From an optimization exercise on the open Yosys and OpenROAD flow, aimed at small area and a short achievable clock period; shortcuts taken in it are not production practice.
RTL that was checked went through simulation tests only; none was proved equivalent to the original.
Not every run is shown, and edits may drop behaviour that the tests do not exercise.
The RTL of runs 2 to 5, 8 and 9 was laid out without a check of its function.

File: design/flow/IndexTable.mem
ff
ff
ff
ff
02
04
06
08
ff
ff
ff
ff
02
04
06
08
File: design/flow/run.sh
#!/bin/bash
# synth_recipe.tcl (not shown) runs the flow's synth.tcl, then flattens the netlist and writes it again
# the make line also repeats each setting of config.mk as NAME=value (left out here)
make -C /OpenROAD-flow-scripts/flow DESIGN_CONFIG=/design/flow/config.mk WORK_HOME=/design/flow/orfs CLKGATE_MAP_FILE= SYNTH_SCRIPT=/design/flow/synth_recipe.tcl finish
File: design/flow/config.mk
export PLATFORM = sky130hd
export DESIGN_NAME = Subsystem
export DESIGN_NICKNAME = Subsystem
export VERILOG_FILES = /design/flow/design.v
export SDC_FILE = /design/flow/constraint.sdc
export NUM_CORES = 4
export LEC_CHECK = 0
export CAP_MARGIN = 20
export CORE_MARGIN = 2
export CORE_UTILIZATION = 40
export SLEW_MARGIN = 20
File: design/flow/StepTable.mem
0007
0008
0009
000a
000b
000c
000d
000e
0010
0011
0013
0015
0017
0019
001c
001f
0022
0025
0029
002d
0032
0037
003c
0042
0049
0050
0058
0061
006b
0076
0082
008f
009d
00ad
00be
00d1
00e6
00fd
0117
0133
0151
0173
0198
01c1
01ee
0220
0256
0292
02d4
031c
036c
03c3
0424
048e
0502
0583
0610
06ab
0756
0812
08e0
09c3
0abd
0bd0
0cff
0e4c
0fba
114c
1307
14ee
1706
1954
1bdc
1ea5
21b6
2515
28ca
2cdf
315b
364b
3bb9
41b2
4844
4f7e
5771
602f
69ce
7462
7fff
File: design/flow/constraint.sdc
create_clock -name core_clock -period 15.0 [get_ports {clk}]
set_input_delay 3.0000 -clock core_clock [delete_from_list [all_inputs] [get_ports {clk}]]
set_output_delay 3.0000 -clock core_clock [all_outputs]
set_load 0.01 [all_outputs]
File: design/flow/design.v
 module quantizer(
    input   logic   [15:0]                                      diff_in,
    input   logic   [14:0]                                      step_size_in,
    input   logic                                               sign_in,
    output  logic   signed  [2:0]                               data_out,
    output  logic   signed  [16:0]                              diff_out
 );
    logic   signed  [16:0]                                  temp_result1;
    logic   signed  [16:0]                                  temp_result2;
    logic   signed  [16:0]                                  temp_result3;
    logic   [15:0]                                          temp_diff1;
    logic   [15:0]                                          temp_diff2;
    logic   [14:0]                                          temp_step1;
    logic   [14:0]                                          temp_step2;
    always_comb begin
        temp_result1                                    =   {5'b0, step_size_in[14:3]};
        if (diff_in >= step_size_in) begin
            data_out[2]                                 =   1;
            temp_diff1                                  =   diff_in - step_size_in;
            temp_result2                                =   temp_result1 + step_size_in;
        end
        else begin
            data_out[2]                                 =   0;
            temp_diff1                                  =   diff_in;
            temp_result2                                =   temp_result1;
        end
        temp_step1                                      =   {1'b0, step_size_in[14:1]};
        if (temp_diff1 >= temp_step1) begin
            data_out[1]                                 =   1;
            temp_diff2                                  =   temp_diff1 - temp_step1;
            temp_result3                                =   temp_result2 + temp_step1;
        end
        else begin
            data_out[1]                                 =   0;
            temp_diff2                                  =   temp_diff1;
            temp_result3                                =   temp_result2;
        end
        temp_step2                                      =   {1'b0, temp_step1[14:1]};
        if (temp_diff2 >= temp_step2) begin
            data_out[0]                                 =   1;
            diff_out                                    =   temp_result3 + temp_step2;
        end
        else begin
            data_out[0]                                 =   0;
            diff_out                                    =   temp_result3;
        end
    end
 endmodule
 module predictor
 (
    input   logic                                               clk,
    input   logic                                               rst,
    input   logic   signed  [15:0]                              pre_sample_in,
    input   logic   signed  [16:0]                              diff_in,
    input   logic   signed  [3:0]                               temp_result_in,
    input   logic   [7:0]                                       index_in,
    output  logic   signed  [15:0]                              pre_sample_out,
    output  logic   [7:0]                                       index_out
 );
    logic   [7:0]                                          index_table      [15:0];
    initial begin
        $readmemh("IndexTable.mem", index_table);
    end
    logic   signed  [8:0]                                   temp_index;
    logic   signed  [15:0]                                  temp_pre_sample;
    always_ff @(posedge clk) begin
        if (rst) begin
            temp_index                                  <=  0;
            temp_pre_sample                             <=  0;
        end
        else begin
            temp_index                                  <=  $signed({1'b0,index_in}) + $signed(index_table[$unsigned(temp_result_in)]);
            temp_pre_sample                             <=  (temp_result_in[3] == 0)? pre_sample_in + diff_in : pre_sample_in - diff_in;
        end
    end
    always_comb begin
        if (temp_index[8] == 1) begin
            index_out                           =   0;
        end
        else if (temp_index > 88) begin
            index_out                           =   88;
        end
        else begin
            index_out                           =   temp_index[7:0];
        end
        if (temp_pre_sample > 32767) begin
            pre_sample_out                      =   32767;
        end
        else if (temp_pre_sample < -32767) begin
            pre_sample_out                      =   -32767;
        end
        else begin
            pre_sample_out                      =   temp_pre_sample;
        end
    end
 endmodule
 module predict_updator
 (
    input   logic   signed  [3:0]                               code_in,
    input   logic   signed  [15:0]                              predict_in,
    input   logic   [14:0]                                      step_size_in,
    output  logic   signed  [15:0]                              predict_out
 );
    logic   signed  [15:0]                                  step_size;
    assign  step_size                                   =   $signed({1'b0, step_size_in});
    logic   signed  [15:0]                                  diff_temp1;
    logic   signed  [15:0]                                  diff_temp2;
    logic   signed  [15:0]                                  diff_temp3;
    logic   signed  [15:0]                                  diff_temp4;
    logic   signed  [16:0]                                  temp_result;
    always_comb begin
        diff_temp1                                      =   {3'b0, step_size[15:3]};
        if (code_in[2]) begin
            diff_temp2                                  =   diff_temp1 + step_size;
        end
        else begin
            diff_temp2                                  =   diff_temp1;
        end
        if (code_in[1]) begin
            diff_temp3                                  =   diff_temp2 + {1'b0, step_size[15:1]};
        end
        else begin
            diff_temp3                                  =   diff_temp2;
        end
        if (code_in[0]) begin
            diff_temp4                                  =   diff_temp3 + {2'b0, step_size[15:2]};
        end
        else begin
            diff_temp4                                  =   diff_temp3;
        end
    end
    always_comb begin
        temp_result                                     =  (code_in[3] == 0)? predict_in + diff_temp4 : predict_in - diff_temp4;
        if (temp_result > 32767) begin
            predict_out                         =   32767;
        end
        else if (temp_result < -32767) begin
            predict_out                         =   -32767;
        end
        else begin
            predict_out                         =   temp_result;
        end
    end
 endmodule
module index_updator
(
    input   logic                                               clk,
    input   logic                                               rst,
    input   logic   [7:0]                                       index_in,
    input   logic   signed  [3:0]                               code_in,
    output  logic   [7:0]                                       index_out
);
    logic   [7:0]                                          index_table      [15:0];
    initial begin
        $readmemh("IndexTable.mem", index_table);
    end
    logic   signed  [8:0]                                   temp_index;
    always_ff @(posedge clk) begin
        if (rst) begin
            temp_index                                  <=  0;
        end
        else begin
            temp_index                                  <=  $signed({1'b0,index_in}) + $signed(index_table[$unsigned(code_in)]);
        end
    end
    always_comb begin
        if (temp_index[8] == 1) begin
            index_out                           =   0;
        end
        else if (temp_index > 88) begin
            index_out                           =   88;
        end
        else begin
            index_out                           =   temp_index[7:0];
        end
    end
endmodule
 module ADPCMEncoder
 (
    input   logic                                               clk,
    input   logic                                               rst,
    input   logic   signed  [15:0]                              data_in,
    input   logic                                               eanble_in,
    output  logic   signed  [3:0]                               data_out,
    output  logic                                               valid_out
 );
    logic   signed  [15:0]                                  temp_data;
    logic                                                   temp_valid;
    always_ff @(posedge clk) begin
        if (rst) begin
            temp_data                                   <=  0;
            temp_valid                                  <=  0;
        end
        else begin
            temp_data                                   <=  data_in;
            temp_valid                                  <=  eanble_in;
        end
    end     
    logic   signed  [15:0]                                  pre_sample;
    logic   [7:0]                                           index;
    logic   [14:0]                                          step_table      [88:0];
    initial begin
        $readmemh("StepTable.mem", step_table);
    end
    logic   [14:0]                                          step_size;
    assign  step_size                                   =   step_table[index];
    logic   signed  [16:0]                                  diff;
    logic   signed  [3:0]                                   temp_result;
    logic   signed  [16:0]                                  quant_diff;
    always_comb begin
        if (temp_data >= pre_sample) begin
            temp_result[3]                              =   0;
            diff                                        =   {temp_data[15], temp_data} - {pre_sample[15], pre_sample};
        end
        else begin
            temp_result[3]                              =   1;
            diff                                        =   {pre_sample[15], pre_sample} - {temp_data[15], temp_data};
        end
    end
    quantizer   quantizer_inst
    (
        .diff_in                                        (diff[15:0]),
        .step_size_in                                   (step_size),
        .sign_in                                        (temp_result[3]),
        .data_out                                       (temp_result[2:0]),
        .diff_out                                       (quant_diff)
    );
    always_ff @(posedge clk) begin
        if (rst) begin
            data_out                                    <=  0;
            valid_out                                   <=  0;
        end
        else begin
            data_out                                    <=  temp_result;
            valid_out                                   <=  temp_valid;
        end
    end
    logic   signed  [15:0]                                  pre_sample_temp;
    logic           [7:0]                                   index_temp;
    predictor predictor_inst
    (
        .clk                                            (clk),
        .rst                                            (rst),
        .pre_sample_in                                  (pre_sample),
        .diff_in                                        (quant_diff),
        .temp_result_in                                 (temp_result),
        .index_in                                       (index),
        .pre_sample_out                                 (pre_sample_temp),
        .index_out                                      (index_temp)
    );
    assign  pre_sample                                  =   pre_sample_temp;
    assign  index                                       =   index_temp;
 endmodule
module ADPCMDecoder
(
    input   logic                                               clk,
    input   logic                                               rst,
    input   logic   signed  [3:0]                               data_in,
    input   logic                                               enable_in,
    output  logic   signed  [15:0]                              data_out,
    output  logic                                               valid_out
);
    logic   signed  [3:0]                                   temp_code;
    logic                                                   temp_enable;
    always_ff @(posedge clk) begin
        if (rst) begin
            temp_code                                   <=  0;
            temp_enable                                 <=  0;
        end
        else begin
            if (enable_in) begin
                temp_code                               <=  data_in;
                temp_enable                             <=  1;
            end
            else begin
                temp_code                               <=  0;
                temp_enable                             <=  0;
            end
        end
    end
    logic   [7:0]                                           index;
    logic   [14:0]                                          step_table      [88:0];
    initial begin
        $readmemh("StepTable.mem", step_table);
    end
    logic   [14:0]                                          step_size;
    assign  step_size                                   =   step_table[index];
    index_updator   index_updator_inst
    (
        .clk                                                (clk),
        .rst                                                (rst),
        .index_in                                           (index),
        .code_in                                            (temp_code),
        .index_out                                          (index)
    );
    logic   signed  [15:0]                                  temp_result;
    predict_updator predict_updator_inst
    (
        .code_in                                            (temp_code),
        .predict_in                                         (data_out),
        .step_size_in                                       (step_size),
        .predict_out                                        (temp_result)
    );
    always_ff @(posedge clk) begin
        if (rst) begin
            data_out                                    <=  0;
        end
        else begin
            if (temp_enable) begin
                valid_out                               <=  1;
                data_out                                <=  temp_result;
            end
            else begin
                valid_out                               <=  0;
                data_out                                <=  0;
            end
        end
    end
endmodule
`timescale 1 ns / 1 ns
module Subsystem
          (clk,
           reset_x,
           clk_enable,
           in1,
           ce_out,
           Out1,
           Out2);
  input   clk;
  input   reset_x;
  input   clk_enable;
  input   signed [15:0] in1;   
  output  ce_out;
  output  signed [15:0] Out1;   
  output  signed [3:0] Out2;   
  wire signed [3:0] adpcm_encoder2_out1;   
  wire signed [15:0] ADPCM_Decoder1_out1;   
  logic   valid1;
  logic   valid2;
  ADPCMEncoder ADPCMEncoder_inst  (.clk(clk),
                                   .rst(reset_x),
                                   .eanble_in(clk_enable),
                                   .data_in(in1),   
                                   .data_out(adpcm_encoder2_out1),   
                                   .valid_out(valid1)
                                   );
  ADPCMDecoder ADPCMDncoder_inst (.clk(clk),
                                   .rst(reset_x),
                                   .enable_in(valid1),
                                   .data_in(adpcm_encoder2_out1),   
                                   .data_out(ADPCM_Decoder1_out1),   
                                   .valid_out(valid2)
                                   );
  assign Out1 = ADPCM_Decoder1_out1;
  assign Out2 = adpcm_encoder2_out1;
  assign ce_out = clk_enable;
endmodule   
run_1/clock_nets.png
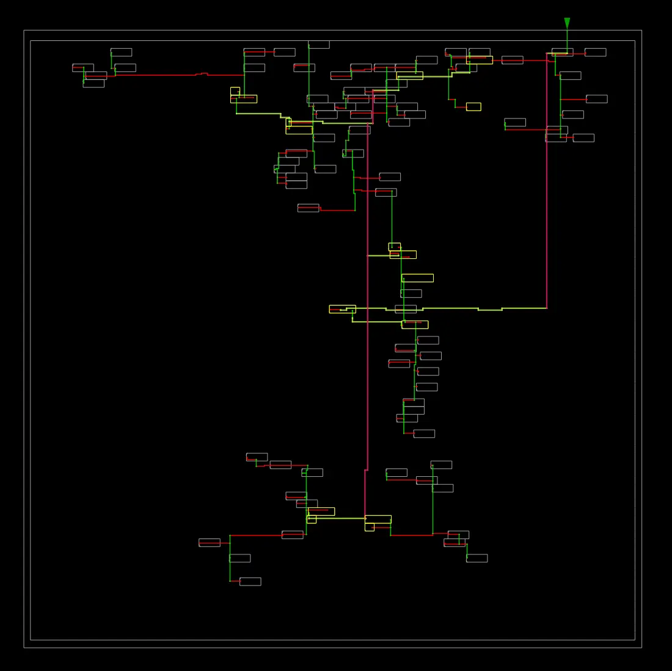
Worst Clk Skew: 0.01187 ns

run_1/class_map.png
Bar = 50 µm. Fill, decap, tap and diode cells in gray.
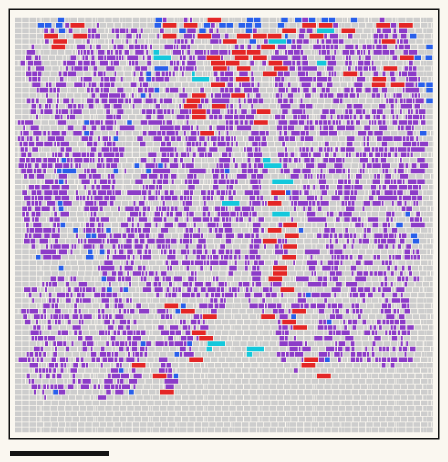
| color | class | cells | share of their area |
|---|---|---|---|
| red | registers | 81 | 8.7% |
| blue | remaining buffers and delay cells | 89 | 4.2% |
| purple | remaining logic cells | 2256 | 85% |
| cyan | clock drivers and dummy loads | 16 | 1.7% |
# rows: 77
fin area: 0.01937 mm²

==> results.cfg, run 1 <==
[run_status]
outcome = complete, no violations

[timing]
setup_violations = 0
tns_ns = 0
hold_violations = 0
min_period_ns = 14.22

[routing]
first_pass_iters = 6
m1WireLength_um = 26260
drc_errors = 0
ant_nets = 0
wire_per_inst_um = 19.42

[clock_network]
cts.htree.levels = 3
clock_latency_ns = 0.36
cts_inserted_buffers = 9
root_buffer = clkbuf_16
hold_buffers = 0
cts_resized = 0
clockBufferDepth = 2
clkTransAtPathRegs_ns = 0.07

[cells_and_area]
largest_class = multi-input gates
final-clk-cell-share_pct = 1.609
fin_util_pct = 43.80
area_delta_synth_final_pct = 7.905
diodes = 0
num-clock-buffers = 10
nets = 2711
layout_common_cells = 238 x ha_1, 217 x nor2_1, 205 x a21oi_1
seq_share_pct = 8.373

[synthesis]
synth-seq-cells = 81
yosys_most_used_dff = dfxtp_1
yosys.area_share.simple_pct = 22.05
ys_seq_area_share_pct = 9.035
synth_top_family_by_area = compound AO/OA/AOI/OAI gates
yosysWarnings = 7
synth_compound_area_share_pct = 32.12

[setup_path]
critPathMaxFanout = 15
crit_path_top_delay_cell = fa_2
critPathBufInv = 4
arrival_ns = 14.47
r2r_slack_ns = 0.78

[worst_hold_path]
min_path_type = flip-flop to flip-flop
min_path_cells = 1

[global_routing]
met3_usage_pct = 2.269
grtUsageTotal_pct = 24.70
antenna_found_initial = 0
grt_pass1_vias = 17628
grt_use_met1_pct = 32.46
grt_overflow = 0
grtUsageMet2_pct = 42.42

[floorplan]
nWellTaps = 592

[placement]
port_buffers = 39
dp_cells = 3006
postPlaceCellArea_mm2 = 0.01882

[job]
max-cap-violations = 0
run_1/top_view.png
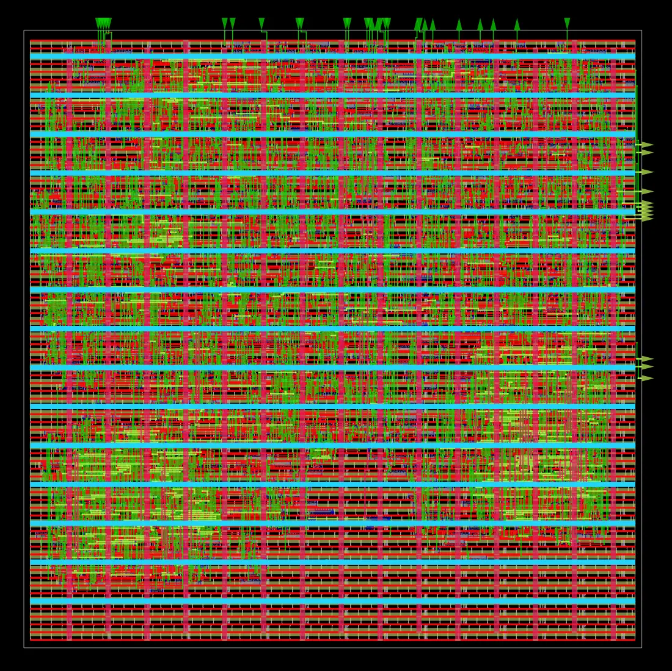
fin cells: 3034
Top-Level Pins: 40

[run 1: cell families (layout without fill, tap and decap cells)]
kind of cell | count (synthesis) | count (layout)
buffers and inverters | 272 | 258
AND/OR/NAND/NOR | 783 | 783
XOR/XNOR | 153 | 153
adder cells (fa/ha/maj) | 255 | 255
other | 1 | 2
AO/OA/AOI/OAI | 838 | 838
flip-flops | 81 | 81
multiplexers | 72 | 72
[run 1: Yosys cell counts (15+ instances only)]
cell type    n  area share [%]
o21a_1      40             1.7
nand2_1    176             3.7
xnor2_1     91             4.4
nor3_1      71             2.0
a21oi_1    207             5.8
clkbuf_1    54             1.1
o21ai_0    172             4.8
a211oi_1    25             1.0
or3_1       28            0.98
o31ai_1     28             1.2
mux2i_1     34             1.9
nand4_1     22            0.77
ha_1       241              17
or2_2       19            0.66
nand2b_1    30             1.0
dfxtp_1     81             9.0
a221oi_1    15            0.73
buf_2       37             1.0
a31oi_1     29             1.0
o21bai_1    24             1.0
a21o_1      54             2.3
o211ai_1    30             1.3
mux2_2      33             2.1
nor2b_1     65             2.3
xor2_1      61             3.0
inv_1      144             3.0
nor2_1     217             4.5
nand3_1     39             1.1
and3_1      23            0.80
--- run 2 (changed files replaced; the others as in run 1) ---
removed: design/flow/IndexTable.mem
removed: design/flow/StepTable.mem
==> design/flow/design.v <==
module quantizer (
    input  logic [15:0] diff_in,
    input  logic [14:0] step_in,
    output logic [2:0]  code,
    output logic [16:0] dq
);
    logic [15:0] d1, d2;
    logic [14:0] s1, s2;
    assign s1 = {1'b0, step_in[14:1]};
    assign s2 = {2'b0, step_in[14:2]};
    always_comb begin
        code[2] = diff_in >= {1'b0, step_in};
        d1      = code[2] ? diff_in - {1'b0, step_in} : diff_in;
        code[1] = d1 >= {1'b0, s1};
        d2      = code[1] ? d1 - {1'b0, s1} : d1;
        code[0] = d2 >= {1'b0, s2};
        dq      = {5'd0, step_in[14:3]} + (code[2] ? {2'd0, step_in} : 17'd0)
                + (code[1] ? {2'd0, s1} : 17'd0) + (code[0] ? {2'd0, s2} : 17'd0);
    end
endmodule
module step_rom (
    input  logic [6:0]  idx,
    output logic [14:0] step
);
    always_comb begin
        case (idx)
            7'd0: step = 15'd7;
            7'd1: step = 15'd8;
            7'd2: step = 15'd9;
            7'd3: step = 15'd10;
            7'd4: step = 15'd11;
            7'd5: step = 15'd12;
            7'd6: step = 15'd13;
            7'd7: step = 15'd14;
            7'd8: step = 15'd16;
            7'd9: step = 15'd17;
            7'd10: step = 15'd19;
            7'd11: step = 15'd21;
            7'd12: step = 15'd23;
            7'd13: step = 15'd25;
            7'd14: step = 15'd28;
            7'd15: step = 15'd31;
            7'd16: step = 15'd34;
            7'd17: step = 15'd37;
            7'd18: step = 15'd41;
            7'd19: step = 15'd45;
            7'd20: step = 15'd50;
            7'd21: step = 15'd55;
            7'd22: step = 15'd60;
            7'd23: step = 15'd66;
            7'd24: step = 15'd73;
            7'd25: step = 15'd80;
            7'd26: step = 15'd88;
            7'd27: step = 15'd97;
            7'd28: step = 15'd107;
            7'd29: step = 15'd118;
            7'd30: step = 15'd130;
            7'd31: step = 15'd143;
            7'd32: step = 15'd157;
            7'd33: step = 15'd173;
            7'd34: step = 15'd190;
            7'd35: step = 15'd209;
            7'd36: step = 15'd230;
            7'd37: step = 15'd253;
            7'd38: step = 15'd279;
            7'd39: step = 15'd307;
            7'd40: step = 15'd337;
            7'd41: step = 15'd371;
            7'd42: step = 15'd408;
            7'd43: step = 15'd449;
            7'd44: step = 15'd494;
            7'd45: step = 15'd544;
            7'd46: step = 15'd598;
            7'd47: step = 15'd658;
            7'd48: step = 15'd724;
            7'd49: step = 15'd796;
            7'd50: step = 15'd876;
            7'd51: step = 15'd963;
            7'd52: step = 15'd1060;
            7'd53: step = 15'd1166;
            7'd54: step = 15'd1282;
            7'd55: step = 15'd1411;
            7'd56: step = 15'd1552;
            7'd57: step = 15'd1707;
            7'd58: step = 15'd1878;
            7'd59: step = 15'd2066;
            7'd60: step = 15'd2272;
            7'd61: step = 15'd2499;
            7'd62: step = 15'd2749;
            7'd63: step = 15'd3024;
            7'd64: step = 15'd3327;
            7'd65: step = 15'd3660;
            7'd66: step = 15'd4026;
            7'd67: step = 15'd4428;
            7'd68: step = 15'd4871;
            7'd69: step = 15'd5358;
            7'd70: step = 15'd5894;
            7'd71: step = 15'd6484;
            7'd72: step = 15'd7132;
            7'd73: step = 15'd7845;
            7'd74: step = 15'd8630;
            7'd75: step = 15'd9493;
            7'd76: step = 15'd10442;
            7'd77: step = 15'd11487;
            7'd78: step = 15'd12635;
            7'd79: step = 15'd13899;
            7'd80: step = 15'd15289;
            7'd81: step = 15'd16818;
            7'd82: step = 15'd18500;
            7'd83: step = 15'd20350;
            7'd84: step = 15'd22385;
            7'd85: step = 15'd24623;
            7'd86: step = 15'd27086;
            7'd87: step = 15'd29794;
            7'd88: step = 15'd32767;
            default: step = 15'd32767;
        endcase
    end
endmodule
module predict_updator (
    input  logic        [3:0]  code,
    input  logic signed [15:0] pred,
    input  logic        [14:0] step,
    output logic signed [15:0] pred_next
);
    logic [15:0] dq;
    logic signed [16:0] sum;
    always_comb begin
        dq  = {4'd0, step[14:3]} + (code[2] ? {1'b0, step} : 16'd0)
            + (code[1] ? {2'd0, step[14:1]} : 16'd0) + (code[0] ? {3'd0, step[14:2]} : 16'd0);
        sum = code[3] ? {pred[15], pred} - {dq[15], dq} : {pred[15], pred} + {dq[15], dq};
        if (sum > 17'sd32767)       pred_next = 16'sd32767;
        else if (sum < -17'sd32767) pred_next = -16'sd32767;
        else                        pred_next = sum[15:0];
    end
endmodule
module index_updator (
    input  logic [6:0] idx,
    input  logic [2:0] code,
    output logic [6:0] idx_next
);
    logic [7:0] sum;
    always_comb begin
        sum = {1'b0, idx} + {4'd0, code[1:0], 1'b0} + 8'd2;
        if (code[2]) begin
            idx_next = (sum > 8'd88) ? 7'd88 : sum[6:0];
        end else begin
            idx_next = (idx == 7'd0) ? 7'd0 : idx - 7'd1;
        end
    end
endmodule
module Subsystem
          (clk,
           reset_x,
           clk_enable,
           in1,
           ce_out,
           Out1,
           Out2);
  input   clk;
  input   reset_x;
  input   clk_enable;
  input   signed [15:0] in1;
  output  ce_out;
  output  signed [15:0] Out1;
  output  signed [3:0] Out2;
  logic signed [15:0] enc_x;       
  logic               enc_v;       
  logic        [3:0]  enc_code;    
  logic               enc_vo;      
  logic        [6:0]  enc_idx;     
  logic signed [15:0] enc_pre;     
  logic [14:0] enc_step;
  step_rom enc_rom (.idx(enc_idx), .step(enc_step));
  logic [16:0] e_diff;
  logic        e_sign;
  logic [15:0] e_mag;
  logic [2:0]  e_q;
  logic [16:0] e_dq;
  logic [15:0] e_pre_n;
  logic [6:0]  e_idx_n;
  assign e_diff = {enc_x[15], enc_x} - {enc_pre[15], enc_pre};
  assign e_sign = e_diff[16];
  assign e_mag  = e_sign ? (16'd0 - e_diff[15:0]) : e_diff[15:0];
  quantizer enc_q (.diff_in(e_mag), .step_in(enc_step), .code(e_q), .dq(e_dq));
  assign e_pre_n = e_sign ? (enc_pre - e_dq[15:0]) : (enc_pre + e_dq[15:0]);
  index_updator enc_iu (.idx(enc_idx), .code(e_q), .idx_next(e_idx_n));
  always_ff @(posedge clk) begin
    if (reset_x) begin
      enc_x    <= 16'sd0;
      enc_v    <= 1'b0;
      enc_code <= 4'd0;
      enc_vo   <= 1'b0;
      enc_idx  <= 7'd0;
      enc_pre  <= 16'sd0;
    end else begin
      enc_x    <= in1;
      enc_v    <= clk_enable;
      enc_code <= {e_sign, e_q};
      enc_vo   <= enc_v;
      enc_idx  <= e_idx_n;
      enc_pre  <= (e_pre_n == 16'h8000) ? 16'sh8001 : e_pre_n;
    end
  end
  logic        [3:0]  dec_code;    
  logic               dec_en;
  logic        [6:0]  dec_idx;
  logic signed [15:0] dec_out;     
  logic [14:0] dec_step;
  step_rom dec_rom (.idx(dec_idx), .step(dec_step));
  logic [6:0]  d_idx_n;
  index_updator dec_iu (.idx(dec_idx), .code(dec_code[2:0]), .idx_next(d_idx_n));
  logic signed [15:0] d_next;
  predict_updator dec_pu (.code(dec_code), .pred(dec_out), .step(dec_step), .pred_next(d_next));
  always_ff @(posedge clk) begin
    if (reset_x) begin
      dec_code <= 4'd0;
      dec_en   <= 1'b0;
      dec_idx  <= 7'd0;
      dec_out  <= 16'sd0;
    end else begin
      dec_code <= enc_vo ? enc_code : 4'd0;
      dec_en   <= enc_vo;
      dec_idx  <= d_idx_n;
      dec_out  <= dec_en ? d_next : 16'sd0;
    end
  end
  assign Out1   = dec_out;
  assign Out2   = enc_code;
  assign ce_out = clk_enable;
endmodule
run_2/clock_nets.png
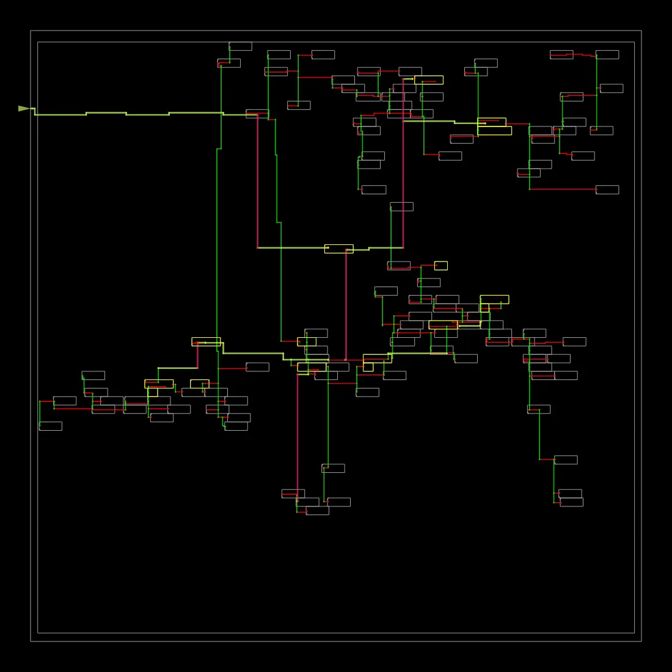
Clock Sink Count: 103
Clk Latency, worst-skew pair: 0.37 ns

run_2/top_view.png
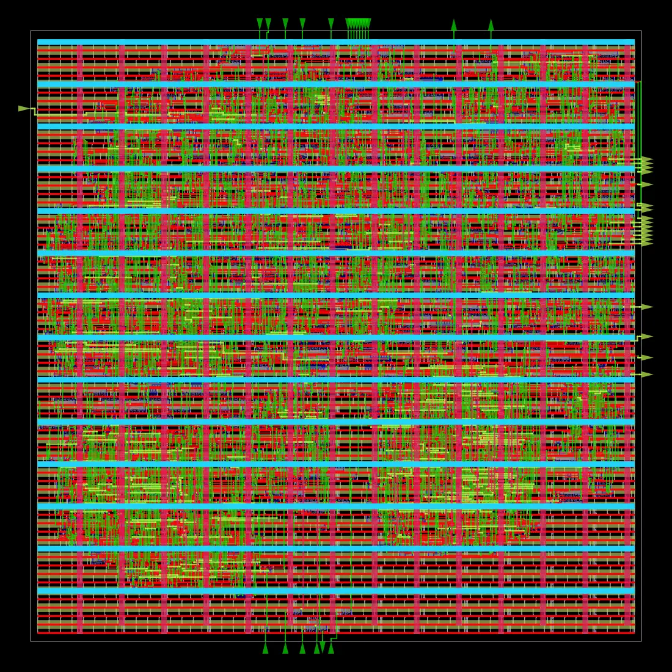
DIE AREA: 0.03874 mm²
fin cells: 2504

run_2/m2.png
Bar = 50 µm. Cells faint in the background.
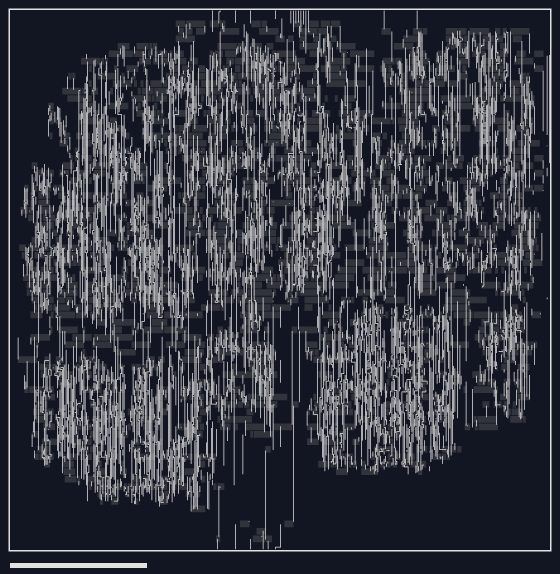
longest straight run: 99.3 µm
wire length on this layer: 21.4 mm
share of all routed wire: 47%
nets with wire on the layer: 1888
main direction: vertical
Total Wirelength: 45290 µm
GRT met2 Usage: 38.79%
Vias: 14787

==> run 2 against run 1 <==
Effect of this change: still clean; synthesized cell count is 17% lower; clock skew increased by 0.0056 ns; final cell count is 17% lower; register-to-register slack worse by 0.14 ns; fmax fell by 0.97%; via count decreased by 20%; global-route usage is 1.7 points lower; synthesized area decreased by 17%; largest cell class unchanged; highest routed layer unchanged.
==> results.cfg, run 2 <==
[setup_path]
critPathMostFrequentCell = a21o_1
r2r_slack_ns = 0.64
crit_start = enc_pre[2]$_SDFF_PP0_
critPathMaxFanout = 7
path_class = flip-flop to flip-flop
arrival_ns = 14.67
critPathCaptureType = flip-flop
worst_r2r_path_depth = 74
cp_num_cells = 74
slowest_delay_ns = 0.60
timing.rr.end = enc_pre[0]$_SDFF_PP0_
critPathBufInv = 4
crit_path_start_kind = flip-flop
crit_path_top_delay_cell = or4_4

[global_routing]
grt_use_met1_pct = 30.76
grt_overflow = 0
grt_pass1_wl_um = 72660
grt_max_degree = 66
antenna_found_initial = 0
met3_usage_pct = 2.361
grtUsageTotal_pct = 22.96
grt_pass1_vias = 13967

[timing]
min_period_ns = 14.36
max_freq_ghz = 0.06963
tns_ns = 0
setup_violations = 0
max_slew_margin_pct = 32.46
whs_ns = 0.4801
hold_violations = 0
worst_pin_slew_ns = 1.012
finalCritPeriodShare_pct = 95.74
skew_ns = 0.01749
fin_ws_ns = 0.6384

[synthesis]
yosysWarnings = 5
synthMuxAreaShare_pct = 1.439
yosys.cell_count.top_type = nand2_1
ys_seq_area_share_pct = 13.87
yosys_most_used_dff = dfxtp_1
synth_area_leader_cell = ha_1
synth_compound_area_share_pct = 25.11
yosys.area_share.adder_pct = 22.01
ys_top_cells_by_count = 204 x nand2_1, 202 x nor2_1, 188 x inv_1, 168 x ha_1, 161 x a21oi_1
synthCells = 2033
yosys.area_share.simple_pct = 22.02
synth-xor-area-share_pct = 7.437
synth_top_area_share_pct = 14.13
synth-seq-cells = 103
synth_edf_count = 0
synth_area_leaders = ha_1 14%, dfxtp_1 14%, fa_1 7.7%
synth_top_family_by_area = compound AO/OA/AOI/OAI gates

[placement]
port_buffers = 39
dp_cells = 2478
postPlaceCellArea_mm2 = 0.01571
dp_hpwl_um = 34190

[cells_and_area]
nets = 2275
area_delta_synth_final_pct = 11.27
layout_common_cells = 202 x nand2_1, 201 x nor2_1, 187 x inv_1
fin_util_pct = 45.20
final_cell_area_mm2 = 0.01655
diodes = 0
num-fill-cells = 3679

[floorplan]
rows = 70
die_h_um = 196.8
start_util_pct = 40.62
core-area_mm2 = 0.03661
io_pins = 40

[clock_network]
clkTransAtPathRegs_ns = 0.08
root_buffer = clkbuf_16
cts_inserted_buffers = 9
hold_buffers = 0
post_cts_buffers = 0
cts_resized = 9
cts.htree.levels = 3
clockBufferDepth = 2

[job]
max-cap-violations = 0

[worst_hold_path]
worstHoldStart = enc_code[0]$_SDFF_PP0_
min_path_type = flip-flop to flip-flop
min_to = dec_code[0]$_SDFF_PP0_
min_path_cells = 1

[routing]
ant_nets = 0
top_layer = met4
m1WireLength_um = 20020
first_pass_iters = 5
drc_errors = 0
vias_per_cell = 5.905
wire_per_inst_um = 18.09

[run_status]
outcome = complete, no violations
## run 2: changes by cell type after synthesis, sizes merged, moves of 28 or more
cell / delta
ha: -73
o21a: -28
o21ai: -51
fa: +43
inv: +42
a21oi: -46
## run 2: kinds of logic (layout without fill, tap and decap cells)
kind of cell,after synthesis,after routing
and+or+nand+nor,693,693
AOI/OAI and AO/OA,568,568
buffers and inverters,298,301
muxes,20,20
adders and majority gates,228,228
DFF,103,103
xor gates and xnor gates,123,123
## run 2: final cells by class
type / count / area [µm²] / area share, %
flip-flops and latches: 103 / 2066 / 12.48
inverters: 194 / 728.2 / 4.401
repair buffers: 91 / 803.3 / 4.854
well taps: 468 / 585.6 / 3.539
clock inverters: 7 / 98.84 / 0.5974
multi-input cells: 1632 / 12040 / 72.76
clock buffers: 9 / 225.2 / 1.361
==> run 2 -> run 3 <==
--- a/design/flow/config.mk
+++ b/design/flow/config.mk
@@ -5,6 +5,7 @@
 export SDC_FILE = /design/flow/constraint.sdc
 export NUM_CORES = 4
 export LEC_CHECK = 0
+export ABC_AREA = 1
 export CAP_MARGIN = 20
 export CORE_MARGIN = 2
 export CORE_UTILIZATION = 40
run_3/clock_nets.png
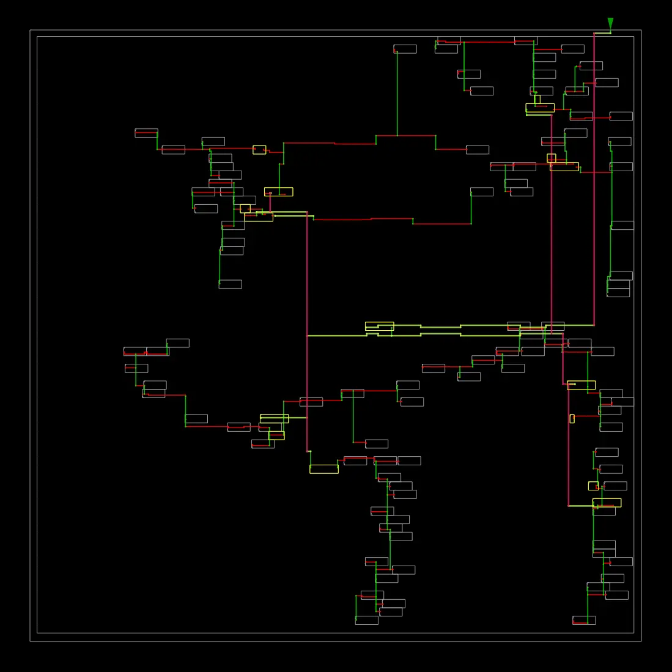
cts bufs inserted: 9
Clock buffer cells: 11

run_3/port_trees.png
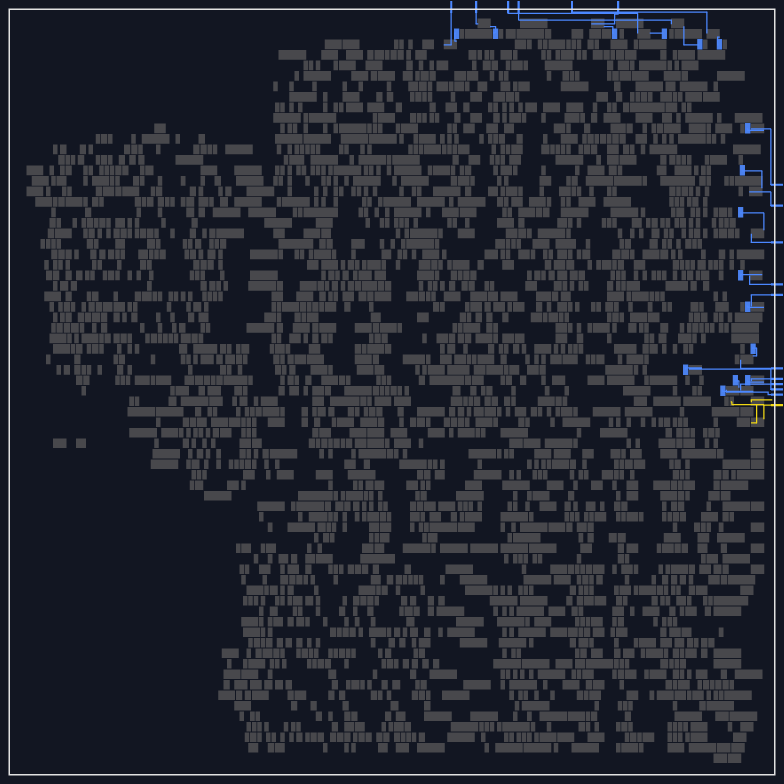
| color | port | bits | direction | end cells | buffers | wire |
|---|---|---|---|---|---|---|
| yellow | ce_out | 1 | output | 0 | 2 | 26.7 µm |
| blue | in1 | 16 | input | 16 | 16 | 350 µm |
# port buffers: 39

run_3/m2.png
Bar = 50 µm. Cells faint in the background.
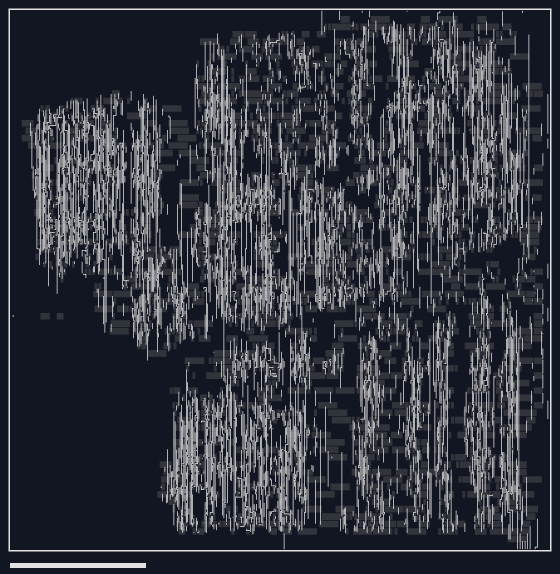
share of all routed wire: 44%
nets with wire on the layer: 2060
longest straight run: 81.9 µm
Vias: 14999
Total Wirelength: 42670 µm
GRT met2 Usage: 35.55%

==> run 3 against run 2 <==
Effect of this change: first-iteration DRC count shrank 5.0%; critical path depth rose by 9; hold slack got worse by 0.063 ns; register-to-register slack better by 0.63 ns; sequential share of layout area increased by 0.25 points; final area decreased by 2.2%; die area up 1.1%.
==> results.cfg, run 3 <==
[synthesis]
synth_area_leader_cell = nand2_1
yosys.area_share.simple_pct = 29.44
synth_top_area_share_pct = 14.90
synth_edf_count = 0
ys_top_cells_by_count = 597 x nand2_1, 415 x inv_1, 189 x nor2_1, 168 x ha_1, 161 x a21oi_1
yosys.area_share.adder_pct = 21.56
synth_area_leaders = nand2_1 15%, ha_1 14%, dfxtp_1 14%
synth_top_family_by_area = simple AND/OR/NAND/NOR gates
synth_compound_area_share_pct = 14.87
yosysWarnings = 5
synthMuxAreaShare_pct = 0
yosys_most_used_dff = dfxtp_1
yosys.cell_count.top_type = nand2_1
synth-xor-area-share_pct = 7.494
synth-seq-cells = 103

[setup_path]
cp_num_cells = 83
timing.rr.end = enc_pre[11]$_SDFF_PP0_
crit_start = enc_pre[4]$_SDFF_PP0_
slowest_delay_ns = 0.53
critPathMostFrequentCell = nand2_1
crit_path_top_delay_cell = fa_1
critPathMaxFanout = 21
arrival_ns = 14.00
r2r_slack_ns = 1.27
critPathCaptureType = flip-flop
path_class = flip-flop to flip-flop
worstSetupEndpoint = enc_pre[11]$_SDFF_PP0_
crit_path_start_kind = flip-flop
worst_r2r_path_depth = 83

[cells_and_area]
num-fill-cells = 3956
n_all_inverters = 427
buffer_area_share_pct = 3.316
nets = 2633
seq_share_pct = 12.74
diodes = 0
area_delta_synth_final_pct = 7.619
final_cell_area_mm2 = 0.01619
buffers_excl_clock = 58
final-clk-cell-share_pct = 1.754
largest_class = multi-input gates
seq_cells = 103
stdcell_count = 2868
seq_area_mm2 = 0.002062
multi_input_area_share_pct = 68.58
nMultiInputCombCells = 1790
fin_util_pct = 43.39
layout_common_cells = 596 x nand2_1, 414 x inv_1, 189 x nor2_1

[global_routing]
grt_pass1_wl_um = 69390
grt_overflow = 0
grtUsageTotal_pct = 21.80
grt_max_degree = 39
antenna_found_initial = 0
grt_pass1_vias = 14080

[floorplan]
fp.dieArea_mm2 = 0.03917
die_h_um = 197.9
rows = 71
io_pins = 40
start_util_pct = 40.32
core-area_mm2 = 0.03731
nWellTaps = 474

[routing]
drc_errors = 0
ant_nets = 0
vias_per_cell = 5.230
first_pass_iters = 6
wire_per_inst_um = 14.88

[run_status]
outcome = complete, no violations

[clock_network]
clkTransAtPathRegs_ns = 0.08
clockBufferDepth = 2
cts.htree.levels = 3
clock_latency_ns = 0.38
root_buffer = clkbuf_16
clock_sinks = 103

[job]
max-cap-violations = 0

[timing]
setup_violations = 0
worst_pin_slew_ns = 0.7838
whs_ns = 0.4170
fin_ws_ns = 1.268
max_freq_ghz = 0.07282
hold_violations = 0
skew_ns = 0.01036
tns_ns = 0
max_slew_margin_pct = 47.60
min_period_ns = 13.73
finalCritPeriodShare_pct = 91.55

[worst_hold_path]
min_path_type = flip-flop to flip-flop
worstHoldStart = enc_v$_SDFF_PP0_
min_to = enc_vo$_SDFF_PP0_
min_path_cells = 2

[placement]
dp_cells = 2842
dp_hpwl_um = 33660
postPlaceCellArea_mm2 = 0.01576
## run 3: cell count changes in the layout (fill, tap and decap cells not counted), sizes merged, moves of 17 or more
cell    before  now
nand2      205  616
inv        197  424
nand3       41  156
xor2        43   89
nor2b       45    0
xnor2       78   38
buf         53   19
nand2b      30    0
a21o        34    5
nor3        53   27
a211oi      27    3
and2        18    1
## run 3: layer usage
layer / track usage [%] / vias up / share of wire [%]
met1: 29.95 / 6834 / 48
met4: 6.990 / 0 / 2.2
li1: - / 7628 / -
met3: 2.538 / 62 / 5.8
met5: 0 / - / 0
met2: 35.55 / 475 / 44
## run 3: worst reg2reg max path: cells and delay by family, from the launching register on
family / cells / cell delay, ns
AO/OA/AOI/OAI: 29 / 4.76
flip-flops: 1 / 0.34
AND/OR/NAND/NOR: 30 / 3.40
buffers and inverters: 13 / 1.36
XOR/XNOR: 3 / 0.40
adder cells (fa/ha/maj): 8 / 3.33
## run 3: repair_timing
item                       CTS  global route
setup buffers                0             8
hold buffers                 0             0
gates resized for setup      0            16
setup endpoints to repair    0            16
hold endpoints to repair     0             0
--- run 4 (changed files replaced; the others as in run 3) ---
==> design/flow/design.v <==
module step_rom(idx, step);
  input [6:0] idx;
  wire [6:0] idx;
  output [14:0] step;
  wire [14:0] step;
  wire n0;
  wire n1;
  wire n10;
  wire n100;
  wire n101;
  wire n102;
  wire n103;
  wire n104;
  wire n105;
  wire n106;
  wire n107;
  wire n108;
  wire n109;
  wire n11;
  wire n110;
  wire n111;
  wire n112;
  wire n113;
  wire n114;
  wire n115;
  wire n116;
  wire n117;
  wire n118;
  wire n119;
  wire n12;
  wire n120;
  wire n121;
  wire n122;
  wire n123;
  wire n124;
  wire n125;
  wire n126;
  wire n127;
  wire n128;
  wire n129;
  wire n13;
  wire n130;
  wire n131;
  wire n132;
  wire n133;
  wire n134;
  wire n135;
  wire n136;
  wire n137;
  wire n138;
  wire n139;
  wire n14;
  wire n140;
  wire n141;
  wire n142;
  wire n143;
  wire n144;
  wire n145;
  wire n146;
  wire n147;
  wire n148;
  wire n149;
  wire n15;
  wire n150;
  wire n151;
  wire n152;
  wire n153;
  wire n154;
  wire n155;
  wire n156;
  wire n157;
  wire n158;
  wire n159;
  wire n16;
  wire n160;
  wire n161;
  wire n162;
  wire n163;
  wire n164;
  wire n165;
  wire n166;
  wire n167;
  wire n168;
  wire n169;
  wire n17;
  wire n170;
  wire n171;
  wire n172;
  wire n173;
  wire n174;
  wire n175;
  wire n176;
  wire n177;
  wire n178;
  wire n179;
  wire n18;
  wire n180;
  wire n181;
  wire n182;
  wire n183;
  wire n184;
  wire n185;
  wire n186;
  wire n187;
  wire n188;
  wire n189;
  wire n19;
  wire n190;
  wire n191;
  wire n192;
  wire n193;
  wire n194;
  wire n195;
  wire n196;
  wire n197;
  wire n198;
  wire n199;
  wire n2;
  wire n20;
  wire n200;
  wire n201;
  wire n202;
  wire n203;
  wire n204;
  wire n205;
  wire n206;
  wire n207;
  wire n208;
  wire n209;
  wire n21;
  wire n210;
  wire n211;
  wire n212;
  wire n213;
  wire n214;
  wire n215;
  wire n216;
  wire n217;
  wire n22;
  wire n23;
  wire n24;
  wire n25;
  wire n26;
  wire n27;
  wire n28;
  wire n29;
  wire n3;
  wire n30;
  wire n31;
  wire n32;
  wire n33;
  wire n34;
  wire n35;
  wire n36;
  wire n37;
  wire n38;
  wire n39;
  wire n4;
  wire n40;
  wire n41;
  wire n42;
  wire n43;
  wire n44;
  wire n45;
  wire n46;
  wire n47;
  wire n48;
  wire n49;
  wire n5;
  wire n50;
  wire n51;
  wire n52;
  wire n53;
  wire n54;
  wire n55;
  wire n56;
  wire n57;
  wire n58;
  wire n59;
  wire n6;
  wire n60;
  wire n61;
  wire n62;
  wire n63;
  wire n64;
  wire n65;
  wire n66;
  wire n67;
  wire n68;
  wire n69;
  wire n7;
  wire n70;
  wire n71;
  wire n72;
  wire n73;
  wire n74;
  wire n75;
  wire n76;
  wire n77;
  wire n78;
  wire n79;
  wire n8;
  wire n80;
  wire n81;
  wire n82;
  wire n83;
  wire n84;
  wire n85;
  wire n86;
  wire n87;
  wire n88;
  wire n89;
  wire n9;
  wire n90;
  wire n91;
  wire n92;
  wire n93;
  wire n94;
  wire n95;
  wire n96;
  wire n97;
  wire n98;
  wire n99;
  assign n195 = ~idx[6];
  assign n194 = ~(idx[2] | idx[0]);
  assign n193 = n194 & ~(idx[1]);
  assign n192 = n193 | idx[3];
  assign n191 = ~(idx[1] | idx[0]);
  assign n190 = idx[2] & ~(n191);
  assign n189 = ~((n190 | n192) & idx[4]);
  assign n188 = ~(idx[2] | idx[1]);
  assign n187 = ~n188;
  assign n186 = idx[3] & ~(idx[4]);
  assign n185 = ~((n186 & n187) | idx[5]);
  assign step[13] = ~((n185 & n189) | n195);
  assign n184 = ~idx[5];
  assign n183 = ~idx[4];
  assign n182 = ~idx[3];
  assign n181 = ~idx[2];
  assign n180 = idx[1] & idx[0];
  assign n179 = n181 & ~(n180);
  assign n178 = idx[2] & ~(idx[1]);
  assign n177 = idx[1] & ~(idx[2]);
  assign n176 = ~(n177 | n178);
  assign n175 = ~n176;
  assign n174 = n182 ? n179 : n175;
  assign n173 = ~n191;
  assign n172 = n180 & ~(n181);
  assign n171 = n172 | idx[3];
  assign n170 = n173 & ~(n171);
  assign n169 = n183 ? n174 : n170;
  assign step[12] = ~((n169 & n184) | n195);
  assign n168 = idx[3] & ~(n179);
  assign n167 = ~(idx[5] & idx[4]);
  assign n166 = n168 & ~(n167);
  assign n165 = ~(n172 | n179);
  assign n164 = idx[3] ? idx[1] : n165;
  assign n163 = idx[2] & idx[0];
  assign n162 = ~n163;
  assign n161 = idx[0] & ~(idx[1]);
  assign n160 = ~(n161 | n178);
  assign n159 = ~((n160 & n162) | idx[3]);
  assign n158 = n183 ? n164 : n159;
  assign n157 = ~(n158 & n184);
  assign step[11] = n195 ? n166 : n157;
  assign n156 = n182 & ~(n180);
  assign n155 = n178 & ~(idx[0]);
  assign n154 = n155 | ~(n156);
  assign n153 = ~(idx[3] & idx[0]);
  assign n152 = ~((n153 & n154) | idx[4]);
  assign n151 = ~((n154 & idx[4]) | n152);
  assign n150 = ~((idx[3] | idx[2]) & idx[4]);
  assign n149 = n150 | n184;
  assign n148 = n149 | n168;
  assign step[10] = ~((n148 & n195) | (n151 & n184));
  assign n147 = ~idx[1];
  assign n146 = idx[2] ? n147 : n180;
  assign n145 = n182 ? idx[2] : n146;
  assign n144 = ~(n190 & idx[3]);
  assign n143 = idx[4] ? n145 : n144;
  assign n142 = idx[5] & ~(n143);
  assign n141 = idx[2] & idx[1];
  assign n140 = ~(n180 | n191);
  assign n139 = ~((n140 | n141) & n182);
  assign n138 = idx[2] & ~(idx[0]);
  assign n137 = ~(n140 & n181);
  assign n136 = n137 & ~(n138);
  assign n135 = ~n136;
  assign n134 = n181 ? n147 : n180;
  assign n133 = n182 ? n135 : n134;
  assign n132 = idx[4] ? n139 : n133;
  assign n131 = n132 | idx[5];
  assign step[9] = n195 ? n142 : n131;
  assign n130 = ~(n178 | n193);
  assign n129 = ~n130;
  assign n128 = idx[1] & ~(idx[0]);
  assign n127 = n128 | idx[2];
  assign n126 = n138 | ~(n127);
  assign n125 = n182 ? n129 : n126;
  assign n124 = ~n141;
  assign n123 = idx[3] ? n190 : n124;
  assign n122 = idx[4] ? n125 : n123;
  assign n121 = idx[5] & ~(n122);
  assign n120 = n126 | idx[3];
  assign n119 = n161 | n181;
  assign n118 = n177 | idx[3];
  assign n117 = n118 | ~(n119);
  assign n116 = n181 & ~(n161);
  assign n115 = idx[3] & ~(n128);
  assign n114 = n115 & ~(n116);
  assign n113 = n117 & ~(n114);
  assign n112 = idx[4] ? n120 : n113;
  assign n111 = n112 | idx[5];
  assign step[8] = n195 ? n121 : n111;
  assign n110 = idx[4] & ~(idx[5]);
  assign n109 = ~n110;
  assign n108 = ~(n141 & idx[3]);
  assign n107 = idx[3] ? n116 : n135;
  assign n106 = n181 ? n147 : n140;
  assign n105 = n182 ? n141 : n106;
  assign n104 = idx[4] ? n107 : n105;
  assign n103 = ~((n104 | n184) & (n108 | n109));
  assign n102 = n181 ? n147 : n128;
  assign n101 = n182 & ~(n102);
  assign n100 = idx[1] & ~(n194);
  assign n99 = n100 | n182;
  assign n98 = ~idx[0];
  assign n97 = n181 ? n98 : n161;
  assign n96 = ~(n97 & n182);
  assign n95 = n96 & n99;
  assign n94 = idx[4] ? n101 : n95;
  assign n93 = ~(n94 & n184);
  assign step[7] = n195 ? n103 : n93;
  assign n92 = n115 ? idx[2] : n116;
  assign n91 = n182 ? n146 : n126;
  assign n90 = idx[4] ? n92 : n91;
  assign n89 = idx[3] ? n124 : n172;
  assign n88 = n89 & ~(n183);
  assign n87 = idx[5] ? n90 : n88;
  assign n86 = ~(n127 & n162);
  assign n85 = n191 | idx[2];
  assign n84 = n182 ? n86 : n85;
  assign n83 = idx[4] ? n117 : n84;
  assign n82 = n83 | idx[5];
  assign step[6] = n195 ? n87 : n82;
  assign n81 = ~((n128 & n182) | n183);
  assign n80 = ~((n137 | n182) & n96);
  assign n79 = ~((n80 & n183) | n81);
  assign n78 = ~(n79 & n184);
  assign n77 = ~(n146 & idx[3]);
  assign n76 = n77 & n171;
  assign n75 = n177 & ~(idx[0]);
  assign n74 = ~(n75 | n155);
  assign n73 = idx[0] & ~(idx[2]);
  assign n72 = n73 & ~(idx[1]);
  assign n71 = ~(n138 | n72);
  assign n70 = n182 ? n74 : n71;
  assign n69 = ~n140;
  assign n68 = idx[2] ? n128 : n69;
  assign n67 = idx[3] ? n160 : n68;
  assign n66 = idx[4] ? n70 : n67;
  assign n65 = ~((n66 | n184) & (n76 | n109));
  assign step[5] = idx[6] ? n78 : n65;
  assign n64 = n140 & ~(n181);
  assign n63 = ~(n64 | n116);
  assign n62 = ~(n172 | n194);
  assign n61 = idx[3] ? n63 : n62;
  assign n60 = ~n128;
  assign n59 = ~((n162 & n60) | idx[3]);
  assign n58 = n183 ? n61 : n59;
  assign n57 = ~(n58 & n184);
  assign n56 = n147 ? idx[0] : n194;
  assign n55 = ~(n56 & idx[3]);
  assign n54 = ~(n156 & idx[2]);
  assign n53 = n183 ? n182 : n54;
  assign n52 = ~(n53 & n55);
  assign n51 = ~n146;
  assign n50 = n116 | n190;
  assign n49 = idx[3] ? n51 : n50;
  assign n48 = n182 ? n188 : n160;
  assign n47 = n183 ? n49 : n48;
  assign n46 = n184 ? n52 : n47;
  assign step[4] = idx[6] ? n57 : n46;
  assign n45 = n147 ? n73 : n138;
  assign n44 = n182 ? n56 : n45;
  assign n43 = ~n74;
  assign n42 = n161 | n194;
  assign n41 = idx[3] ? n43 : n42;
  assign n40 = idx[4] ? n44 : n41;
  assign n39 = ~(n144 & n192);
  assign n38 = n181 ? idx[1] : n128;
  assign n37 = n181 ? idx[0] : n140;
  assign n36 = ~n37;
  assign n35 = n182 ? n38 : n36;
  assign n34 = n183 ? n39 : n35;
  assign n33 = idx[5] ? n40 : n34;
  assign n32 = n182 ? n119 : n85;
  assign n31 = n176 ^ idx[0];
  assign n30 = n31 | idx[3];
  assign n29 = n183 ? n32 : n30;
  assign n28 = n29 | idx[5];
  assign step[3] = n195 ? n33 : n28;
  assign n27 = idx[3] ? n162 : n36;
  assign n26 = ~(n190 | n193);
  assign n25 = n182 ? n26 : n42;
  assign n24 = idx[4] ? n27 : n25;
  assign n23 = idx[3] ? n60 : n100;
  assign n22 = ~n180;
  assign n21 = ~((n138 | n182) & n22);
  assign n20 = idx[4] ? n23 : n21;
  assign n19 = n20 | n184;
  assign n18 = ~((n24 | idx[5]) & n19);
  assign n17 = ~n75;
  assign n16 = n182 ? n17 : n119;
  assign n15 = n118 | n64;
  assign n14 = n183 ? n16 : n15;
  assign n13 = n14 | idx[5];
  assign step[2] = n195 ? n18 : n13;
  assign n12 = idx[2] ? n191 : n22;
  assign n11 = ~(n141 | n191);
  assign n10 = ~n11;
  assign n9 = n182 ? n12 : n10;
  assign n8 = idx[3] ? n72 : n75;
  assign n7 = n119 & ~(n8);
  assign n6 = idx[4] ? n9 : n7;
  assign n5 = n6 | n184;
  assign n4 = ~(idx[3] | idx[0]);
  assign n3 = n4 | idx[2];
  assign n2 = n181 ? n128 : n69;
  assign n1 = n182 ? n69 : n2;
  assign n0 = ~((n1 & n183) | (n3 & n81));
  assign n217 = ~((n0 | idx[5]) & n5);
  assign n216 = n141 | ~(n4);
  assign n215 = n181 ? n98 : n22;
  assign n214 = idx[3] ? n127 : n215;
  assign n213 = idx[4] ? n216 : n214;
  assign n212 = n213 | idx[5];
  assign step[1] = n195 ? n217 : n212;
  assign n211 = n181 ? n98 : n191;
  assign n210 = n182 ? n173 : n211;
  assign n209 = ~((n130 & n182) | n183);
  assign n208 = n184 & ~(n209);
  assign n207 = ~((n210 | idx[4]) & n208);
  assign n206 = ~((n127 & idx[3]) | n43);
  assign n205 = n181 ? n161 : n140;
  assign n196 = n182 ? n180 : n205;
  assign n197 = n183 ? n206 : n196;
  assign n198 = idx[3] ? n69 : n11;
  assign n199 = n181 ? n173 : n60;
  assign n200 = n182 ? n98 : n199;
  assign n201 = idx[4] ? n198 : n200;
  assign n202 = idx[5] ? n197 : n201;
  assign step[0] = idx[6] ? n207 : n202;
  assign n203 = n191 | n183;
  assign n204 = n150 & ~(idx[5]);
  assign step[14] = ~((n204 & n203) | n195);
endmodule
module index_updator (
    input  logic [6:0] idx,
    input  logic [2:0] code,
    output logic [6:0] idx_next
);
    logic [7:0] sum;
    always_comb begin
        sum = {1'b0, idx} + {4'd0, code[1:0], 1'b0} + 8'd2;
        if (code[2]) begin
            idx_next = (sum > 8'd88) ? 7'd88 : sum[6:0];
        end else begin
            idx_next = (idx == 7'd0) ? 7'd0 : idx - 7'd1;
        end
    end
endmodule
module rca #(parameter W = 16) (
    input  logic [W-1:0] a,
    input  logic [W-1:0] b,
    input  logic         ci,
    output logic [W-1:0] s,
    output logic         co
);
    logic [W:0] c;
    assign c[0] = ci;
    genvar i;
    generate for (i = 0; i < W; i = i + 1) begin : g
        assign s[i]   = a[i] ^ b[i] ^ c[i];
        assign c[i+1] = (a[i] & b[i]) | (c[i] & (a[i] ^ b[i]));
    end endgenerate
    assign co = c[W];
endmodule
module pfa #(parameter W = 16) (
    input  logic [W-1:0] a,
    input  logic [W-1:0] b,
    input  logic         ci,
    output logic [W-1:0] s,
    output logic         co
);
    localparam L = $clog2(W + 1);
    logic [W:0] g [0:L];
    logic [W:0] p [0:L];
    assign g[0][0] = ci;
    assign p[0][0] = 1'b0;
    genvar i, l;
    generate
        for (i = 0; i < W; i = i + 1) begin : gi
            assign g[0][i+1] = a[i] & b[i];
            assign p[0][i+1] = a[i] ^ b[i];
        end
        for (l = 0; l < L; l = l + 1) begin : gl
            for (i = 0; i <= W; i = i + 1) begin : gb
                if (((i >> l) & 1) == 1) begin : cmb
                    localparam integer J = ((i >> l) << l) - 1;
                    assign g[l+1][i] = g[l][i] | (p[l][i] & g[l][J]);
                    assign p[l+1][i] = p[l][i] & p[l][J];
                end else begin : pas
                    assign g[l+1][i] = g[l][i];
                    assign p[l+1][i] = p[l][i];
                end
            end
        end
        for (i = 0; i < W; i = i + 1) begin : gs
            assign s[i] = p[0][i+1] ^ g[L][i];
        end
    endgenerate
    assign co = g[L][W];
endmodule
module Subsystem
          (clk,
           reset_x,
           clk_enable,
           in1,
           ce_out,
           Out1,
           Out2);
  input   clk;
  input   reset_x;
  input   clk_enable;
  input   signed [15:0] in1;
  output  ce_out;
  output  signed [15:0] Out1;
  output  signed [3:0] Out2;
  logic [15:0] enc_x;       
  logic        enc_v;       
  logic [3:0]  enc_code;    
  logic        enc_vo;      
  logic [6:0]  enc_idx;     
  logic [15:0] enc_pre;     
  logic [14:0] es;
  step_rom enc_rom (.idx(enc_idx), .step(es));
  logic [16:0] e;
  logic        e_co;
  pfa #(17) u_e (.a({enc_x[15], enc_x}), .b(~{enc_pre[15], enc_pre}), .ci(1'b1), .s(e), .co(e_co));
  logic sgn;
  assign sgn = e[16];
  logic [15:0] en, m;
  logic        en_co;
  pfa #(16) u_en (.a(enc_pre), .b(~enc_x), .ci(1'b1), .s(en), .co(en_co));
  assign m = sgn ? en : e[15:0];
  logic [15:0] d1, d2, d3, r1, r2, r3;
  logic        b2, b1, b0;
  pfa #(16) u_q1 (.a(m),  .b(~{1'b0, es}),        .ci(1'b1), .s(d1), .co(b2));
  assign r1 = b2 ? d1 : m;
  pfa #(16) u_q2 (.a(r1), .b(~{2'b0, es[14:1]}),  .ci(1'b1), .s(d2), .co(b1));
  assign r2 = b1 ? d2 : r1;
  pfa #(16) u_q3 (.a(r2), .b(~{3'b0, es[14:2]}),  .ci(1'b1), .s(d3), .co(b0));
  assign r3 = b0 ? d3 : r2;
  logic [15:0] y, pn;
  logic        y_co, pn_co;
  rca #(16) u_y (.a(enc_x), .b({4'd0, es[14:3]} ^ {16{sgn}}), .ci(sgn), .s(y), .co(y_co));
  pfa #(16) u_p (.a(y), .b(r3 ^ {16{~sgn}}), .ci(~sgn), .s(pn), .co(pn_co));
  logic [6:0] e_idx_n;
  index_updator enc_iu (.idx(enc_idx), .code({b2, b1, b0}), .idx_next(e_idx_n));
  always_ff @(posedge clk) begin
    if (reset_x) begin
      enc_x    <= 16'd0;
      enc_v    <= 1'b0;
      enc_code <= 4'd0;
      enc_vo   <= 1'b0;
      enc_idx  <= 7'd0;
      enc_pre  <= 16'd0;
    end else begin
      enc_x    <= in1;
      enc_v    <= clk_enable;
      enc_code <= {sgn, b2, b1, b0};
      enc_vo   <= enc_v;
      enc_idx  <= e_idx_n;
      enc_pre  <= {pn[15:1], pn[0] | (pn[15] & ~|pn[14:0])};
    end
  end
  logic [3:0]  dec_code;    
  logic        dec_en;
  logic [6:0]  dec_idx;
  logic [15:0] dec_out;     
  logic [14:0] ds;
  step_rom dec_rom (.idx(dec_idx), .step(ds));
  logic [6:0]  d_idx_n;
  index_updator dec_iu (.idx(dec_idx), .code(dec_code[2:0]), .idx_next(d_idx_n));
  logic [15:0] t0, t1, t2, t3;
  assign t0 = {4'd0, ds[14:3]};
  assign t1 = dec_code[2] ? {1'b0, ds} : 16'd0;
  assign t2 = dec_code[1] ? {2'd0, ds[14:1]} : 16'd0;
  assign t3 = dec_code[0] ? {3'd0, ds[14:2]} : 16'd0;
  logic [15:0] cs1, cc1, cs2, cc2, dq;
  logic        dq_co;
  assign cs1 = t0 ^ t1 ^ t2;
  assign cc1 = {(t0[14:0] & t1[14:0]) | (t0[14:0] & t2[14:0]) | (t1[14:0] & t2[14:0]), 1'b0};
  assign cs2 = cs1 ^ cc1 ^ t3;
  assign cc2 = {(cs1[14:0] & cc1[14:0]) | (cs1[14:0] & t3[14:0]) | (cc1[14:0] & t3[14:0]), 1'b0};
  rca #(16) u_dq (.a(cs2), .b(cc2), .ci(1'b0), .s(dq), .co(dq_co));
  logic [16:0] sm;
  logic        sm_co;
  rca #(17) u_o (.a({dec_out[15], dec_out}), .b({dq[15], dq} ^ {17{dec_code[3]}}), .ci(dec_code[3]),
                  .s(sm), .co(sm_co));
  logic [15:0] d_next;
  always_comb begin
    if (sm[16] != sm[15])                  d_next = sm[16] ? 16'h8001 : 16'h7fff;
    else if (sm[15:0] == 16'h8000)         d_next = 16'h8001;
    else                                   d_next = sm[15:0];
  end
  always_ff @(posedge clk) begin
    if (reset_x) begin
      dec_code <= 4'd0;
      dec_en   <= 1'b0;
      dec_idx  <= 7'd0;
      dec_out  <= 16'd0;
    end else begin
      dec_code <= enc_vo ? enc_code : 4'd0;
      dec_en   <= enc_vo;
      dec_idx  <= d_idx_n;
      dec_out  <= dec_en ? d_next : 16'd0;
    end
  end
  assign Out1   = dec_out;
  assign Out2   = enc_code;
  assign ce_out = clk_enable;
endmodule
run_4/top_view.png
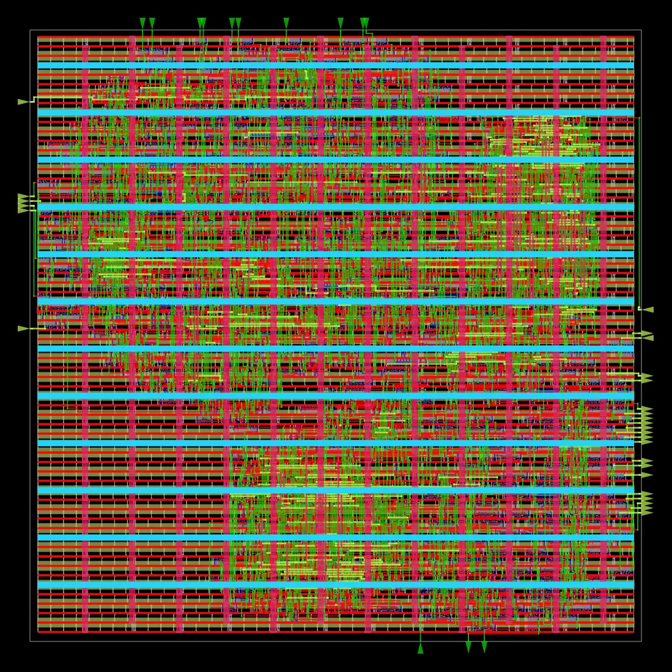
Die Y: 176.1 µm
DIE AREA: 0.03101 mm²
fin area: 0.01291 mm²

run_4/port_trees.png
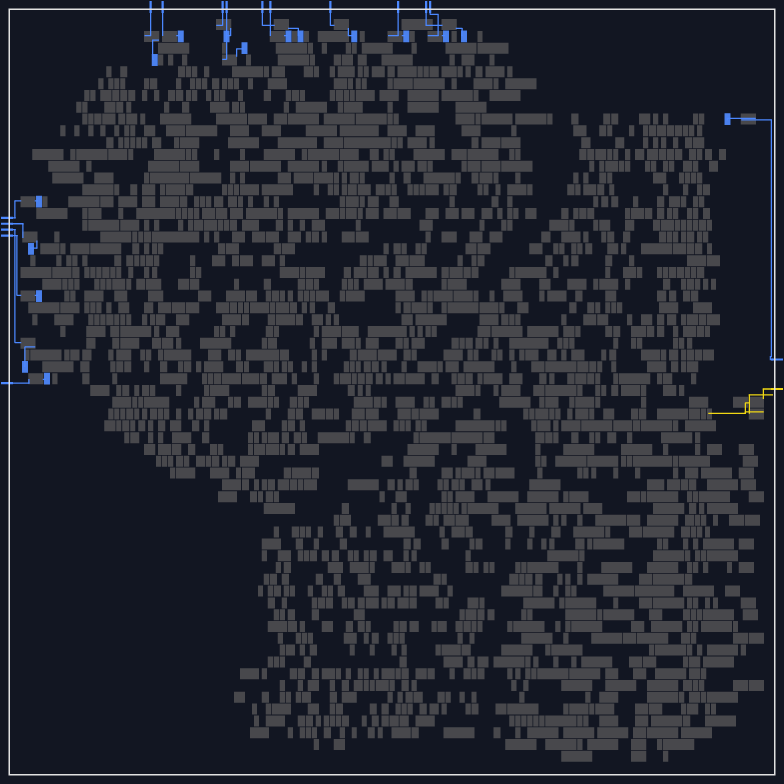
| color | port | bits | direction | end cells | buffers | wire |
|---|---|---|---|---|---|---|
| blue | in1 | 16 | input | 16 | 16 | 236 µm |
| yellow | ce_out | 1 | output | 0 | 2 | 30.0 µm |

run_4/clock_nets.png
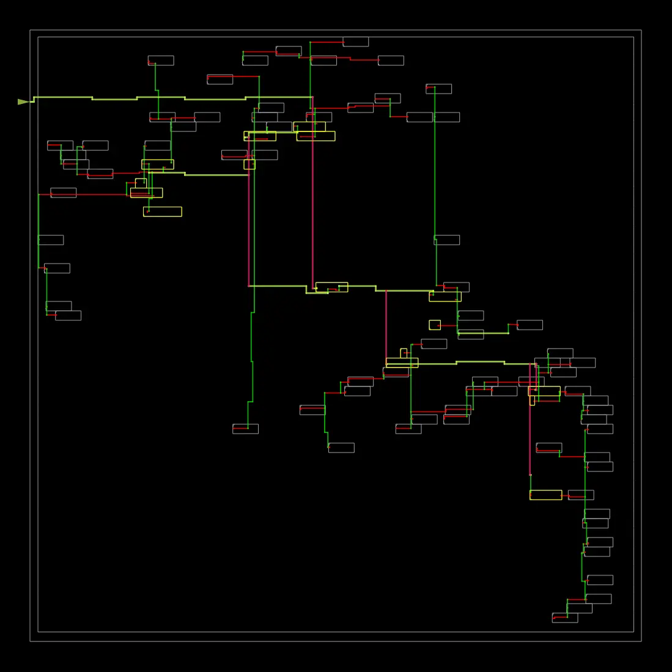
Clk Latency, worst-skew pair: 0.35 ns
Clock buffer cells: 10
seq_cells: 73
Clock Sink Count: 73

==> run 4 against run 3 <==
Effect of this change: final cell count shrank 25%; first-iteration DRC count fell by 27%; critical path type unchanged; synthesized area is 21% lower.
==> results.cfg, run 4 <==
[run_status]
outcome = complete, no violations

[cells_and_area]
num-fill-cells = 3031
seq_area_mm2 = 0.001461
largest_class = multi-input gates
buffers_excl_clock = 52
multi_input_area_mm2 = 0.009090
buffer_area_share_pct = 3.741
final-clk-cell-share_pct = 2.481
nets = 1975
fin_util_pct = 43.90
diodes = 0
layout_common_cells = 331 x nand2_1, 273 x inv_1, 212 x nor2_1

[routing]
vias = 11398
drc_errors = 0
drt-total-wl_um = 34690

[setup_path]
critPathCaptureType = flip-flop
path_class = flip-flop to flip-flop
critPathBufInv = 6
crit_start = enc_x[1]$_SDFF_PP0_
slowest_delay_ns = 0.65
r2r_slack_ns = 2.22
crit_path_top_delay_cell = inv_2

[synthesis]
synthCells = 1734
synth_area_leaders = fa_1 15%, ha_1 13%, dfxtp_1 12%
yosys.cell_count.top_type = nand2_1
yosys_most_used_dff = dfxtp_1
synthMuxAreaShare_pct = 0.09506
synth-seq-cells = 73
synth-xor-area-share_pct = 6.580
ys_seq_area_share_pct = 12.34
synth_area_leader_cell = fa_1
ys_top_cells_by_count = 331 x nand2_1, 274 x inv_1, 212 x nor2_1, 125 x ha_1, 101 x o21ai_0
yosys.area_share.simple_pct = 25.76

[clock_network]
post_cts_buffers = 0
clkTransAtPathRegs_ns = 0.06
cts_resized = 0
clockBufferDepth = 2
hold_buffers = 0
cts.htree.levels = 3
cts_inserted_buffers = 9

[timing]
tns_ns = 0
finalCritPeriodShare_pct = 85.23
fin_ws_ns = 2.215
min_period_ns = 12.79
whs_ns = 0.4115
setup_violations = 0
worst_pin_slew_ns = 0.8961
hold_violations = 0

[floorplan]
io_pins = 40
nWellTaps = 390

[worst_hold_path]
min_path_type = flip-flop to flip-flop
worstHoldStart = enc_v$_SDFF_PP0_

[job]
max-cap-violations = 0

[global_routing]
grt_max_degree = 46
antenna_found_initial = 0
grt_pass1_wl_um = 55880
grt_overflow = 0
grtUsageTotal_pct = 22.64

[placement]
port_buffers = 39
dp_hpwl_um = 27680
run 4: cell count changes after synthesis, sizes merged, moves of 32 or more:
cell	delta
inv	-145
o21ai	-43
fa	+32
a21oi	-61
nand2	-263
xor2	-34
nand3	-72
ha	-43
run 4: metal layers:
layer	global-route usage (%)	wire length, µm
met5	0	0
met4	7.610	963
met3	3.531	2166
met2	38.20	16360
met1	29.53	15200
run 4: per-stage QoR:
step                cell area (µm²)  instances
floorplan                     11850       1734
global placement              12590       2121
detailed placement            12590       2121
CTS                           12910       2137
global route                  12910       2137
finish                        12910       2137
run 4: path summary, 6_finish.rpt:
kind	cells after the start	end
setup / recovery	65	enc_pre[0]$_SDFF_PP0_
hold / removal	2	enc_vo$_SDFF_PP0_
setup reg to reg	65	enc_pre[0]$_SDFF_PP0_
hold reg to reg	2	enc_vo$_SDFF_PP0_
==> run 4 -> run 5 <==
--- a/design/flow/config.mk
+++ b/design/flow/config.mk
@@ -9,4 +9,5 @@
 export CAP_MARGIN = 20
 export CORE_MARGIN = 2
 export CORE_UTILIZATION = 40
+export SETUP_SLACK_MARGIN = 4
 export SLEW_MARGIN = 20
run_5/port_trees.png
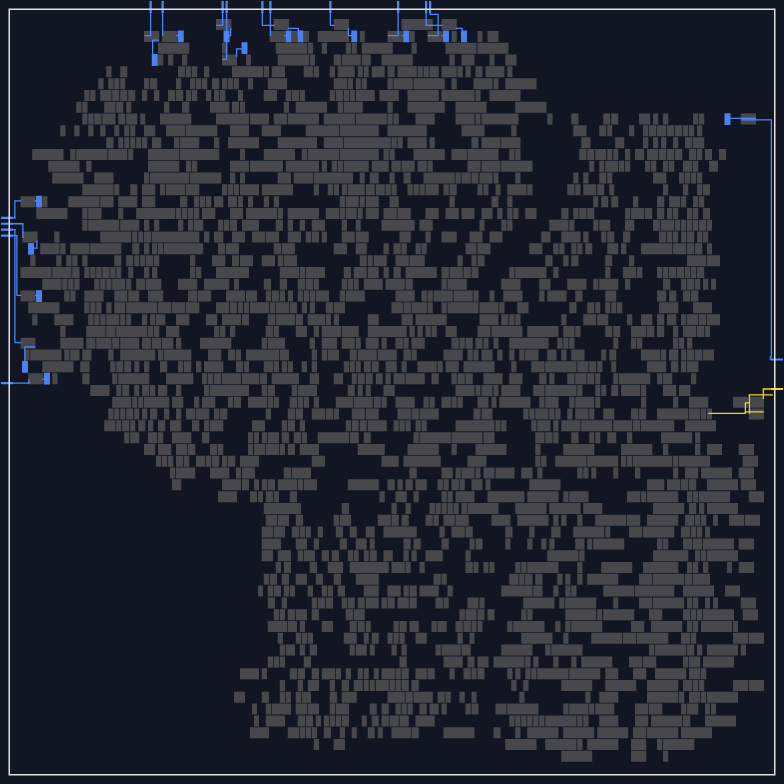
| color | port | bits | direction | end cells | buffers | wire |
|---|---|---|---|---|---|---|
| blue | in1 | 16 | input | 16 | 16 | 236 µm |
| yellow | ce_out | 1 | output | 0 | 2 | 30.0 µm |

run_5/top_view.png
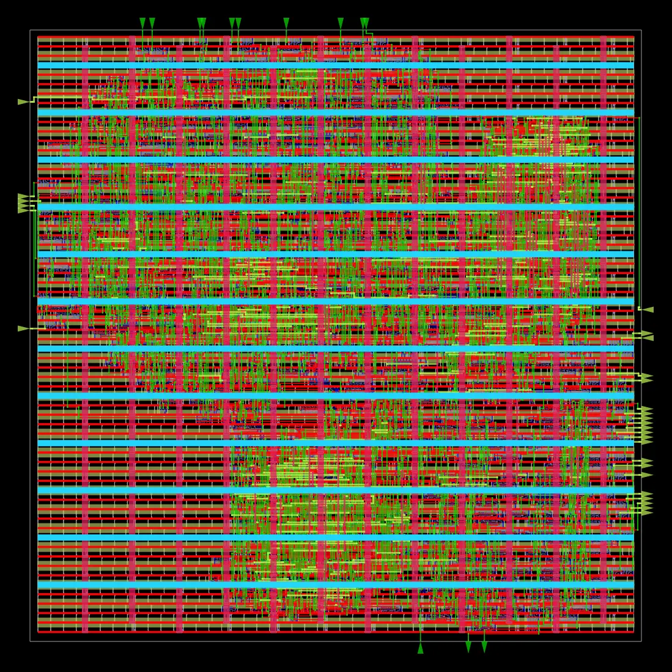
Die Wd: 176.1 µm
Finished Core Util: 46.14%
# rows: 63
fin area: 0.01357 mm²
fin cells: 2175

run_5/m2.png
Bar = 50 µm. Cells faint in the background.
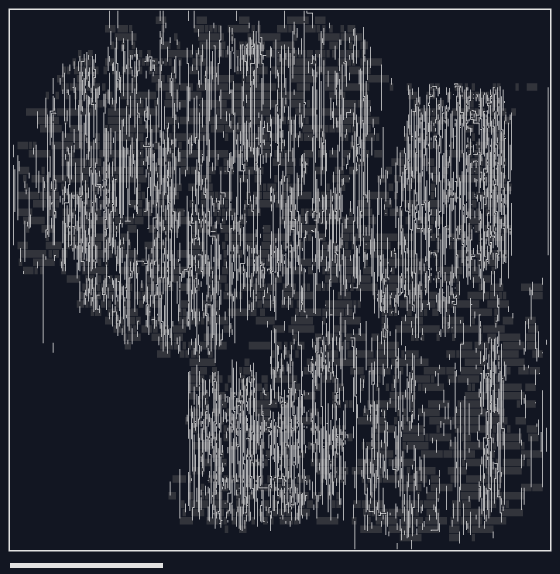
longest straight run: 54.6 µm
wire length on this layer: 17000 µm
nets with wire on the layer: 1602
Total Wirelength: 36430 µm
GRT met2 Usage: 38.71%
Vias: 11660

==> run 5 against run 4 <==
Effect of this change: final area is 5.1% higher; count of clock-buffer cells in the layout stayed put; synthesized cell count is the same; hold slack got worse by 0.0024 ns; clock skew increased by 0.0019 ns; first-iteration DRC count up 7.2%; via count grew 2.3%; synthesized area unchanged; non-clock buffer count grew 30.
==> results.cfg, run 5 <==
[run_status]
outcome = complete, no violations

[timing]
fin_ws_ns = 4.477
whs_ns = 0.4091
max_freq_ghz = 0.09503
max_slew_margin_pct = 34.65
skew_ns = 0.008249
worst_pin_slew_ns = 0.9802
hold_violations = 0
setup_violations = 0
min_period_ns = 10.52

[synthesis]
synth_top_area_share_pct = 15.04
synth-seq-cells = 73
yosys.area_share.simple_pct = 25.76
ys_top_cells_by_count = 331 x nand2_1, 274 x inv_1, 212 x nor2_1, 125 x ha_1, 101 x o21ai_0
synthCells = 1734
synth_area_leader_cell = fa_1
synth_area_leaders = fa_1 15%, ha_1 13%, dfxtp_1 12%
synth_top_family_by_area = adder cells
yosys.cell_count.top_type = nand2_1
yosysWarnings = 8
synth_edf_count = 0
synth-xor-area-share_pct = 6.580
ys_seq_area_share_pct = 12.34
synth_compound_area_share_pct = 16.05
yosys_most_used_dff = dfxtp_1

[floorplan]
core-area_mm2 = 0.02940
start_util_pct = 40.29
fp.dieArea_mm2 = 0.03101

[routing]
first_pass_iters = 8
wire_per_inst_um = 16.75
vias_per_cell = 5.361
ant_nets = 0

[cells_and_area]
layout_common_cells = 324 x nand2_1, 265 x inv_1, 206 x nor2_1
buffers_excl_clock = 82
seq_share_pct = 10.98
area_delta_synth_final_pct = 14.51
seq_area_mm2 = 0.001489
num-clock-buffers = 10
largest_class = multi-input gates
multi_input_area_mm2 = 0.009375
n_all_inverters = 290
buffer_area_share_pct = 5.433
nets = 2013

[worst_hold_path]
min_path_type = flip-flop to flip-flop

[global_routing]
grt_pass1_wl_um = 56770
grt_max_degree = 46
grt_pass1_vias = 11099
grt_overflow = 0
grtUsageTotal_pct = 23.03
antenna_found_initial = 0

[clock_network]
root_buffer = clkbuf_16
clockBufferDepth = 2
clock_latency_ns = 0.35
cts_resized = 23
clkTransAtPathRegs_ns = 0.06
cts_inserted_buffers = 9
cts.htree.levels = 3

[setup_path]
cp_num_cells = 32
worstSetupEndpoint = dec_out[11]$_SDFF_PP0_
crit_start = dec_idx[3]$_SDFF_PP0_
path_class = flip-flop to flip-flop
worst_r2r_path_depth = 32
critPathMaxFanout = 28
arrival_ns = 10.80
slowest_delay_ns = 0.55
timing.rr.end = dec_out[11]$_SDFF_PP0_

[placement]
dp_hpwl_um = 27680
postPlaceCellArea_mm2 = 0.01259
port_buffers = 39
dp_cells = 2121
-- run 5: cell counts after synthesis --
No cell type changed its count.
-- run 5: routing by layer --
| metal | up-vias | part of all wire (%) | global-route usage, % |
|---|---|---|---|
| met3 | 96 | 6.7 | 3.488 |
| met4 | 0 | 3.0 | 7.955 |
| met2 | 467 | 47 | 38.71 |
| met5 | - | 0 | 0 |
| met1 | 5394 | 44 | 30.15 |
| li1 | 5703 | - | - |
-- run 5: worst min path at each step --
stage | start | to | cells after the start
after floorplan | enc_v$_SDFF_PP0_ | enc_vo$_SDFF_PP0_ | 2
after global placement | enc_v$_SDFF_PP0_ | enc_vo$_SDFF_PP0_ | 2
after detailed placement | enc_v$_SDFF_PP0_ | enc_vo$_SDFF_PP0_ | 2
after CTS | enc_v$_SDFF_PP0_ | enc_vo$_SDFF_PP0_ | 2
after global routing | enc_v$_SDFF_PP0_ | enc_vo$_SDFF_PP0_ | 2
final | enc_v$_SDFF_PP0_ | enc_vo$_SDFF_PP0_ | 2
-- run 5: cell families after synthesis --
kind of cell               Yosys count
muxes                                1
and+or+nand+nor                    705
DFF                                 73
adders and majority gates          214
AOI/OAI and AO/OA                  313
xor gates and xnor gates            89
buffers and inverters              339
==> run 5 -> run 6 <==
--- a/design/flow/design.v
+++ b/design/flow/design.v
@@ -493,7 +493,7 @@
     output logic [W-1:0] s,
     output logic         co
 );
-    localparam L = $clog2(W + 1);
+    localparam L = ((W + 1) <= 2 ? 1 : (W + 1) <= 4 ? 2 : (W + 1) <= 8 ? 3 : (W + 1) <= 16 ? 4 : (W + 1) <= 32 ? 5 : 6);
     logic [W:0] g [0:L];
     logic [W:0] p [0:L];
     assign g[0][0] = ci;
--- a/design/flow/config.mk
+++ b/design/flow/config.mk
@@ -9,5 +9,5 @@
 export CAP_MARGIN = 20
 export CORE_MARGIN = 2
 export CORE_UTILIZATION = 40
-export SETUP_SLACK_MARGIN = 4
+export SETUP_SLACK_MARGIN = 5
 export SLEW_MARGIN = 20
run_6/class_map.png
Bar = 50 µm. Fill, decap, tap and diode cells in gray.
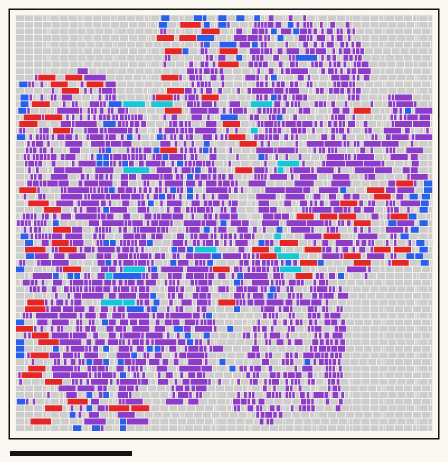
| color | class | cells | share of their area |
|---|---|---|---|
| purple | remaining logic cells | 1613 | 78% |
| cyan | clock drivers and dummy loads | 16 | 2.2% |
| red | registers | 73 | 11% |
| blue | remaining buffers and delay cells | 139 | 8.9% |
Seq area share: 10.36%
Finished Core Util: 49.63%

run_6/m2.png
Bar = 50 µm. Cells faint in the background.
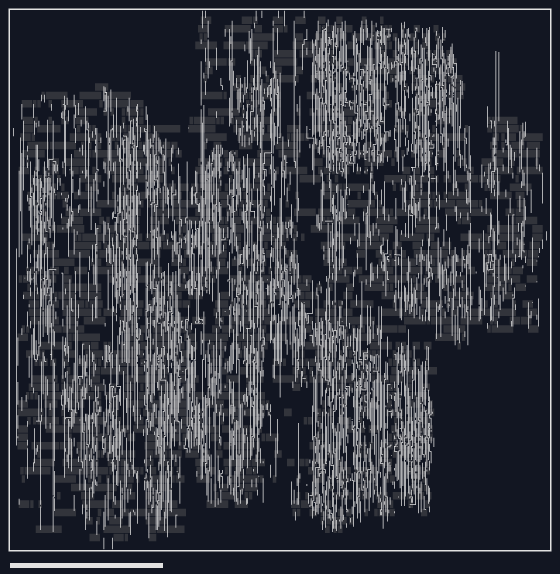
wire length on this layer: 17500 µm
nets with wire on the layer: 1674
share of all routed wire: 46%
longest straight run: 76.5 µm
Total Wirelength: 37860 µm
Vias: 12087
GRT met2 Usage: 39.51%

run_6/clock_nets.png
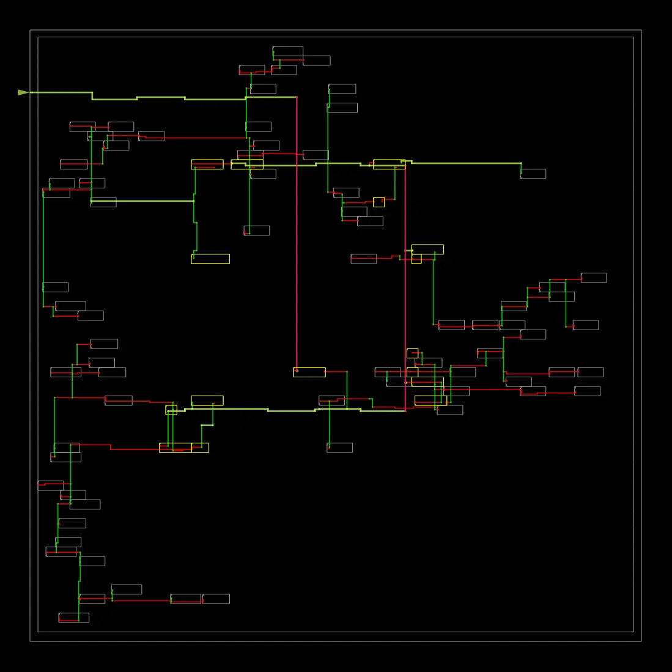
Clk Latency, worst-skew pair: 0.36 ns
Worst Clk Skew: 0.01241 ns

==> run 6 against run 5 <==
Effect of this change: still clean; first-iteration DRC count down 5.5%; via count grew 3.7%; critical endpoint is now enc_pre[0]$_SDFF_PP0_.
==> results.cfg, run 6 <==
[global_routing]
grt_overflow = 0
grt_use_met1_pct = 32.23
grt_pass1_vias = 11588
grt-busiest-layer = met2
antenna_found_initial = 0
grtUsageTotal_pct = 23.97
met3_usage_pct = 3.165
grt_pass1_wl_um = 59560

[timing]
hold_violations = 0
max_freq_ghz = 0.1024
tns_ns = 0
max_slew_margin_pct = 35.98
whs_ns = 0.4136
finalCritPeriodShare_pct = 65.08
min_period_ns = 9.763

[run_status]
outcome = complete, no violations

[floorplan]
nWellTaps = 390
rows = 63
start_util_pct = 40.29
die_h_um = 176.1

[cells_and_area]
nets = 2069
seq_area_mm2 = 0.001511
largest_class = multi-input gates
n_all_inverters = 290
final_cell_area_mm2 = 0.01459
nMultiInputCombCells = 1323
layout_common_cells = 316 x nand2_1, 257 x inv_1, 197 x nor2_1
buffers_excl_clock = 139
final-clk-cell-share_pct = 2.135
multi_input_area_share_pct = 67.64
diodes = 0
seq_cells = 73

[worst_hold_path]
min_to = enc_vo$_SDFF_PP0_
min_path_cells = 2
min_path_type = flip-flop to flip-flop

[synthesis]
synthCells = 1734
yosys_most_used_dff = dfxtp_1
yosys.cell_count.top_type = nand2_1
ys_top_cells_by_count = 331 x nand2_1, 274 x inv_1, 212 x nor2_1, 125 x ha_1, 101 x o21ai_0
synth_area_leader_cell = fa_1
yosys.area_share.adder_pct = 28.24
ys_seq_area_share_pct = 12.34
yosysWarnings = 8
synth-xor-area-share_pct = 6.580
synthMuxAreaShare_pct = 0.09506
synth_top_area_share_pct = 15.04
synth-seq-cells = 73
synth_edf_count = 0
synth_top_family_by_area = adder cells

[setup_path]
timing.rr.end = enc_pre[0]$_SDFF_PP0_
critPathMostFrequentCell = nand2_1
crit_path_top_delay_cell = fa_2
critPathCaptureType = flip-flop
worst_r2r_path_depth = 64
arrival_ns = 10.05
crit_path_start_kind = flip-flop
critPathBufInv = 8
r2r_slack_ns = 5.24
slowest_delay_ns = 0.47

[clock_network]
cts_inserted_buffers = 9
cts.htree.levels = 3
clockBufferDepth = 2
cts_resized = 86
clock_sinks = 73
post_cts_buffers = 36
clkTransAtPathRegs_ns = 0.07

[placement]
postPlaceCellArea_mm2 = 0.01267
port_buffers = 39
dp_hpwl_um = 27810
gp_congestion = 0.9591
dp_cells = 2124

[routing]
wl_met2_um = 17520
first_pass_iters = 6
wire_per_inst_um = 16.97
vias_per_cell = 5.418
m1WireLength_um = 16310
drc_errors = 0
routed-wl-met3_um = 2706
ant_nets = 0

[job]
max-cap-violations = 0
[run 6: changes by cell type in the layout (fill, tap and decap cells not counted), moves of 12 or more]
cell / previous run / this run
ha_1: 116 / 101
fa_1: 86 / 73
o21ai_0: 93 / 81
buf_4: 40 / 90
fa_2: 3 / 16
ha_4: 7 / 22
[run 6: how the worst max path moves through the flow]
stage                          from                     to  cells after the start
3_3_place_gp    enc_x[6]$_SDFF_PP0_  enc_pre[0]$_SDFF_PP0_                     67
6_report       enc_x[13]$_SDFF_PP0_  enc_pre[0]$_SDFF_PP0_                     64
3_5_place_dp    enc_x[6]$_SDFF_PP0_  enc_pre[0]$_SDFF_PP0_                     67
4_1_cts         enc_x[5]$_SDFF_PP0_  enc_pre[0]$_SDFF_PP0_                     70
5_1_grt         enc_x[8]$_SDFF_PP0_  enc_pre[0]$_SDFF_PP0_                     69
2_1_floorplan   enc_x[2]$_SDFF_PP0_  enc_pre[0]$_SDFF_PP0_                     72
==> run 6 -> run 7 <==
--- a/design/flow/config.mk
+++ b/design/flow/config.mk
@@ -6,8 +6,8 @@
 export NUM_CORES = 4
 export LEC_CHECK = 0
 export ABC_AREA = 1
-export CAP_MARGIN = 20
+export CAP_MARGIN = 50
 export CORE_MARGIN = 2
 export CORE_UTILIZATION = 40
 export SETUP_SLACK_MARGIN = 5
-export SLEW_MARGIN = 20
+export SLEW_MARGIN = 70
run_7/port_trees.png
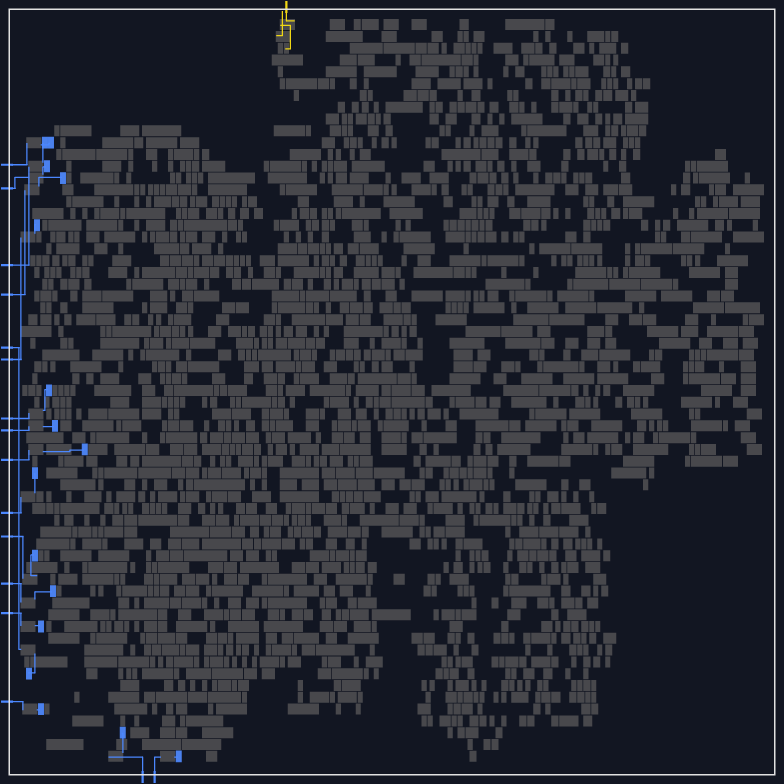
| color | port | bits | direction | end cells | buffers | wire |
|---|---|---|---|---|---|---|
| yellow | ce_out | 1 | output | 0 | 2 | 19.9 µm |
| blue | in1 | 16 | input | 16 | 16 | 302 µm |

run_7/class_map.png
Bar = 50 µm. Fill, decap, tap and diode cells in gray.
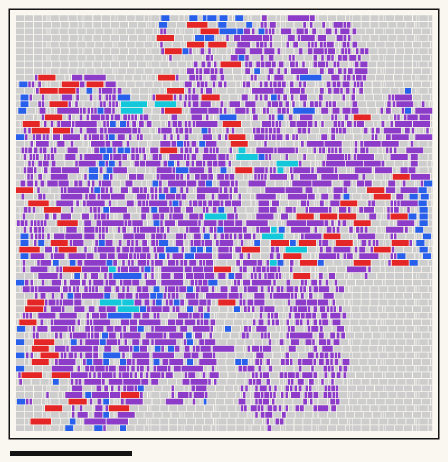
| color | class | cells | share of their area |
|---|---|---|---|
| purple | remaining logic cells | 1610 | 78% |
| red | registers | 73 | 10% |
| blue | remaining buffers and delay cells | 154 | 9.7% |
| cyan | clock drivers and dummy loads | 16 | 2.1% |
Finished Core Util: 51.26%
core area: 0.02940 mm²

run_7/m4.png
Supply wires on this layer in gray.
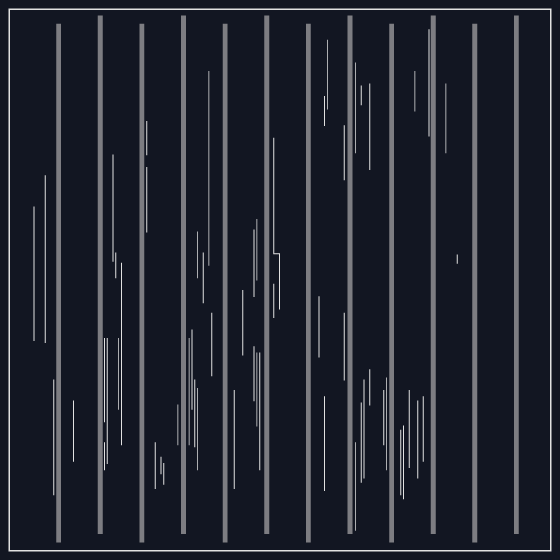
nets with wire on the layer: 53
wire length on this layer: 1410 µm
longest straight run: 63.2 µm
share of all routed wire: 3.7%
Total Wirelength: 38630 µm
Vias: 12202

==> run 7 against run 6 <==
Effect of this change: still clean on timing, DRC and antenna; clock skew shrank 0.0028 ns; synthesized cell count unchanged; final cell count rose by 0.54%; global-route usage increased by 0.086 points; first-iteration DRC count up 4.9%; critical path depth up 2.
==> results.cfg, run 7 <==
[timing]
tns_ns = 0
whs_ns = 0.4133
hold_violations = 0
fin_ws_ns = 5.216
max_freq_ghz = 0.1022

[routing]
drc_errors = 0
ant_nets = 0
first_pass_iters = 6

[synthesis]
synthCells = 1734
ys_seq_area_share_pct = 12.34
ys_top_cells_by_count = 331 x nand2_1, 274 x inv_1, 212 x nor2_1, 125 x ha_1, 101 x o21ai_0
yosys.cell_count.top_type = nand2_1
yosysWarnings = 8
synth_top_area_share_pct = 15.04
synth_edf_count = 0

[clock_network]
cts_resized = 93
cts_inserted_buffers = 9
clock_latency_ns = 0.36
clkTransAtPathRegs_ns = 0.07
post_cts_buffers = 39

[global_routing]
grtUsageTotal_pct = 24.06

[run_status]
outcome = complete, no violations

[placement]
gp_congestion = 0.9591
dp_cells = 2125
port_buffers = 39

[floorplan]
die_w_um = 176.1
rows = 63
fp.dieArea_mm2 = 0.03101
io_pins = 40

[setup_path]
timing.rr.end = enc_pre[0]$_SDFF_PP0_
cp_num_cells = 66
worstSetupEndpoint = enc_pre[0]$_SDFF_PP0_
slowest_delay_ns = 0.55
path_class = flip-flop to flip-flop
critPathMaxFanout = 7
crit_path_start_kind = flip-flop
critPathBufInv = 11
crit_start = enc_x[13]$_SDFF_PP0_

[cells_and_area]
diodes = 0
nets = 2081
seq_area_mm2 = 0.001516
layout_common_cells = 303 x nand2_1, 237 x inv_1, 194 x nor2_1

[worst_hold_path]
min_path_cells = 2
[run 7: final cells by class]
type	count	share of cell area (%)
inverters	284	7.546
repair inverters	4	0.1743
clock inverters	6	0.4732
well taps	390	3.238
clock buffers	10	1.586
multi-input cells	1322	67.53
flip-flops and latches	73	10.06
repair buffers	154	9.389
[run 7: tightest hold or removal path: cells and delay by family (launching register included)]
family / cells / cell delay [ns]
simple gates: 1 / 0.03
flops: 1 / 0.30
buf+inv: 1 / 0.04
[run 7: metal layers]
layer / vias to the layer above / global-route usage, % / share of wire (%)
met4: 0 / 8.127 / 3.7
met5: - / 0 / 0
met3: 125 / 4.156 / 7.9
met1: 5701 / 31.77 / 41
li1: 5826 / - / -
met2: 550 / 39.75 / 47
[run 7: cells by family (layout without fill, tap and decap cells)]
logic type | Yosys count | after routing | synth area share, %
buf+inv | 339 | 458 | 10.93
xor+xnor | 89 | 89 | 6.580
mux | 1 | 1 | 0.09505
compound gates | 313 | 313 | 16.05
fa+ha+maj | 214 | 214 | 28.24
flops | 73 | 73 | 12.34
simple gates | 705 | 705 | 25.76
==> run 7 -> run 8 <==
--- a/design/flow/design.v
+++ b/design/flow/design.v
@@ -470,22 +470,6 @@
         end
     end
 endmodule
-module rca #(parameter W = 16) (
-    input  logic [W-1:0] a,
-    input  logic [W-1:0] b,
-    input  logic         ci,
-    output logic [W-1:0] s,
-    output logic         co
-);
-    logic [W:0] c;
-    assign c[0] = ci;
-    genvar i;
-    generate for (i = 0; i < W; i = i + 1) begin : g
-        assign s[i]   = a[i] ^ b[i] ^ c[i];
-        assign c[i+1] = (a[i] & b[i]) | (c[i] & (a[i] ^ b[i]));
-    end endgenerate
-    assign co = c[W];
-endmodule
 module pfa #(parameter W = 16) (
     input  logic [W-1:0] a,
     input  logic [W-1:0] b,
@@ -493,7 +477,7 @@
     output logic [W-1:0] s,
     output logic         co
 );
-    localparam L = ((W + 1) <= 2 ? 1 : (W + 1) <= 4 ? 2 : (W + 1) <= 8 ? 3 : (W + 1) <= 16 ? 4 : (W + 1) <= 32 ? 5 : 6);
+    localparam L = $clog2(W + 1);
     logic [W:0] g [0:L];
     logic [W:0] p [0:L];
     assign g[0][0] = ci;
@@ -522,6 +506,61 @@
     endgenerate
     assign co = g[L][W];
 endmodule
+module pfa2 #(parameter W = 16) (
+    input  logic [W-1:0] a,
+    input  logic [W-1:0] b,
+    output logic [W-1:0] s0,
+    output logic [W-1:0] s1
+);
+    localparam L = $clog2(W);
+    logic [W-1:0] g [0:L];
+    logic [W-1:0] p [0:L];
+    genvar i, l;
+    generate
+        for (i = 0; i < W; i = i + 1) begin : gi
+            assign g[0][i] = a[i] & b[i];
+            assign p[0][i] = a[i] ^ b[i];
+        end
+        for (l = 0; l < L; l = l + 1) begin : gl
+            for (i = 0; i < W; i = i + 1) begin : gb
+                if (((i >> l) & 1) == 1) begin : cmb
+                    localparam integer J = ((i >> l) << l) - 1;
+                    assign g[l+1][i] = g[l][i] | (p[l][i] & g[l][J]);
+                    assign p[l+1][i] = p[l][i] & p[l][J];
+                end else begin : pas
+                    assign g[l+1][i] = g[l][i];
+                    assign p[l+1][i] = p[l][i];
+                end
+            end
+        end
+        assign s0[0] = p[0][0];
+        assign s1[0] = ~p[0][0];
+        for (i = 1; i < W; i = i + 1) begin : gs
+            assign s0[i] = p[0][i] ^ g[L][i-1];
+            assign s1[i] = p[0][i] ^ (g[L][i-1] | p[L][i-1]);
+        end
+    endgenerate
+endmodule
+module pco #(parameter W = 16) (
+    input  logic [W-1:0] a,
+    input  logic [W-1:0] b,
+    output logic         co
+);
+    logic [W-1:0] s;
+    logic         c;
+    pfa #(W) u (.a(a), .b(b), .ci(1'b0), .s(s), .co(c));
+    assign co = c;
+endmodule
+module csa #(parameter W = 16) (
+    input  logic [W-1:0] a,
+    input  logic [W-1:0] b,
+    input  logic [W-1:0] c,
+    output logic [W-1:0] s,
+    output logic [W-1:0] cy
+);
+    assign s  = a ^ b ^ c;
+    assign cy = (a & b) | (a & c) | (b & c);
+endmodule
 module Subsystem
           (clk,
            reset_x,
@@ -545,27 +584,51 @@
   logic [15:0] enc_pre;     
   logic [14:0] es;
   step_rom enc_rom (.idx(enc_idx), .step(es));
-  logic [16:0] e;
-  logic        e_co;
-  pfa #(17) u_e (.a({enc_x[15], enc_x}), .b(~{enc_pre[15], enc_pre}), .ci(1'b1), .s(e), .co(e_co));
+  logic [15:0] s0, sh1, sh2, sh3;    
+  assign s0  = {1'b0, es};
+  assign sh1 = {2'b0, es[14:1]};
+  assign sh2 = {3'b0, es[14:2]};
+  assign sh3 = {4'b0, es[14:3]};
+  logic [16:0] e, em1;
+  pfa2 #(17) u_e (.a({enc_x[15], enc_x}), .b(~{enc_pre[15], enc_pre}), .s0(em1), .s1(e));
   logic sgn;
   assign sgn = e[16];
-  logic [15:0] en, m;
-  logic        en_co;
-  pfa #(16) u_en (.a(enc_pre), .b(~enc_x), .ci(1'b1), .s(en), .co(en_co));
-  assign m = sgn ? en : e[15:0];
-  logic [15:0] d1, d2, d3, r1, r2, r3;
-  logic        b2, b1, b0;
-  pfa #(16) u_q1 (.a(m),  .b(~{1'b0, es}),        .ci(1'b1), .s(d1), .co(b2));
-  assign r1 = b2 ? d1 : m;
-  pfa #(16) u_q2 (.a(r1), .b(~{2'b0, es[14:1]}),  .ci(1'b1), .s(d2), .co(b1));
-  assign r2 = b1 ? d2 : r1;
-  pfa #(16) u_q3 (.a(r2), .b(~{3'b0, es[14:2]}),  .ci(1'b1), .s(d3), .co(b0));
-  assign r3 = b0 ? d3 : r2;
-  logic [15:0] y, pn;
-  logic        y_co, pn_co;
-  rca #(16) u_y (.a(enc_x), .b({4'd0, es[14:3]} ^ {16{sgn}}), .ci(sgn), .s(y), .co(y_co));
-  pfa #(16) u_p (.a(y), .b(r3 ^ {16{~sgn}}), .ci(~sgn), .s(pn), .co(pn_co));
+  logic [15:0] nm;
+  assign nm = sgn ? em1[15:0] : ~e[15:0];
+  logic c1, c2, c3, c4, c5, c6, c7;
+  logic k1, k2, k4;
+  pco #(16) u_c1 (.a(nm), .b(sh2), .co(k1));
+  pco #(16) u_c2 (.a(nm), .b(sh1), .co(k2));
+  pco #(16) u_c4 (.a(nm), .b(s0),  .co(k4));
+  assign c1 = ~k1;
+  assign c2 = ~k2;
+  assign c4 = ~k4;
+  logic [15:0] sa, ca, sb, cb, sc, cc, sd, cd;
+  logic        ka, kb, kc, kd;
+  csa #(16) u_ra (.a(nm), .b(s0),  .c(sh2), .s(sa), .cy(ca));           
+  pco #(16) u_c5 (.a(sa), .b({ca[14:0], 1'b0}), .co(ka));
+  assign c5 = ~(ka | ca[15]);
+  csa #(16) u_rb (.a(sa), .b({ca[14:0], 1'b0}), .c(sh1), .s(sb), .cy(cb));  
+  pco #(16) u_c7 (.a(sb), .b({cb[14:0], 1'b0}), .co(kb));
+  assign c7 = ~(kb | ca[15] | cb[15]);
+  csa #(16) u_rc (.a(nm), .b(sh1), .c(sh2), .s(sc), .cy(cc));          
+  pco #(16) u_c3 (.a(sc), .b({cc[14:0], 1'b0}), .co(kc));
+  assign c3 = ~(kc | cc[15]);
+  csa #(16) u_rd (.a(nm), .b(s0),  .c(sh1), .s(sd), .cy(cd));           
+  pco #(16) u_c6 (.a(sd), .b({cd[14:0], 1'b0}), .co(kd));
+  assign c6 = ~(kd | cd[15]);
+  logic b2, b1, b0;
+  assign b2 = c4;
+  assign b1 = b2 ? c6 : c2;
+  assign b0 = b2 ? (b1 ? c7 : c5) : (b1 ? c3 : c1);
+  logic [15:0] msk;
+  assign msk = {16{sgn}};
+  logic [15:0] q1, q2, q3, r1, r2, r3, pn;
+  logic        pn_co;
+  csa #(16) u_p1 (.a(enc_pre), .b(sh3 ^ msk), .c((s0 & {16{b2}}) ^ msk), .s(q1), .cy(r1));
+  csa #(16) u_p2 (.a(q1), .b({r1[14:0], sgn}), .c((sh1 & {16{b1}}) ^ msk), .s(q2), .cy(r2));
+  csa #(16) u_p3 (.a(q2), .b({r2[14:0], sgn}), .c((sh2 & {16{b0}}) ^ msk), .s(q3), .cy(r3));
+  pfa #(16) u_p (.a(q3), .b({r3[14:0], sgn}), .ci(sgn), .s(pn), .co(pn_co));
   logic [6:0] e_idx_n;
   index_updator enc_iu (.idx(enc_idx), .code({b2, b1, b0}), .idx_next(e_idx_n));
   always_ff @(posedge clk) begin
@@ -600,15 +663,13 @@
   assign t3 = dec_code[0] ? {3'd0, ds[14:2]} : 16'd0;
   logic [15:0] cs1, cc1, cs2, cc2, dq;
   logic        dq_co;
-  assign cs1 = t0 ^ t1 ^ t2;
-  assign cc1 = {(t0[14:0] & t1[14:0]) | (t0[14:0] & t2[14:0]) | (t1[14:0] & t2[14:0]), 1'b0};
-  assign cs2 = cs1 ^ cc1 ^ t3;
-  assign cc2 = {(cs1[14:0] & cc1[14:0]) | (cs1[14:0] & t3[14:0]) | (cc1[14:0] & t3[14:0]), 1'b0};
-  rca #(16) u_dq (.a(cs2), .b(cc2), .ci(1'b0), .s(dq), .co(dq_co));
+  csa #(16) u_d1 (.a(t0), .b(t1), .c(t2), .s(cs1), .cy(cc1));
+  csa #(16) u_d2 (.a(cs1), .b({cc1[14:0], 1'b0}), .c(t3), .s(cs2), .cy(cc2));
+  pfa #(16) u_dq (.a(cs2), .b({cc2[14:0], 1'b0}), .ci(1'b0), .s(dq), .co(dq_co));
   logic [16:0] sm;
   logic        sm_co;
-  rca #(17) u_o (.a({dec_out[15], dec_out}), .b({dq[15], dq} ^ {17{dec_code[3]}}), .ci(dec_code[3]),
-                  .s(sm), .co(sm_co));
+  pfa #(17) u_o (.a({dec_out[15], dec_out}), .b({dq[15], dq} ^ {17{dec_code[3]}}), .ci(dec_code[3]),
+                 .s(sm), .co(sm_co));
   logic [15:0] d_next;
   always_comb begin
     if (sm[16] != sm[15])                  d_next = sm[16] ? 16'h8001 : 16'h7fff;
--- a/design/flow/config.mk
+++ b/design/flow/config.mk
@@ -6,8 +6,7 @@
 export NUM_CORES = 4
 export LEC_CHECK = 0
 export ABC_AREA = 1
-export CAP_MARGIN = 50
+export CAP_MARGIN = 20
 export CORE_MARGIN = 2
 export CORE_UTILIZATION = 40
-export SETUP_SLACK_MARGIN = 5
-export SLEW_MARGIN = 70
+export SLEW_MARGIN = 20
run_8/m2.png
Bar = 50 µm. Cells faint in the background.
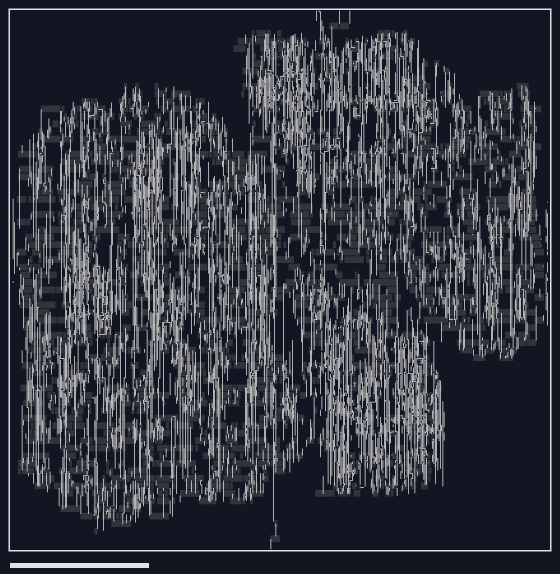
main direction: vertical
longest straight run: 72.4 µm
nets with wire on the layer: 1941
share of all routed wire: 47%
Vias: 13444
GRT met2 Usage: 38.09%

run_8/port_trees.png
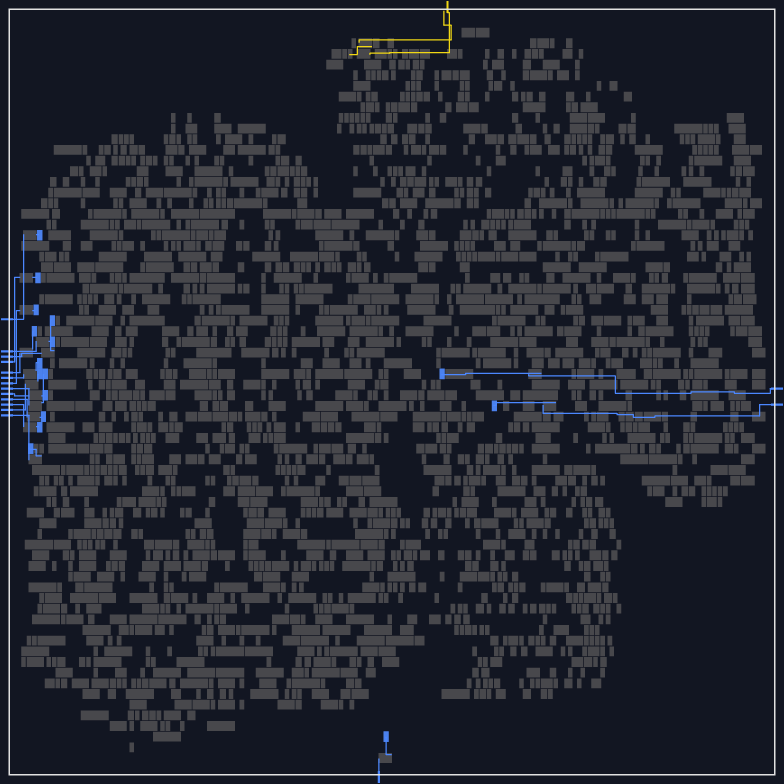
| color | port | bits | direction | end cells | buffers | wire |
|---|---|---|---|---|---|---|
| blue | in1 | 16 | input | 16 | 16 | 375 µm |
| yellow | ce_out | 1 | output | 0 | 2 | 72.9 µm |

run_8/m4.png
Supply wires on this layer in gray.
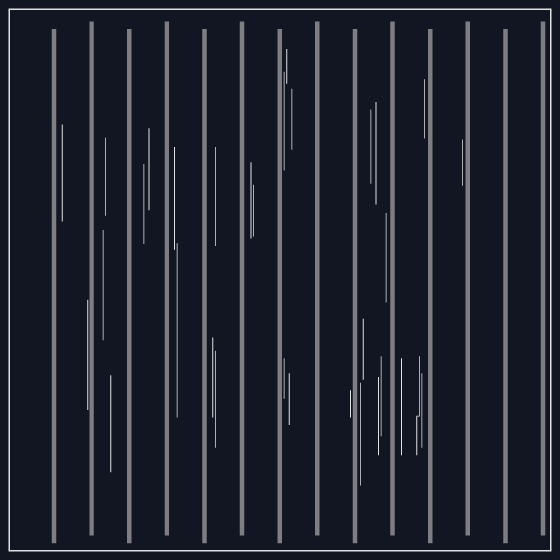
longest straight run: 62.6 µm
main direction: vertical
Total Wirelength: 41710 µm

==> run 8 against run 7 <==
Effect of this change: critical path depth shrank 21; synthesized area grew 23%; setup slack lost 0.093 ns; sequential share of layout area shrank 0.73 points; highest routed layer unchanged; fmax shrank 0.94%; routed wire length grew 8.0%; final area grew 3.9%; register-to-register slack lost 0.09 ns.
==> results.cfg, run 8 <==
[synthesis]
synth-seq-cells = 73
yosysWarnings = 11
ys_top_cells_by_count = 416 x inv_1, 364 x nand2_1, 198 x nor2_1, 191 x ha_1, 133 x fa_1
synth_area_leader_cell = fa_1
synth_edf_count = 0
yosys.area_share.adder_pct = 34.70
synth_top_area_share_pct = 18.28
synth_area_leaders = fa_1 18%, ha_1 16%, inv_1 11%
ys_seq_area_share_pct = 10.04
synth_top_family_by_area = adder cells
yosys.area_share.simple_pct = 22.43
synthCells = 2075
synth-xor-area-share_pct = 4.984

[floorplan]
rows = 69
core-area_mm2 = 0.03574
die_h_um = 194.8
start_util_pct = 40.74
fp.dieArea_mm2 = 0.03795
die_w_um = 194.8
io_pins = 40

[cells_and_area]
final_cell_area_mm2 = 0.01566
seq_area_mm2 = 0.001461
stdcell_count = 2554
multi_input_area_share_pct = 71.26
buffers_excl_clock = 54
diodes = 0
multi_input_area_mm2 = 0.01116
fin_util_pct = 43.82
nets = 2431
seq_share_pct = 9.331
area_delta_synth_final_pct = 7.553
largest_class = multi-input gates
seq_cells = 73
nMultiInputCombCells = 1507
layout_common_cells = 416 x inv_1, 364 x nand2_1, 198 x nor2_1
n_all_inverters = 443
final-clk-cell-share_pct = 1.845

[setup_path]
worst_r2r_path_depth = 45
critPathCaptureType = flip-flop
crit_path_start_kind = flip-flop
worstSetupEndpoint = enc_pre[0]$_SDFF_PP0_
crit_start = enc_pre[0]$_SDFF_PP0_
slowest_delay_ns = 0.52
critPathMaxFanout = 36

[global_routing]
grt_overflow = 0
grtUsageTotal_pct = 22.24
grt_pass1_wl_um = 68730
grt_max_degree = 49
grt_pass1_vias = 13501

[clock_network]
clock_latency_ns = 0.35
cts.htree.levels = 3
root_buffer = clkbuf_16
post_cts_buffers = 0
clockBufferDepth = 2
hold_buffers = 0
cts_inserted_buffers = 9
clock_sinks = 73

[timing]
skew_ns = 0.01012
setup_violations = 0
fin_ws_ns = 5.123
max_slew_margin_pct = 33.22
min_period_ns = 9.877

[placement]
dp_cells = 2538
gp_congestion = 0.9560
dp_hpwl_um = 34310

[worst_hold_path]
min_path_type = flip-flop to flip-flop
min_to = dec_code[2]$_SDFF_PP0_

[routing]
ant_nets = 0
wire_per_inst_um = 16.33
first_pass_iters = 8
drc_errors = 0

[run_status]
outcome = complete, no violations
-- run 8: critical path, delay by kind of cell, from the launching register on --
kind            cells  cell delay [ns]
compound gates      6             1.32
xor+xnor            1             0.48
fa+ha+maj           7             2.76
buf+inv             9             1.40
flops               1             0.38
simple gates       22             3.40
-- run 8: kinds of logic after synthesis --
logic type	Yosys count
multiplexers	3
XOR/XNOR	82
buffers and inverters	495
adder cells (fa/ha/maj)	324
AO/OA/AOI/OAI	347
flip-flops	73
AND/OR/NAND/NOR	751
-- run 8: per-layer routing --
metal  vias up  wire length [µm]  GRT usage (%)
met4         0               933          6.050
met5         -                 0              0
met2       454             19650          38.09
met1      6296             18760          30.03
met3        71              2370          1.995
li1       6623                 -              -
==> run 8 -> run 9 <==
--- a/design/flow/config.mk
+++ b/design/flow/config.mk
@@ -9,4 +9,5 @@
 export CAP_MARGIN = 20
 export CORE_MARGIN = 2
 export CORE_UTILIZATION = 40
+export SETUP_SLACK_MARGIN = 5
 export SLEW_MARGIN = 20
run_9/clock_nets.png
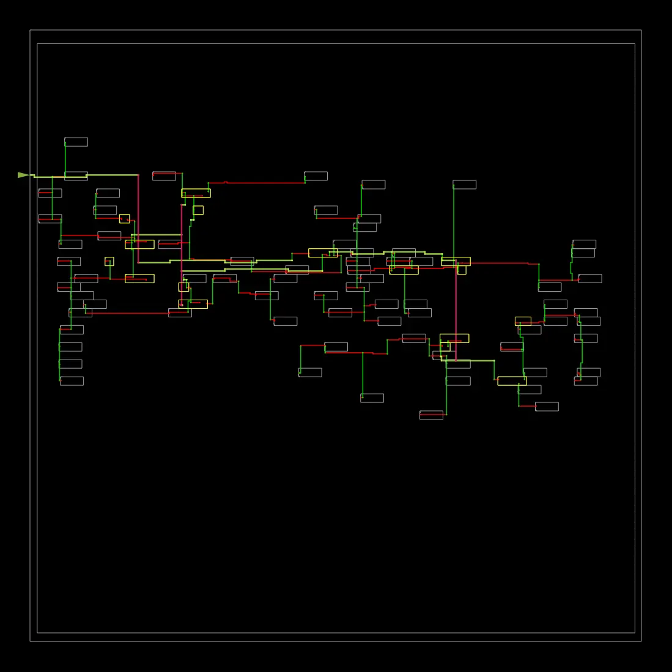
Worst Clk Skew: 0.01086 ns
Clk Latency, worst-skew pair: 0.35 ns

run_9/m2.png
Bar = 50 µm. Cells faint in the background.
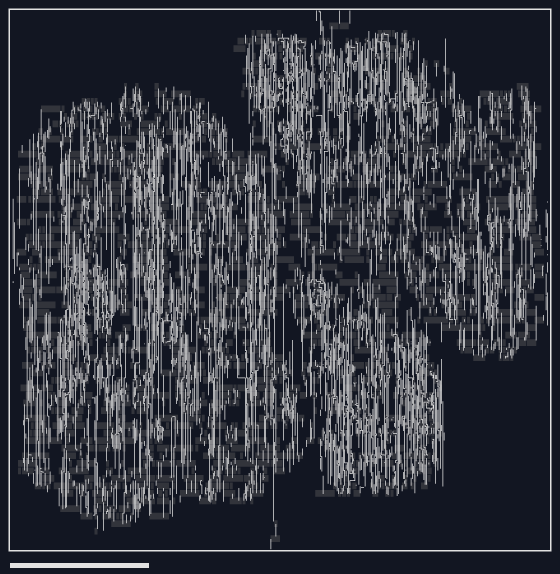
nets with wire on the layer: 1946
main direction: vertical
Vias: 13541
Total Wirelength: 42040 µm

run_9/top_view.png
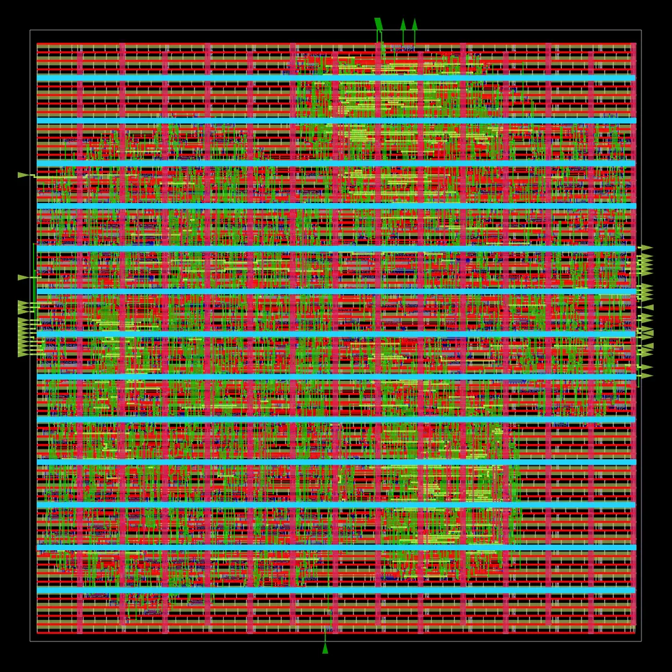
fin area: 0.01577 mm²
fin cells: 2561
Die Y: 194.8 µm

==> run 9 against run 8 <==
Effect of this change: final cell count up 0.27%; flip-flop and latch count unchanged; critical path depth unchanged; sequential share of layout area about the same; first-iteration DRC count down 2.3%; largest cell class unchanged; routed wire length up 0.79%; die area unchanged.
==> results.cfg, run 9 <==
[floorplan]
start_util_pct = 40.74
core-area_mm2 = 0.03574
fp.dieArea_mm2 = 0.03795
rows = 69
io_pins = 40
die_w_um = 194.8

[global_routing]
grt_pass1_vias = 13501
grt-busiest-layer = met2
met3_usage_pct = 1.995
grt_use_met1_pct = 30.03
grt_overflow = 0
antenna_found_initial = 0
grtUsageTotal_pct = 22.24
grtUsageMet2_pct = 38.09

[worst_hold_path]
min_path_type = flip-flop to flip-flop
min_path_cells = 2
min_to = dec_code[2]$_SDFF_PP0_
worstHoldStart = enc_code[2]$_SDFF_PP0_

[timing]
whs_ns = 0.4286
finalCritPeriodShare_pct = 61.68
worst_pin_slew_ns = 1.003
hold_violations = 0
fin_ws_ns = 5.748
tns_ns = 0
max_freq_ghz = 0.1081
max_slew_margin_pct = 33.13
setup_violations = 0

[cells_and_area]
multi_input_area_mm2 = 0.01122
area_delta_synth_final_pct = 8.317
num-fill-cells = 3713
layout_common_cells = 414 x inv_1, 364 x nand2_1, 198 x nor2_1
seq_area_mm2 = 0.001464
diodes = 0
fin_util_pct = 44.13
nets = 2438

[run_status]
outcome = complete, no violations

[job]
max-cap-violations = 0

[setup_path]
slowest_delay_ns = 0.52
critPathBufInv = 7
critPathMostFrequentCell = inv_1
crit_start = enc_pre[0]$_SDFF_PP0_
arrival_ns = 9.52
cp_top_family = adder cells
crit_path_top_delay_cell = fa_1
r2r_slack_ns = 5.75
cp_num_cells = 45
reg2reg_from = enc_pre[0]$_SDFF_PP0_
worst_r2r_path_depth = 45
timing.rr.end = enc_pre[0]$_SDFF_PP0_
crit_path_start_kind = flip-flop
critPathCaptureType = flip-flop
critPathMaxFanout = 18
path_class = flip-flop to flip-flop

[synthesis]
synth-seq-cells = 73
synthCells = 2075
ys_seq_area_share_pct = 10.04
synth_area_leaders = fa_1 18%, ha_1 16%, inv_1 11%
yosys_most_used_dff = dfxtp_1
synth_area_leader_cell = fa_1
ys_top_cells_by_count = 416 x inv_1, 364 x nand2_1, 198 x nor2_1, 191 x ha_1, 133 x fa_1
yosysWarnings = 11

[routing]
wire_per_inst_um = 16.42
routed-wl-met3_um = 2265
ant_nets = 0
drc_errors = 0
wl_met2_um = 19870
vias_per_cell = 5.287
top_layer = met4

[placement]
dp_cells = 2538
dp_hpwl_um = 34310
postPlaceCellArea_mm2 = 0.01536
gp_congestion = 0.9560

[clock_network]
cts.htree.levels = 3
clock_sinks = 73
clkTransAtPathRegs_ns = 0.06
clockBufferDepth = 2
cts_inserted_buffers = 9
root_buffer = clkbuf_16
run 9: cell types whose count changed in the layout (fill, tap and decap cells not counted), sizes merged:
cell | before | now
nand2 | 386 | 387
clkinvlp | 2 | 3
inv | 439 | 437
buf | 16 | 22
clkinv | 8 | 9
run 9: area by class of cell:
cell class / instances / share of cell area [%]
clock buffers: 10 / 1.515
clock inverters: 6 / 0.3173
inverters: 443 / 10.65
multi-input cells: 1508 / 71.13
flip-flops and latches: 73 / 9.281
well taps: 461 / 3.657
repair buffers: 60 / 3.443
run 9: what timing repair did:
item | in CTS | in global routing
gates resized for setup | 0 | 13
buffers inserted | 0 | 6
setup endpoints to repair | 0 | 1
hold buffers | 0 | 0
run 9: cells by family (layout without fill, tap and decap cells):
| kind of cell | count (synthesis) | count (layout) | synth area share (%) |
|---|---|---|---|
| AND/OR/NAND/NOR | 751 | 752 | 22.43 |
| adder cells (fa/ha/maj) | 324 | 324 | 34.70 |
| multiplexers | 3 | 3 | 0.2062 |
| AO/OA/AOI/OAI | 347 | 347 | 14.24 |
| buffers and inverters | 495 | 519 | 13.41 |
| XOR/XNOR | 82 | 82 | 4.984 |
| flip-flops | 73 | 73 | 10.04 |

==> screenshots <==
Metal 2.
Bar = 50 µm. Cells faint in the background.
image #1
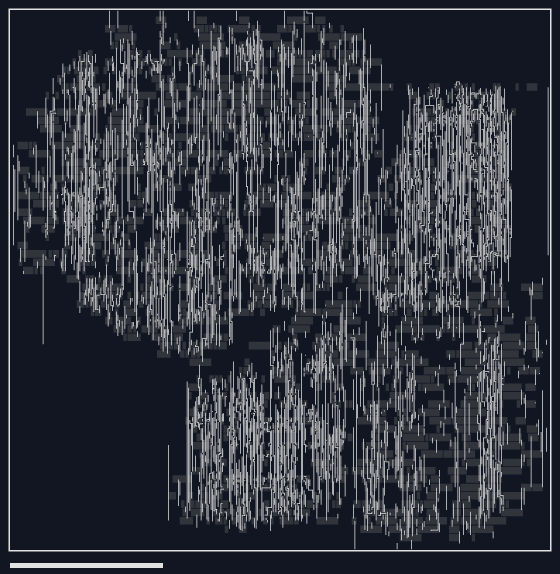
image #2
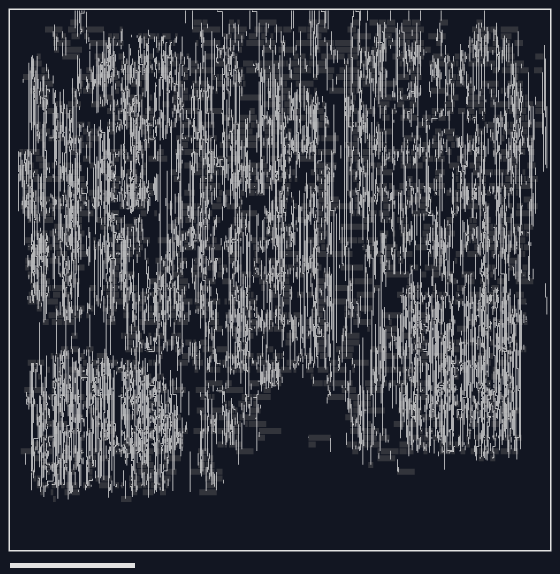
image #3
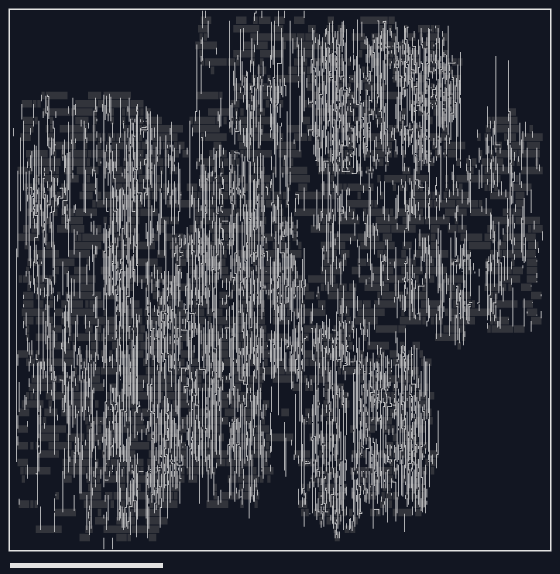
| picture | from |
|---|---|
| image #2 | run 1 |
| image #1 | run 4 |
| image #3 | run 7 |
- largest die: image #2

Key to image #3:
wire length on this layer: 18300 µm
nets with wire on the layer: 1726
longest straight run: 69.5 µm
share of all routed wire: 47%
main direction: vertical

[static timing again, ports no longer ideal]
How much do the figures lean on ideal ports? The routed layouts below were timed once more, with nothing changed but the port constraints. Step 1 assumes that a clkbuf_16 drives the clock port and a buf_2 every other input. Step 2 moves the port delays by t, midway between the first and last clock arrival at a register: inputs arrive t later, outputs are due t later. That takes back most of the time a late clock gives input paths. Slacks: no drivers / after step 1 / after step 2; pairs: no drivers / after step 1.
| run | t, ns | slack for setup (ns) | worst register clock-pin slew, ns | worst data-port slew with drivers (ns) |
|---|---|---|---|---|
| run 1 | 0.411 | 0.778 / 0.778 / 0.778 | 0.07 / 0.07 | 0.04 |
| run 2 | 0.413 | 0.638 / 0.638 / 0.638 | 0.09 / 0.09 | 0.04 |
| run 3 | 0.431 | 1.268 / 1.268 / 1.268 | 0.08 / 0.08 | 0.06 |
| run 4 | 0.398 | 2.215 / 2.215 / 2.215 | 0.06 / 0.06 | 0.05 |
| run 5 | 0.399 | 4.477 / 4.477 / 4.477 | 0.07 / 0.07 | 0.05 |
| run 6 | 0.403 | 5.237 / 5.237 / 5.237 | 0.07 / 0.07 | 0.05 |
| run 7 | 0.397 | 5.216 / 5.216 / 5.216 | 0.07 / 0.07 | 0.06 |
| run 8 | 0.389 | 5.123 / 5.123 / 5.123 | 0.07 / 0.07 | 0.07 |
| run 9 | 0.387 | 5.748 / 5.748 / 5.748 | 0.07 / 0.07 | 0.07 |
After both steps every run listed still meets setup and hold.
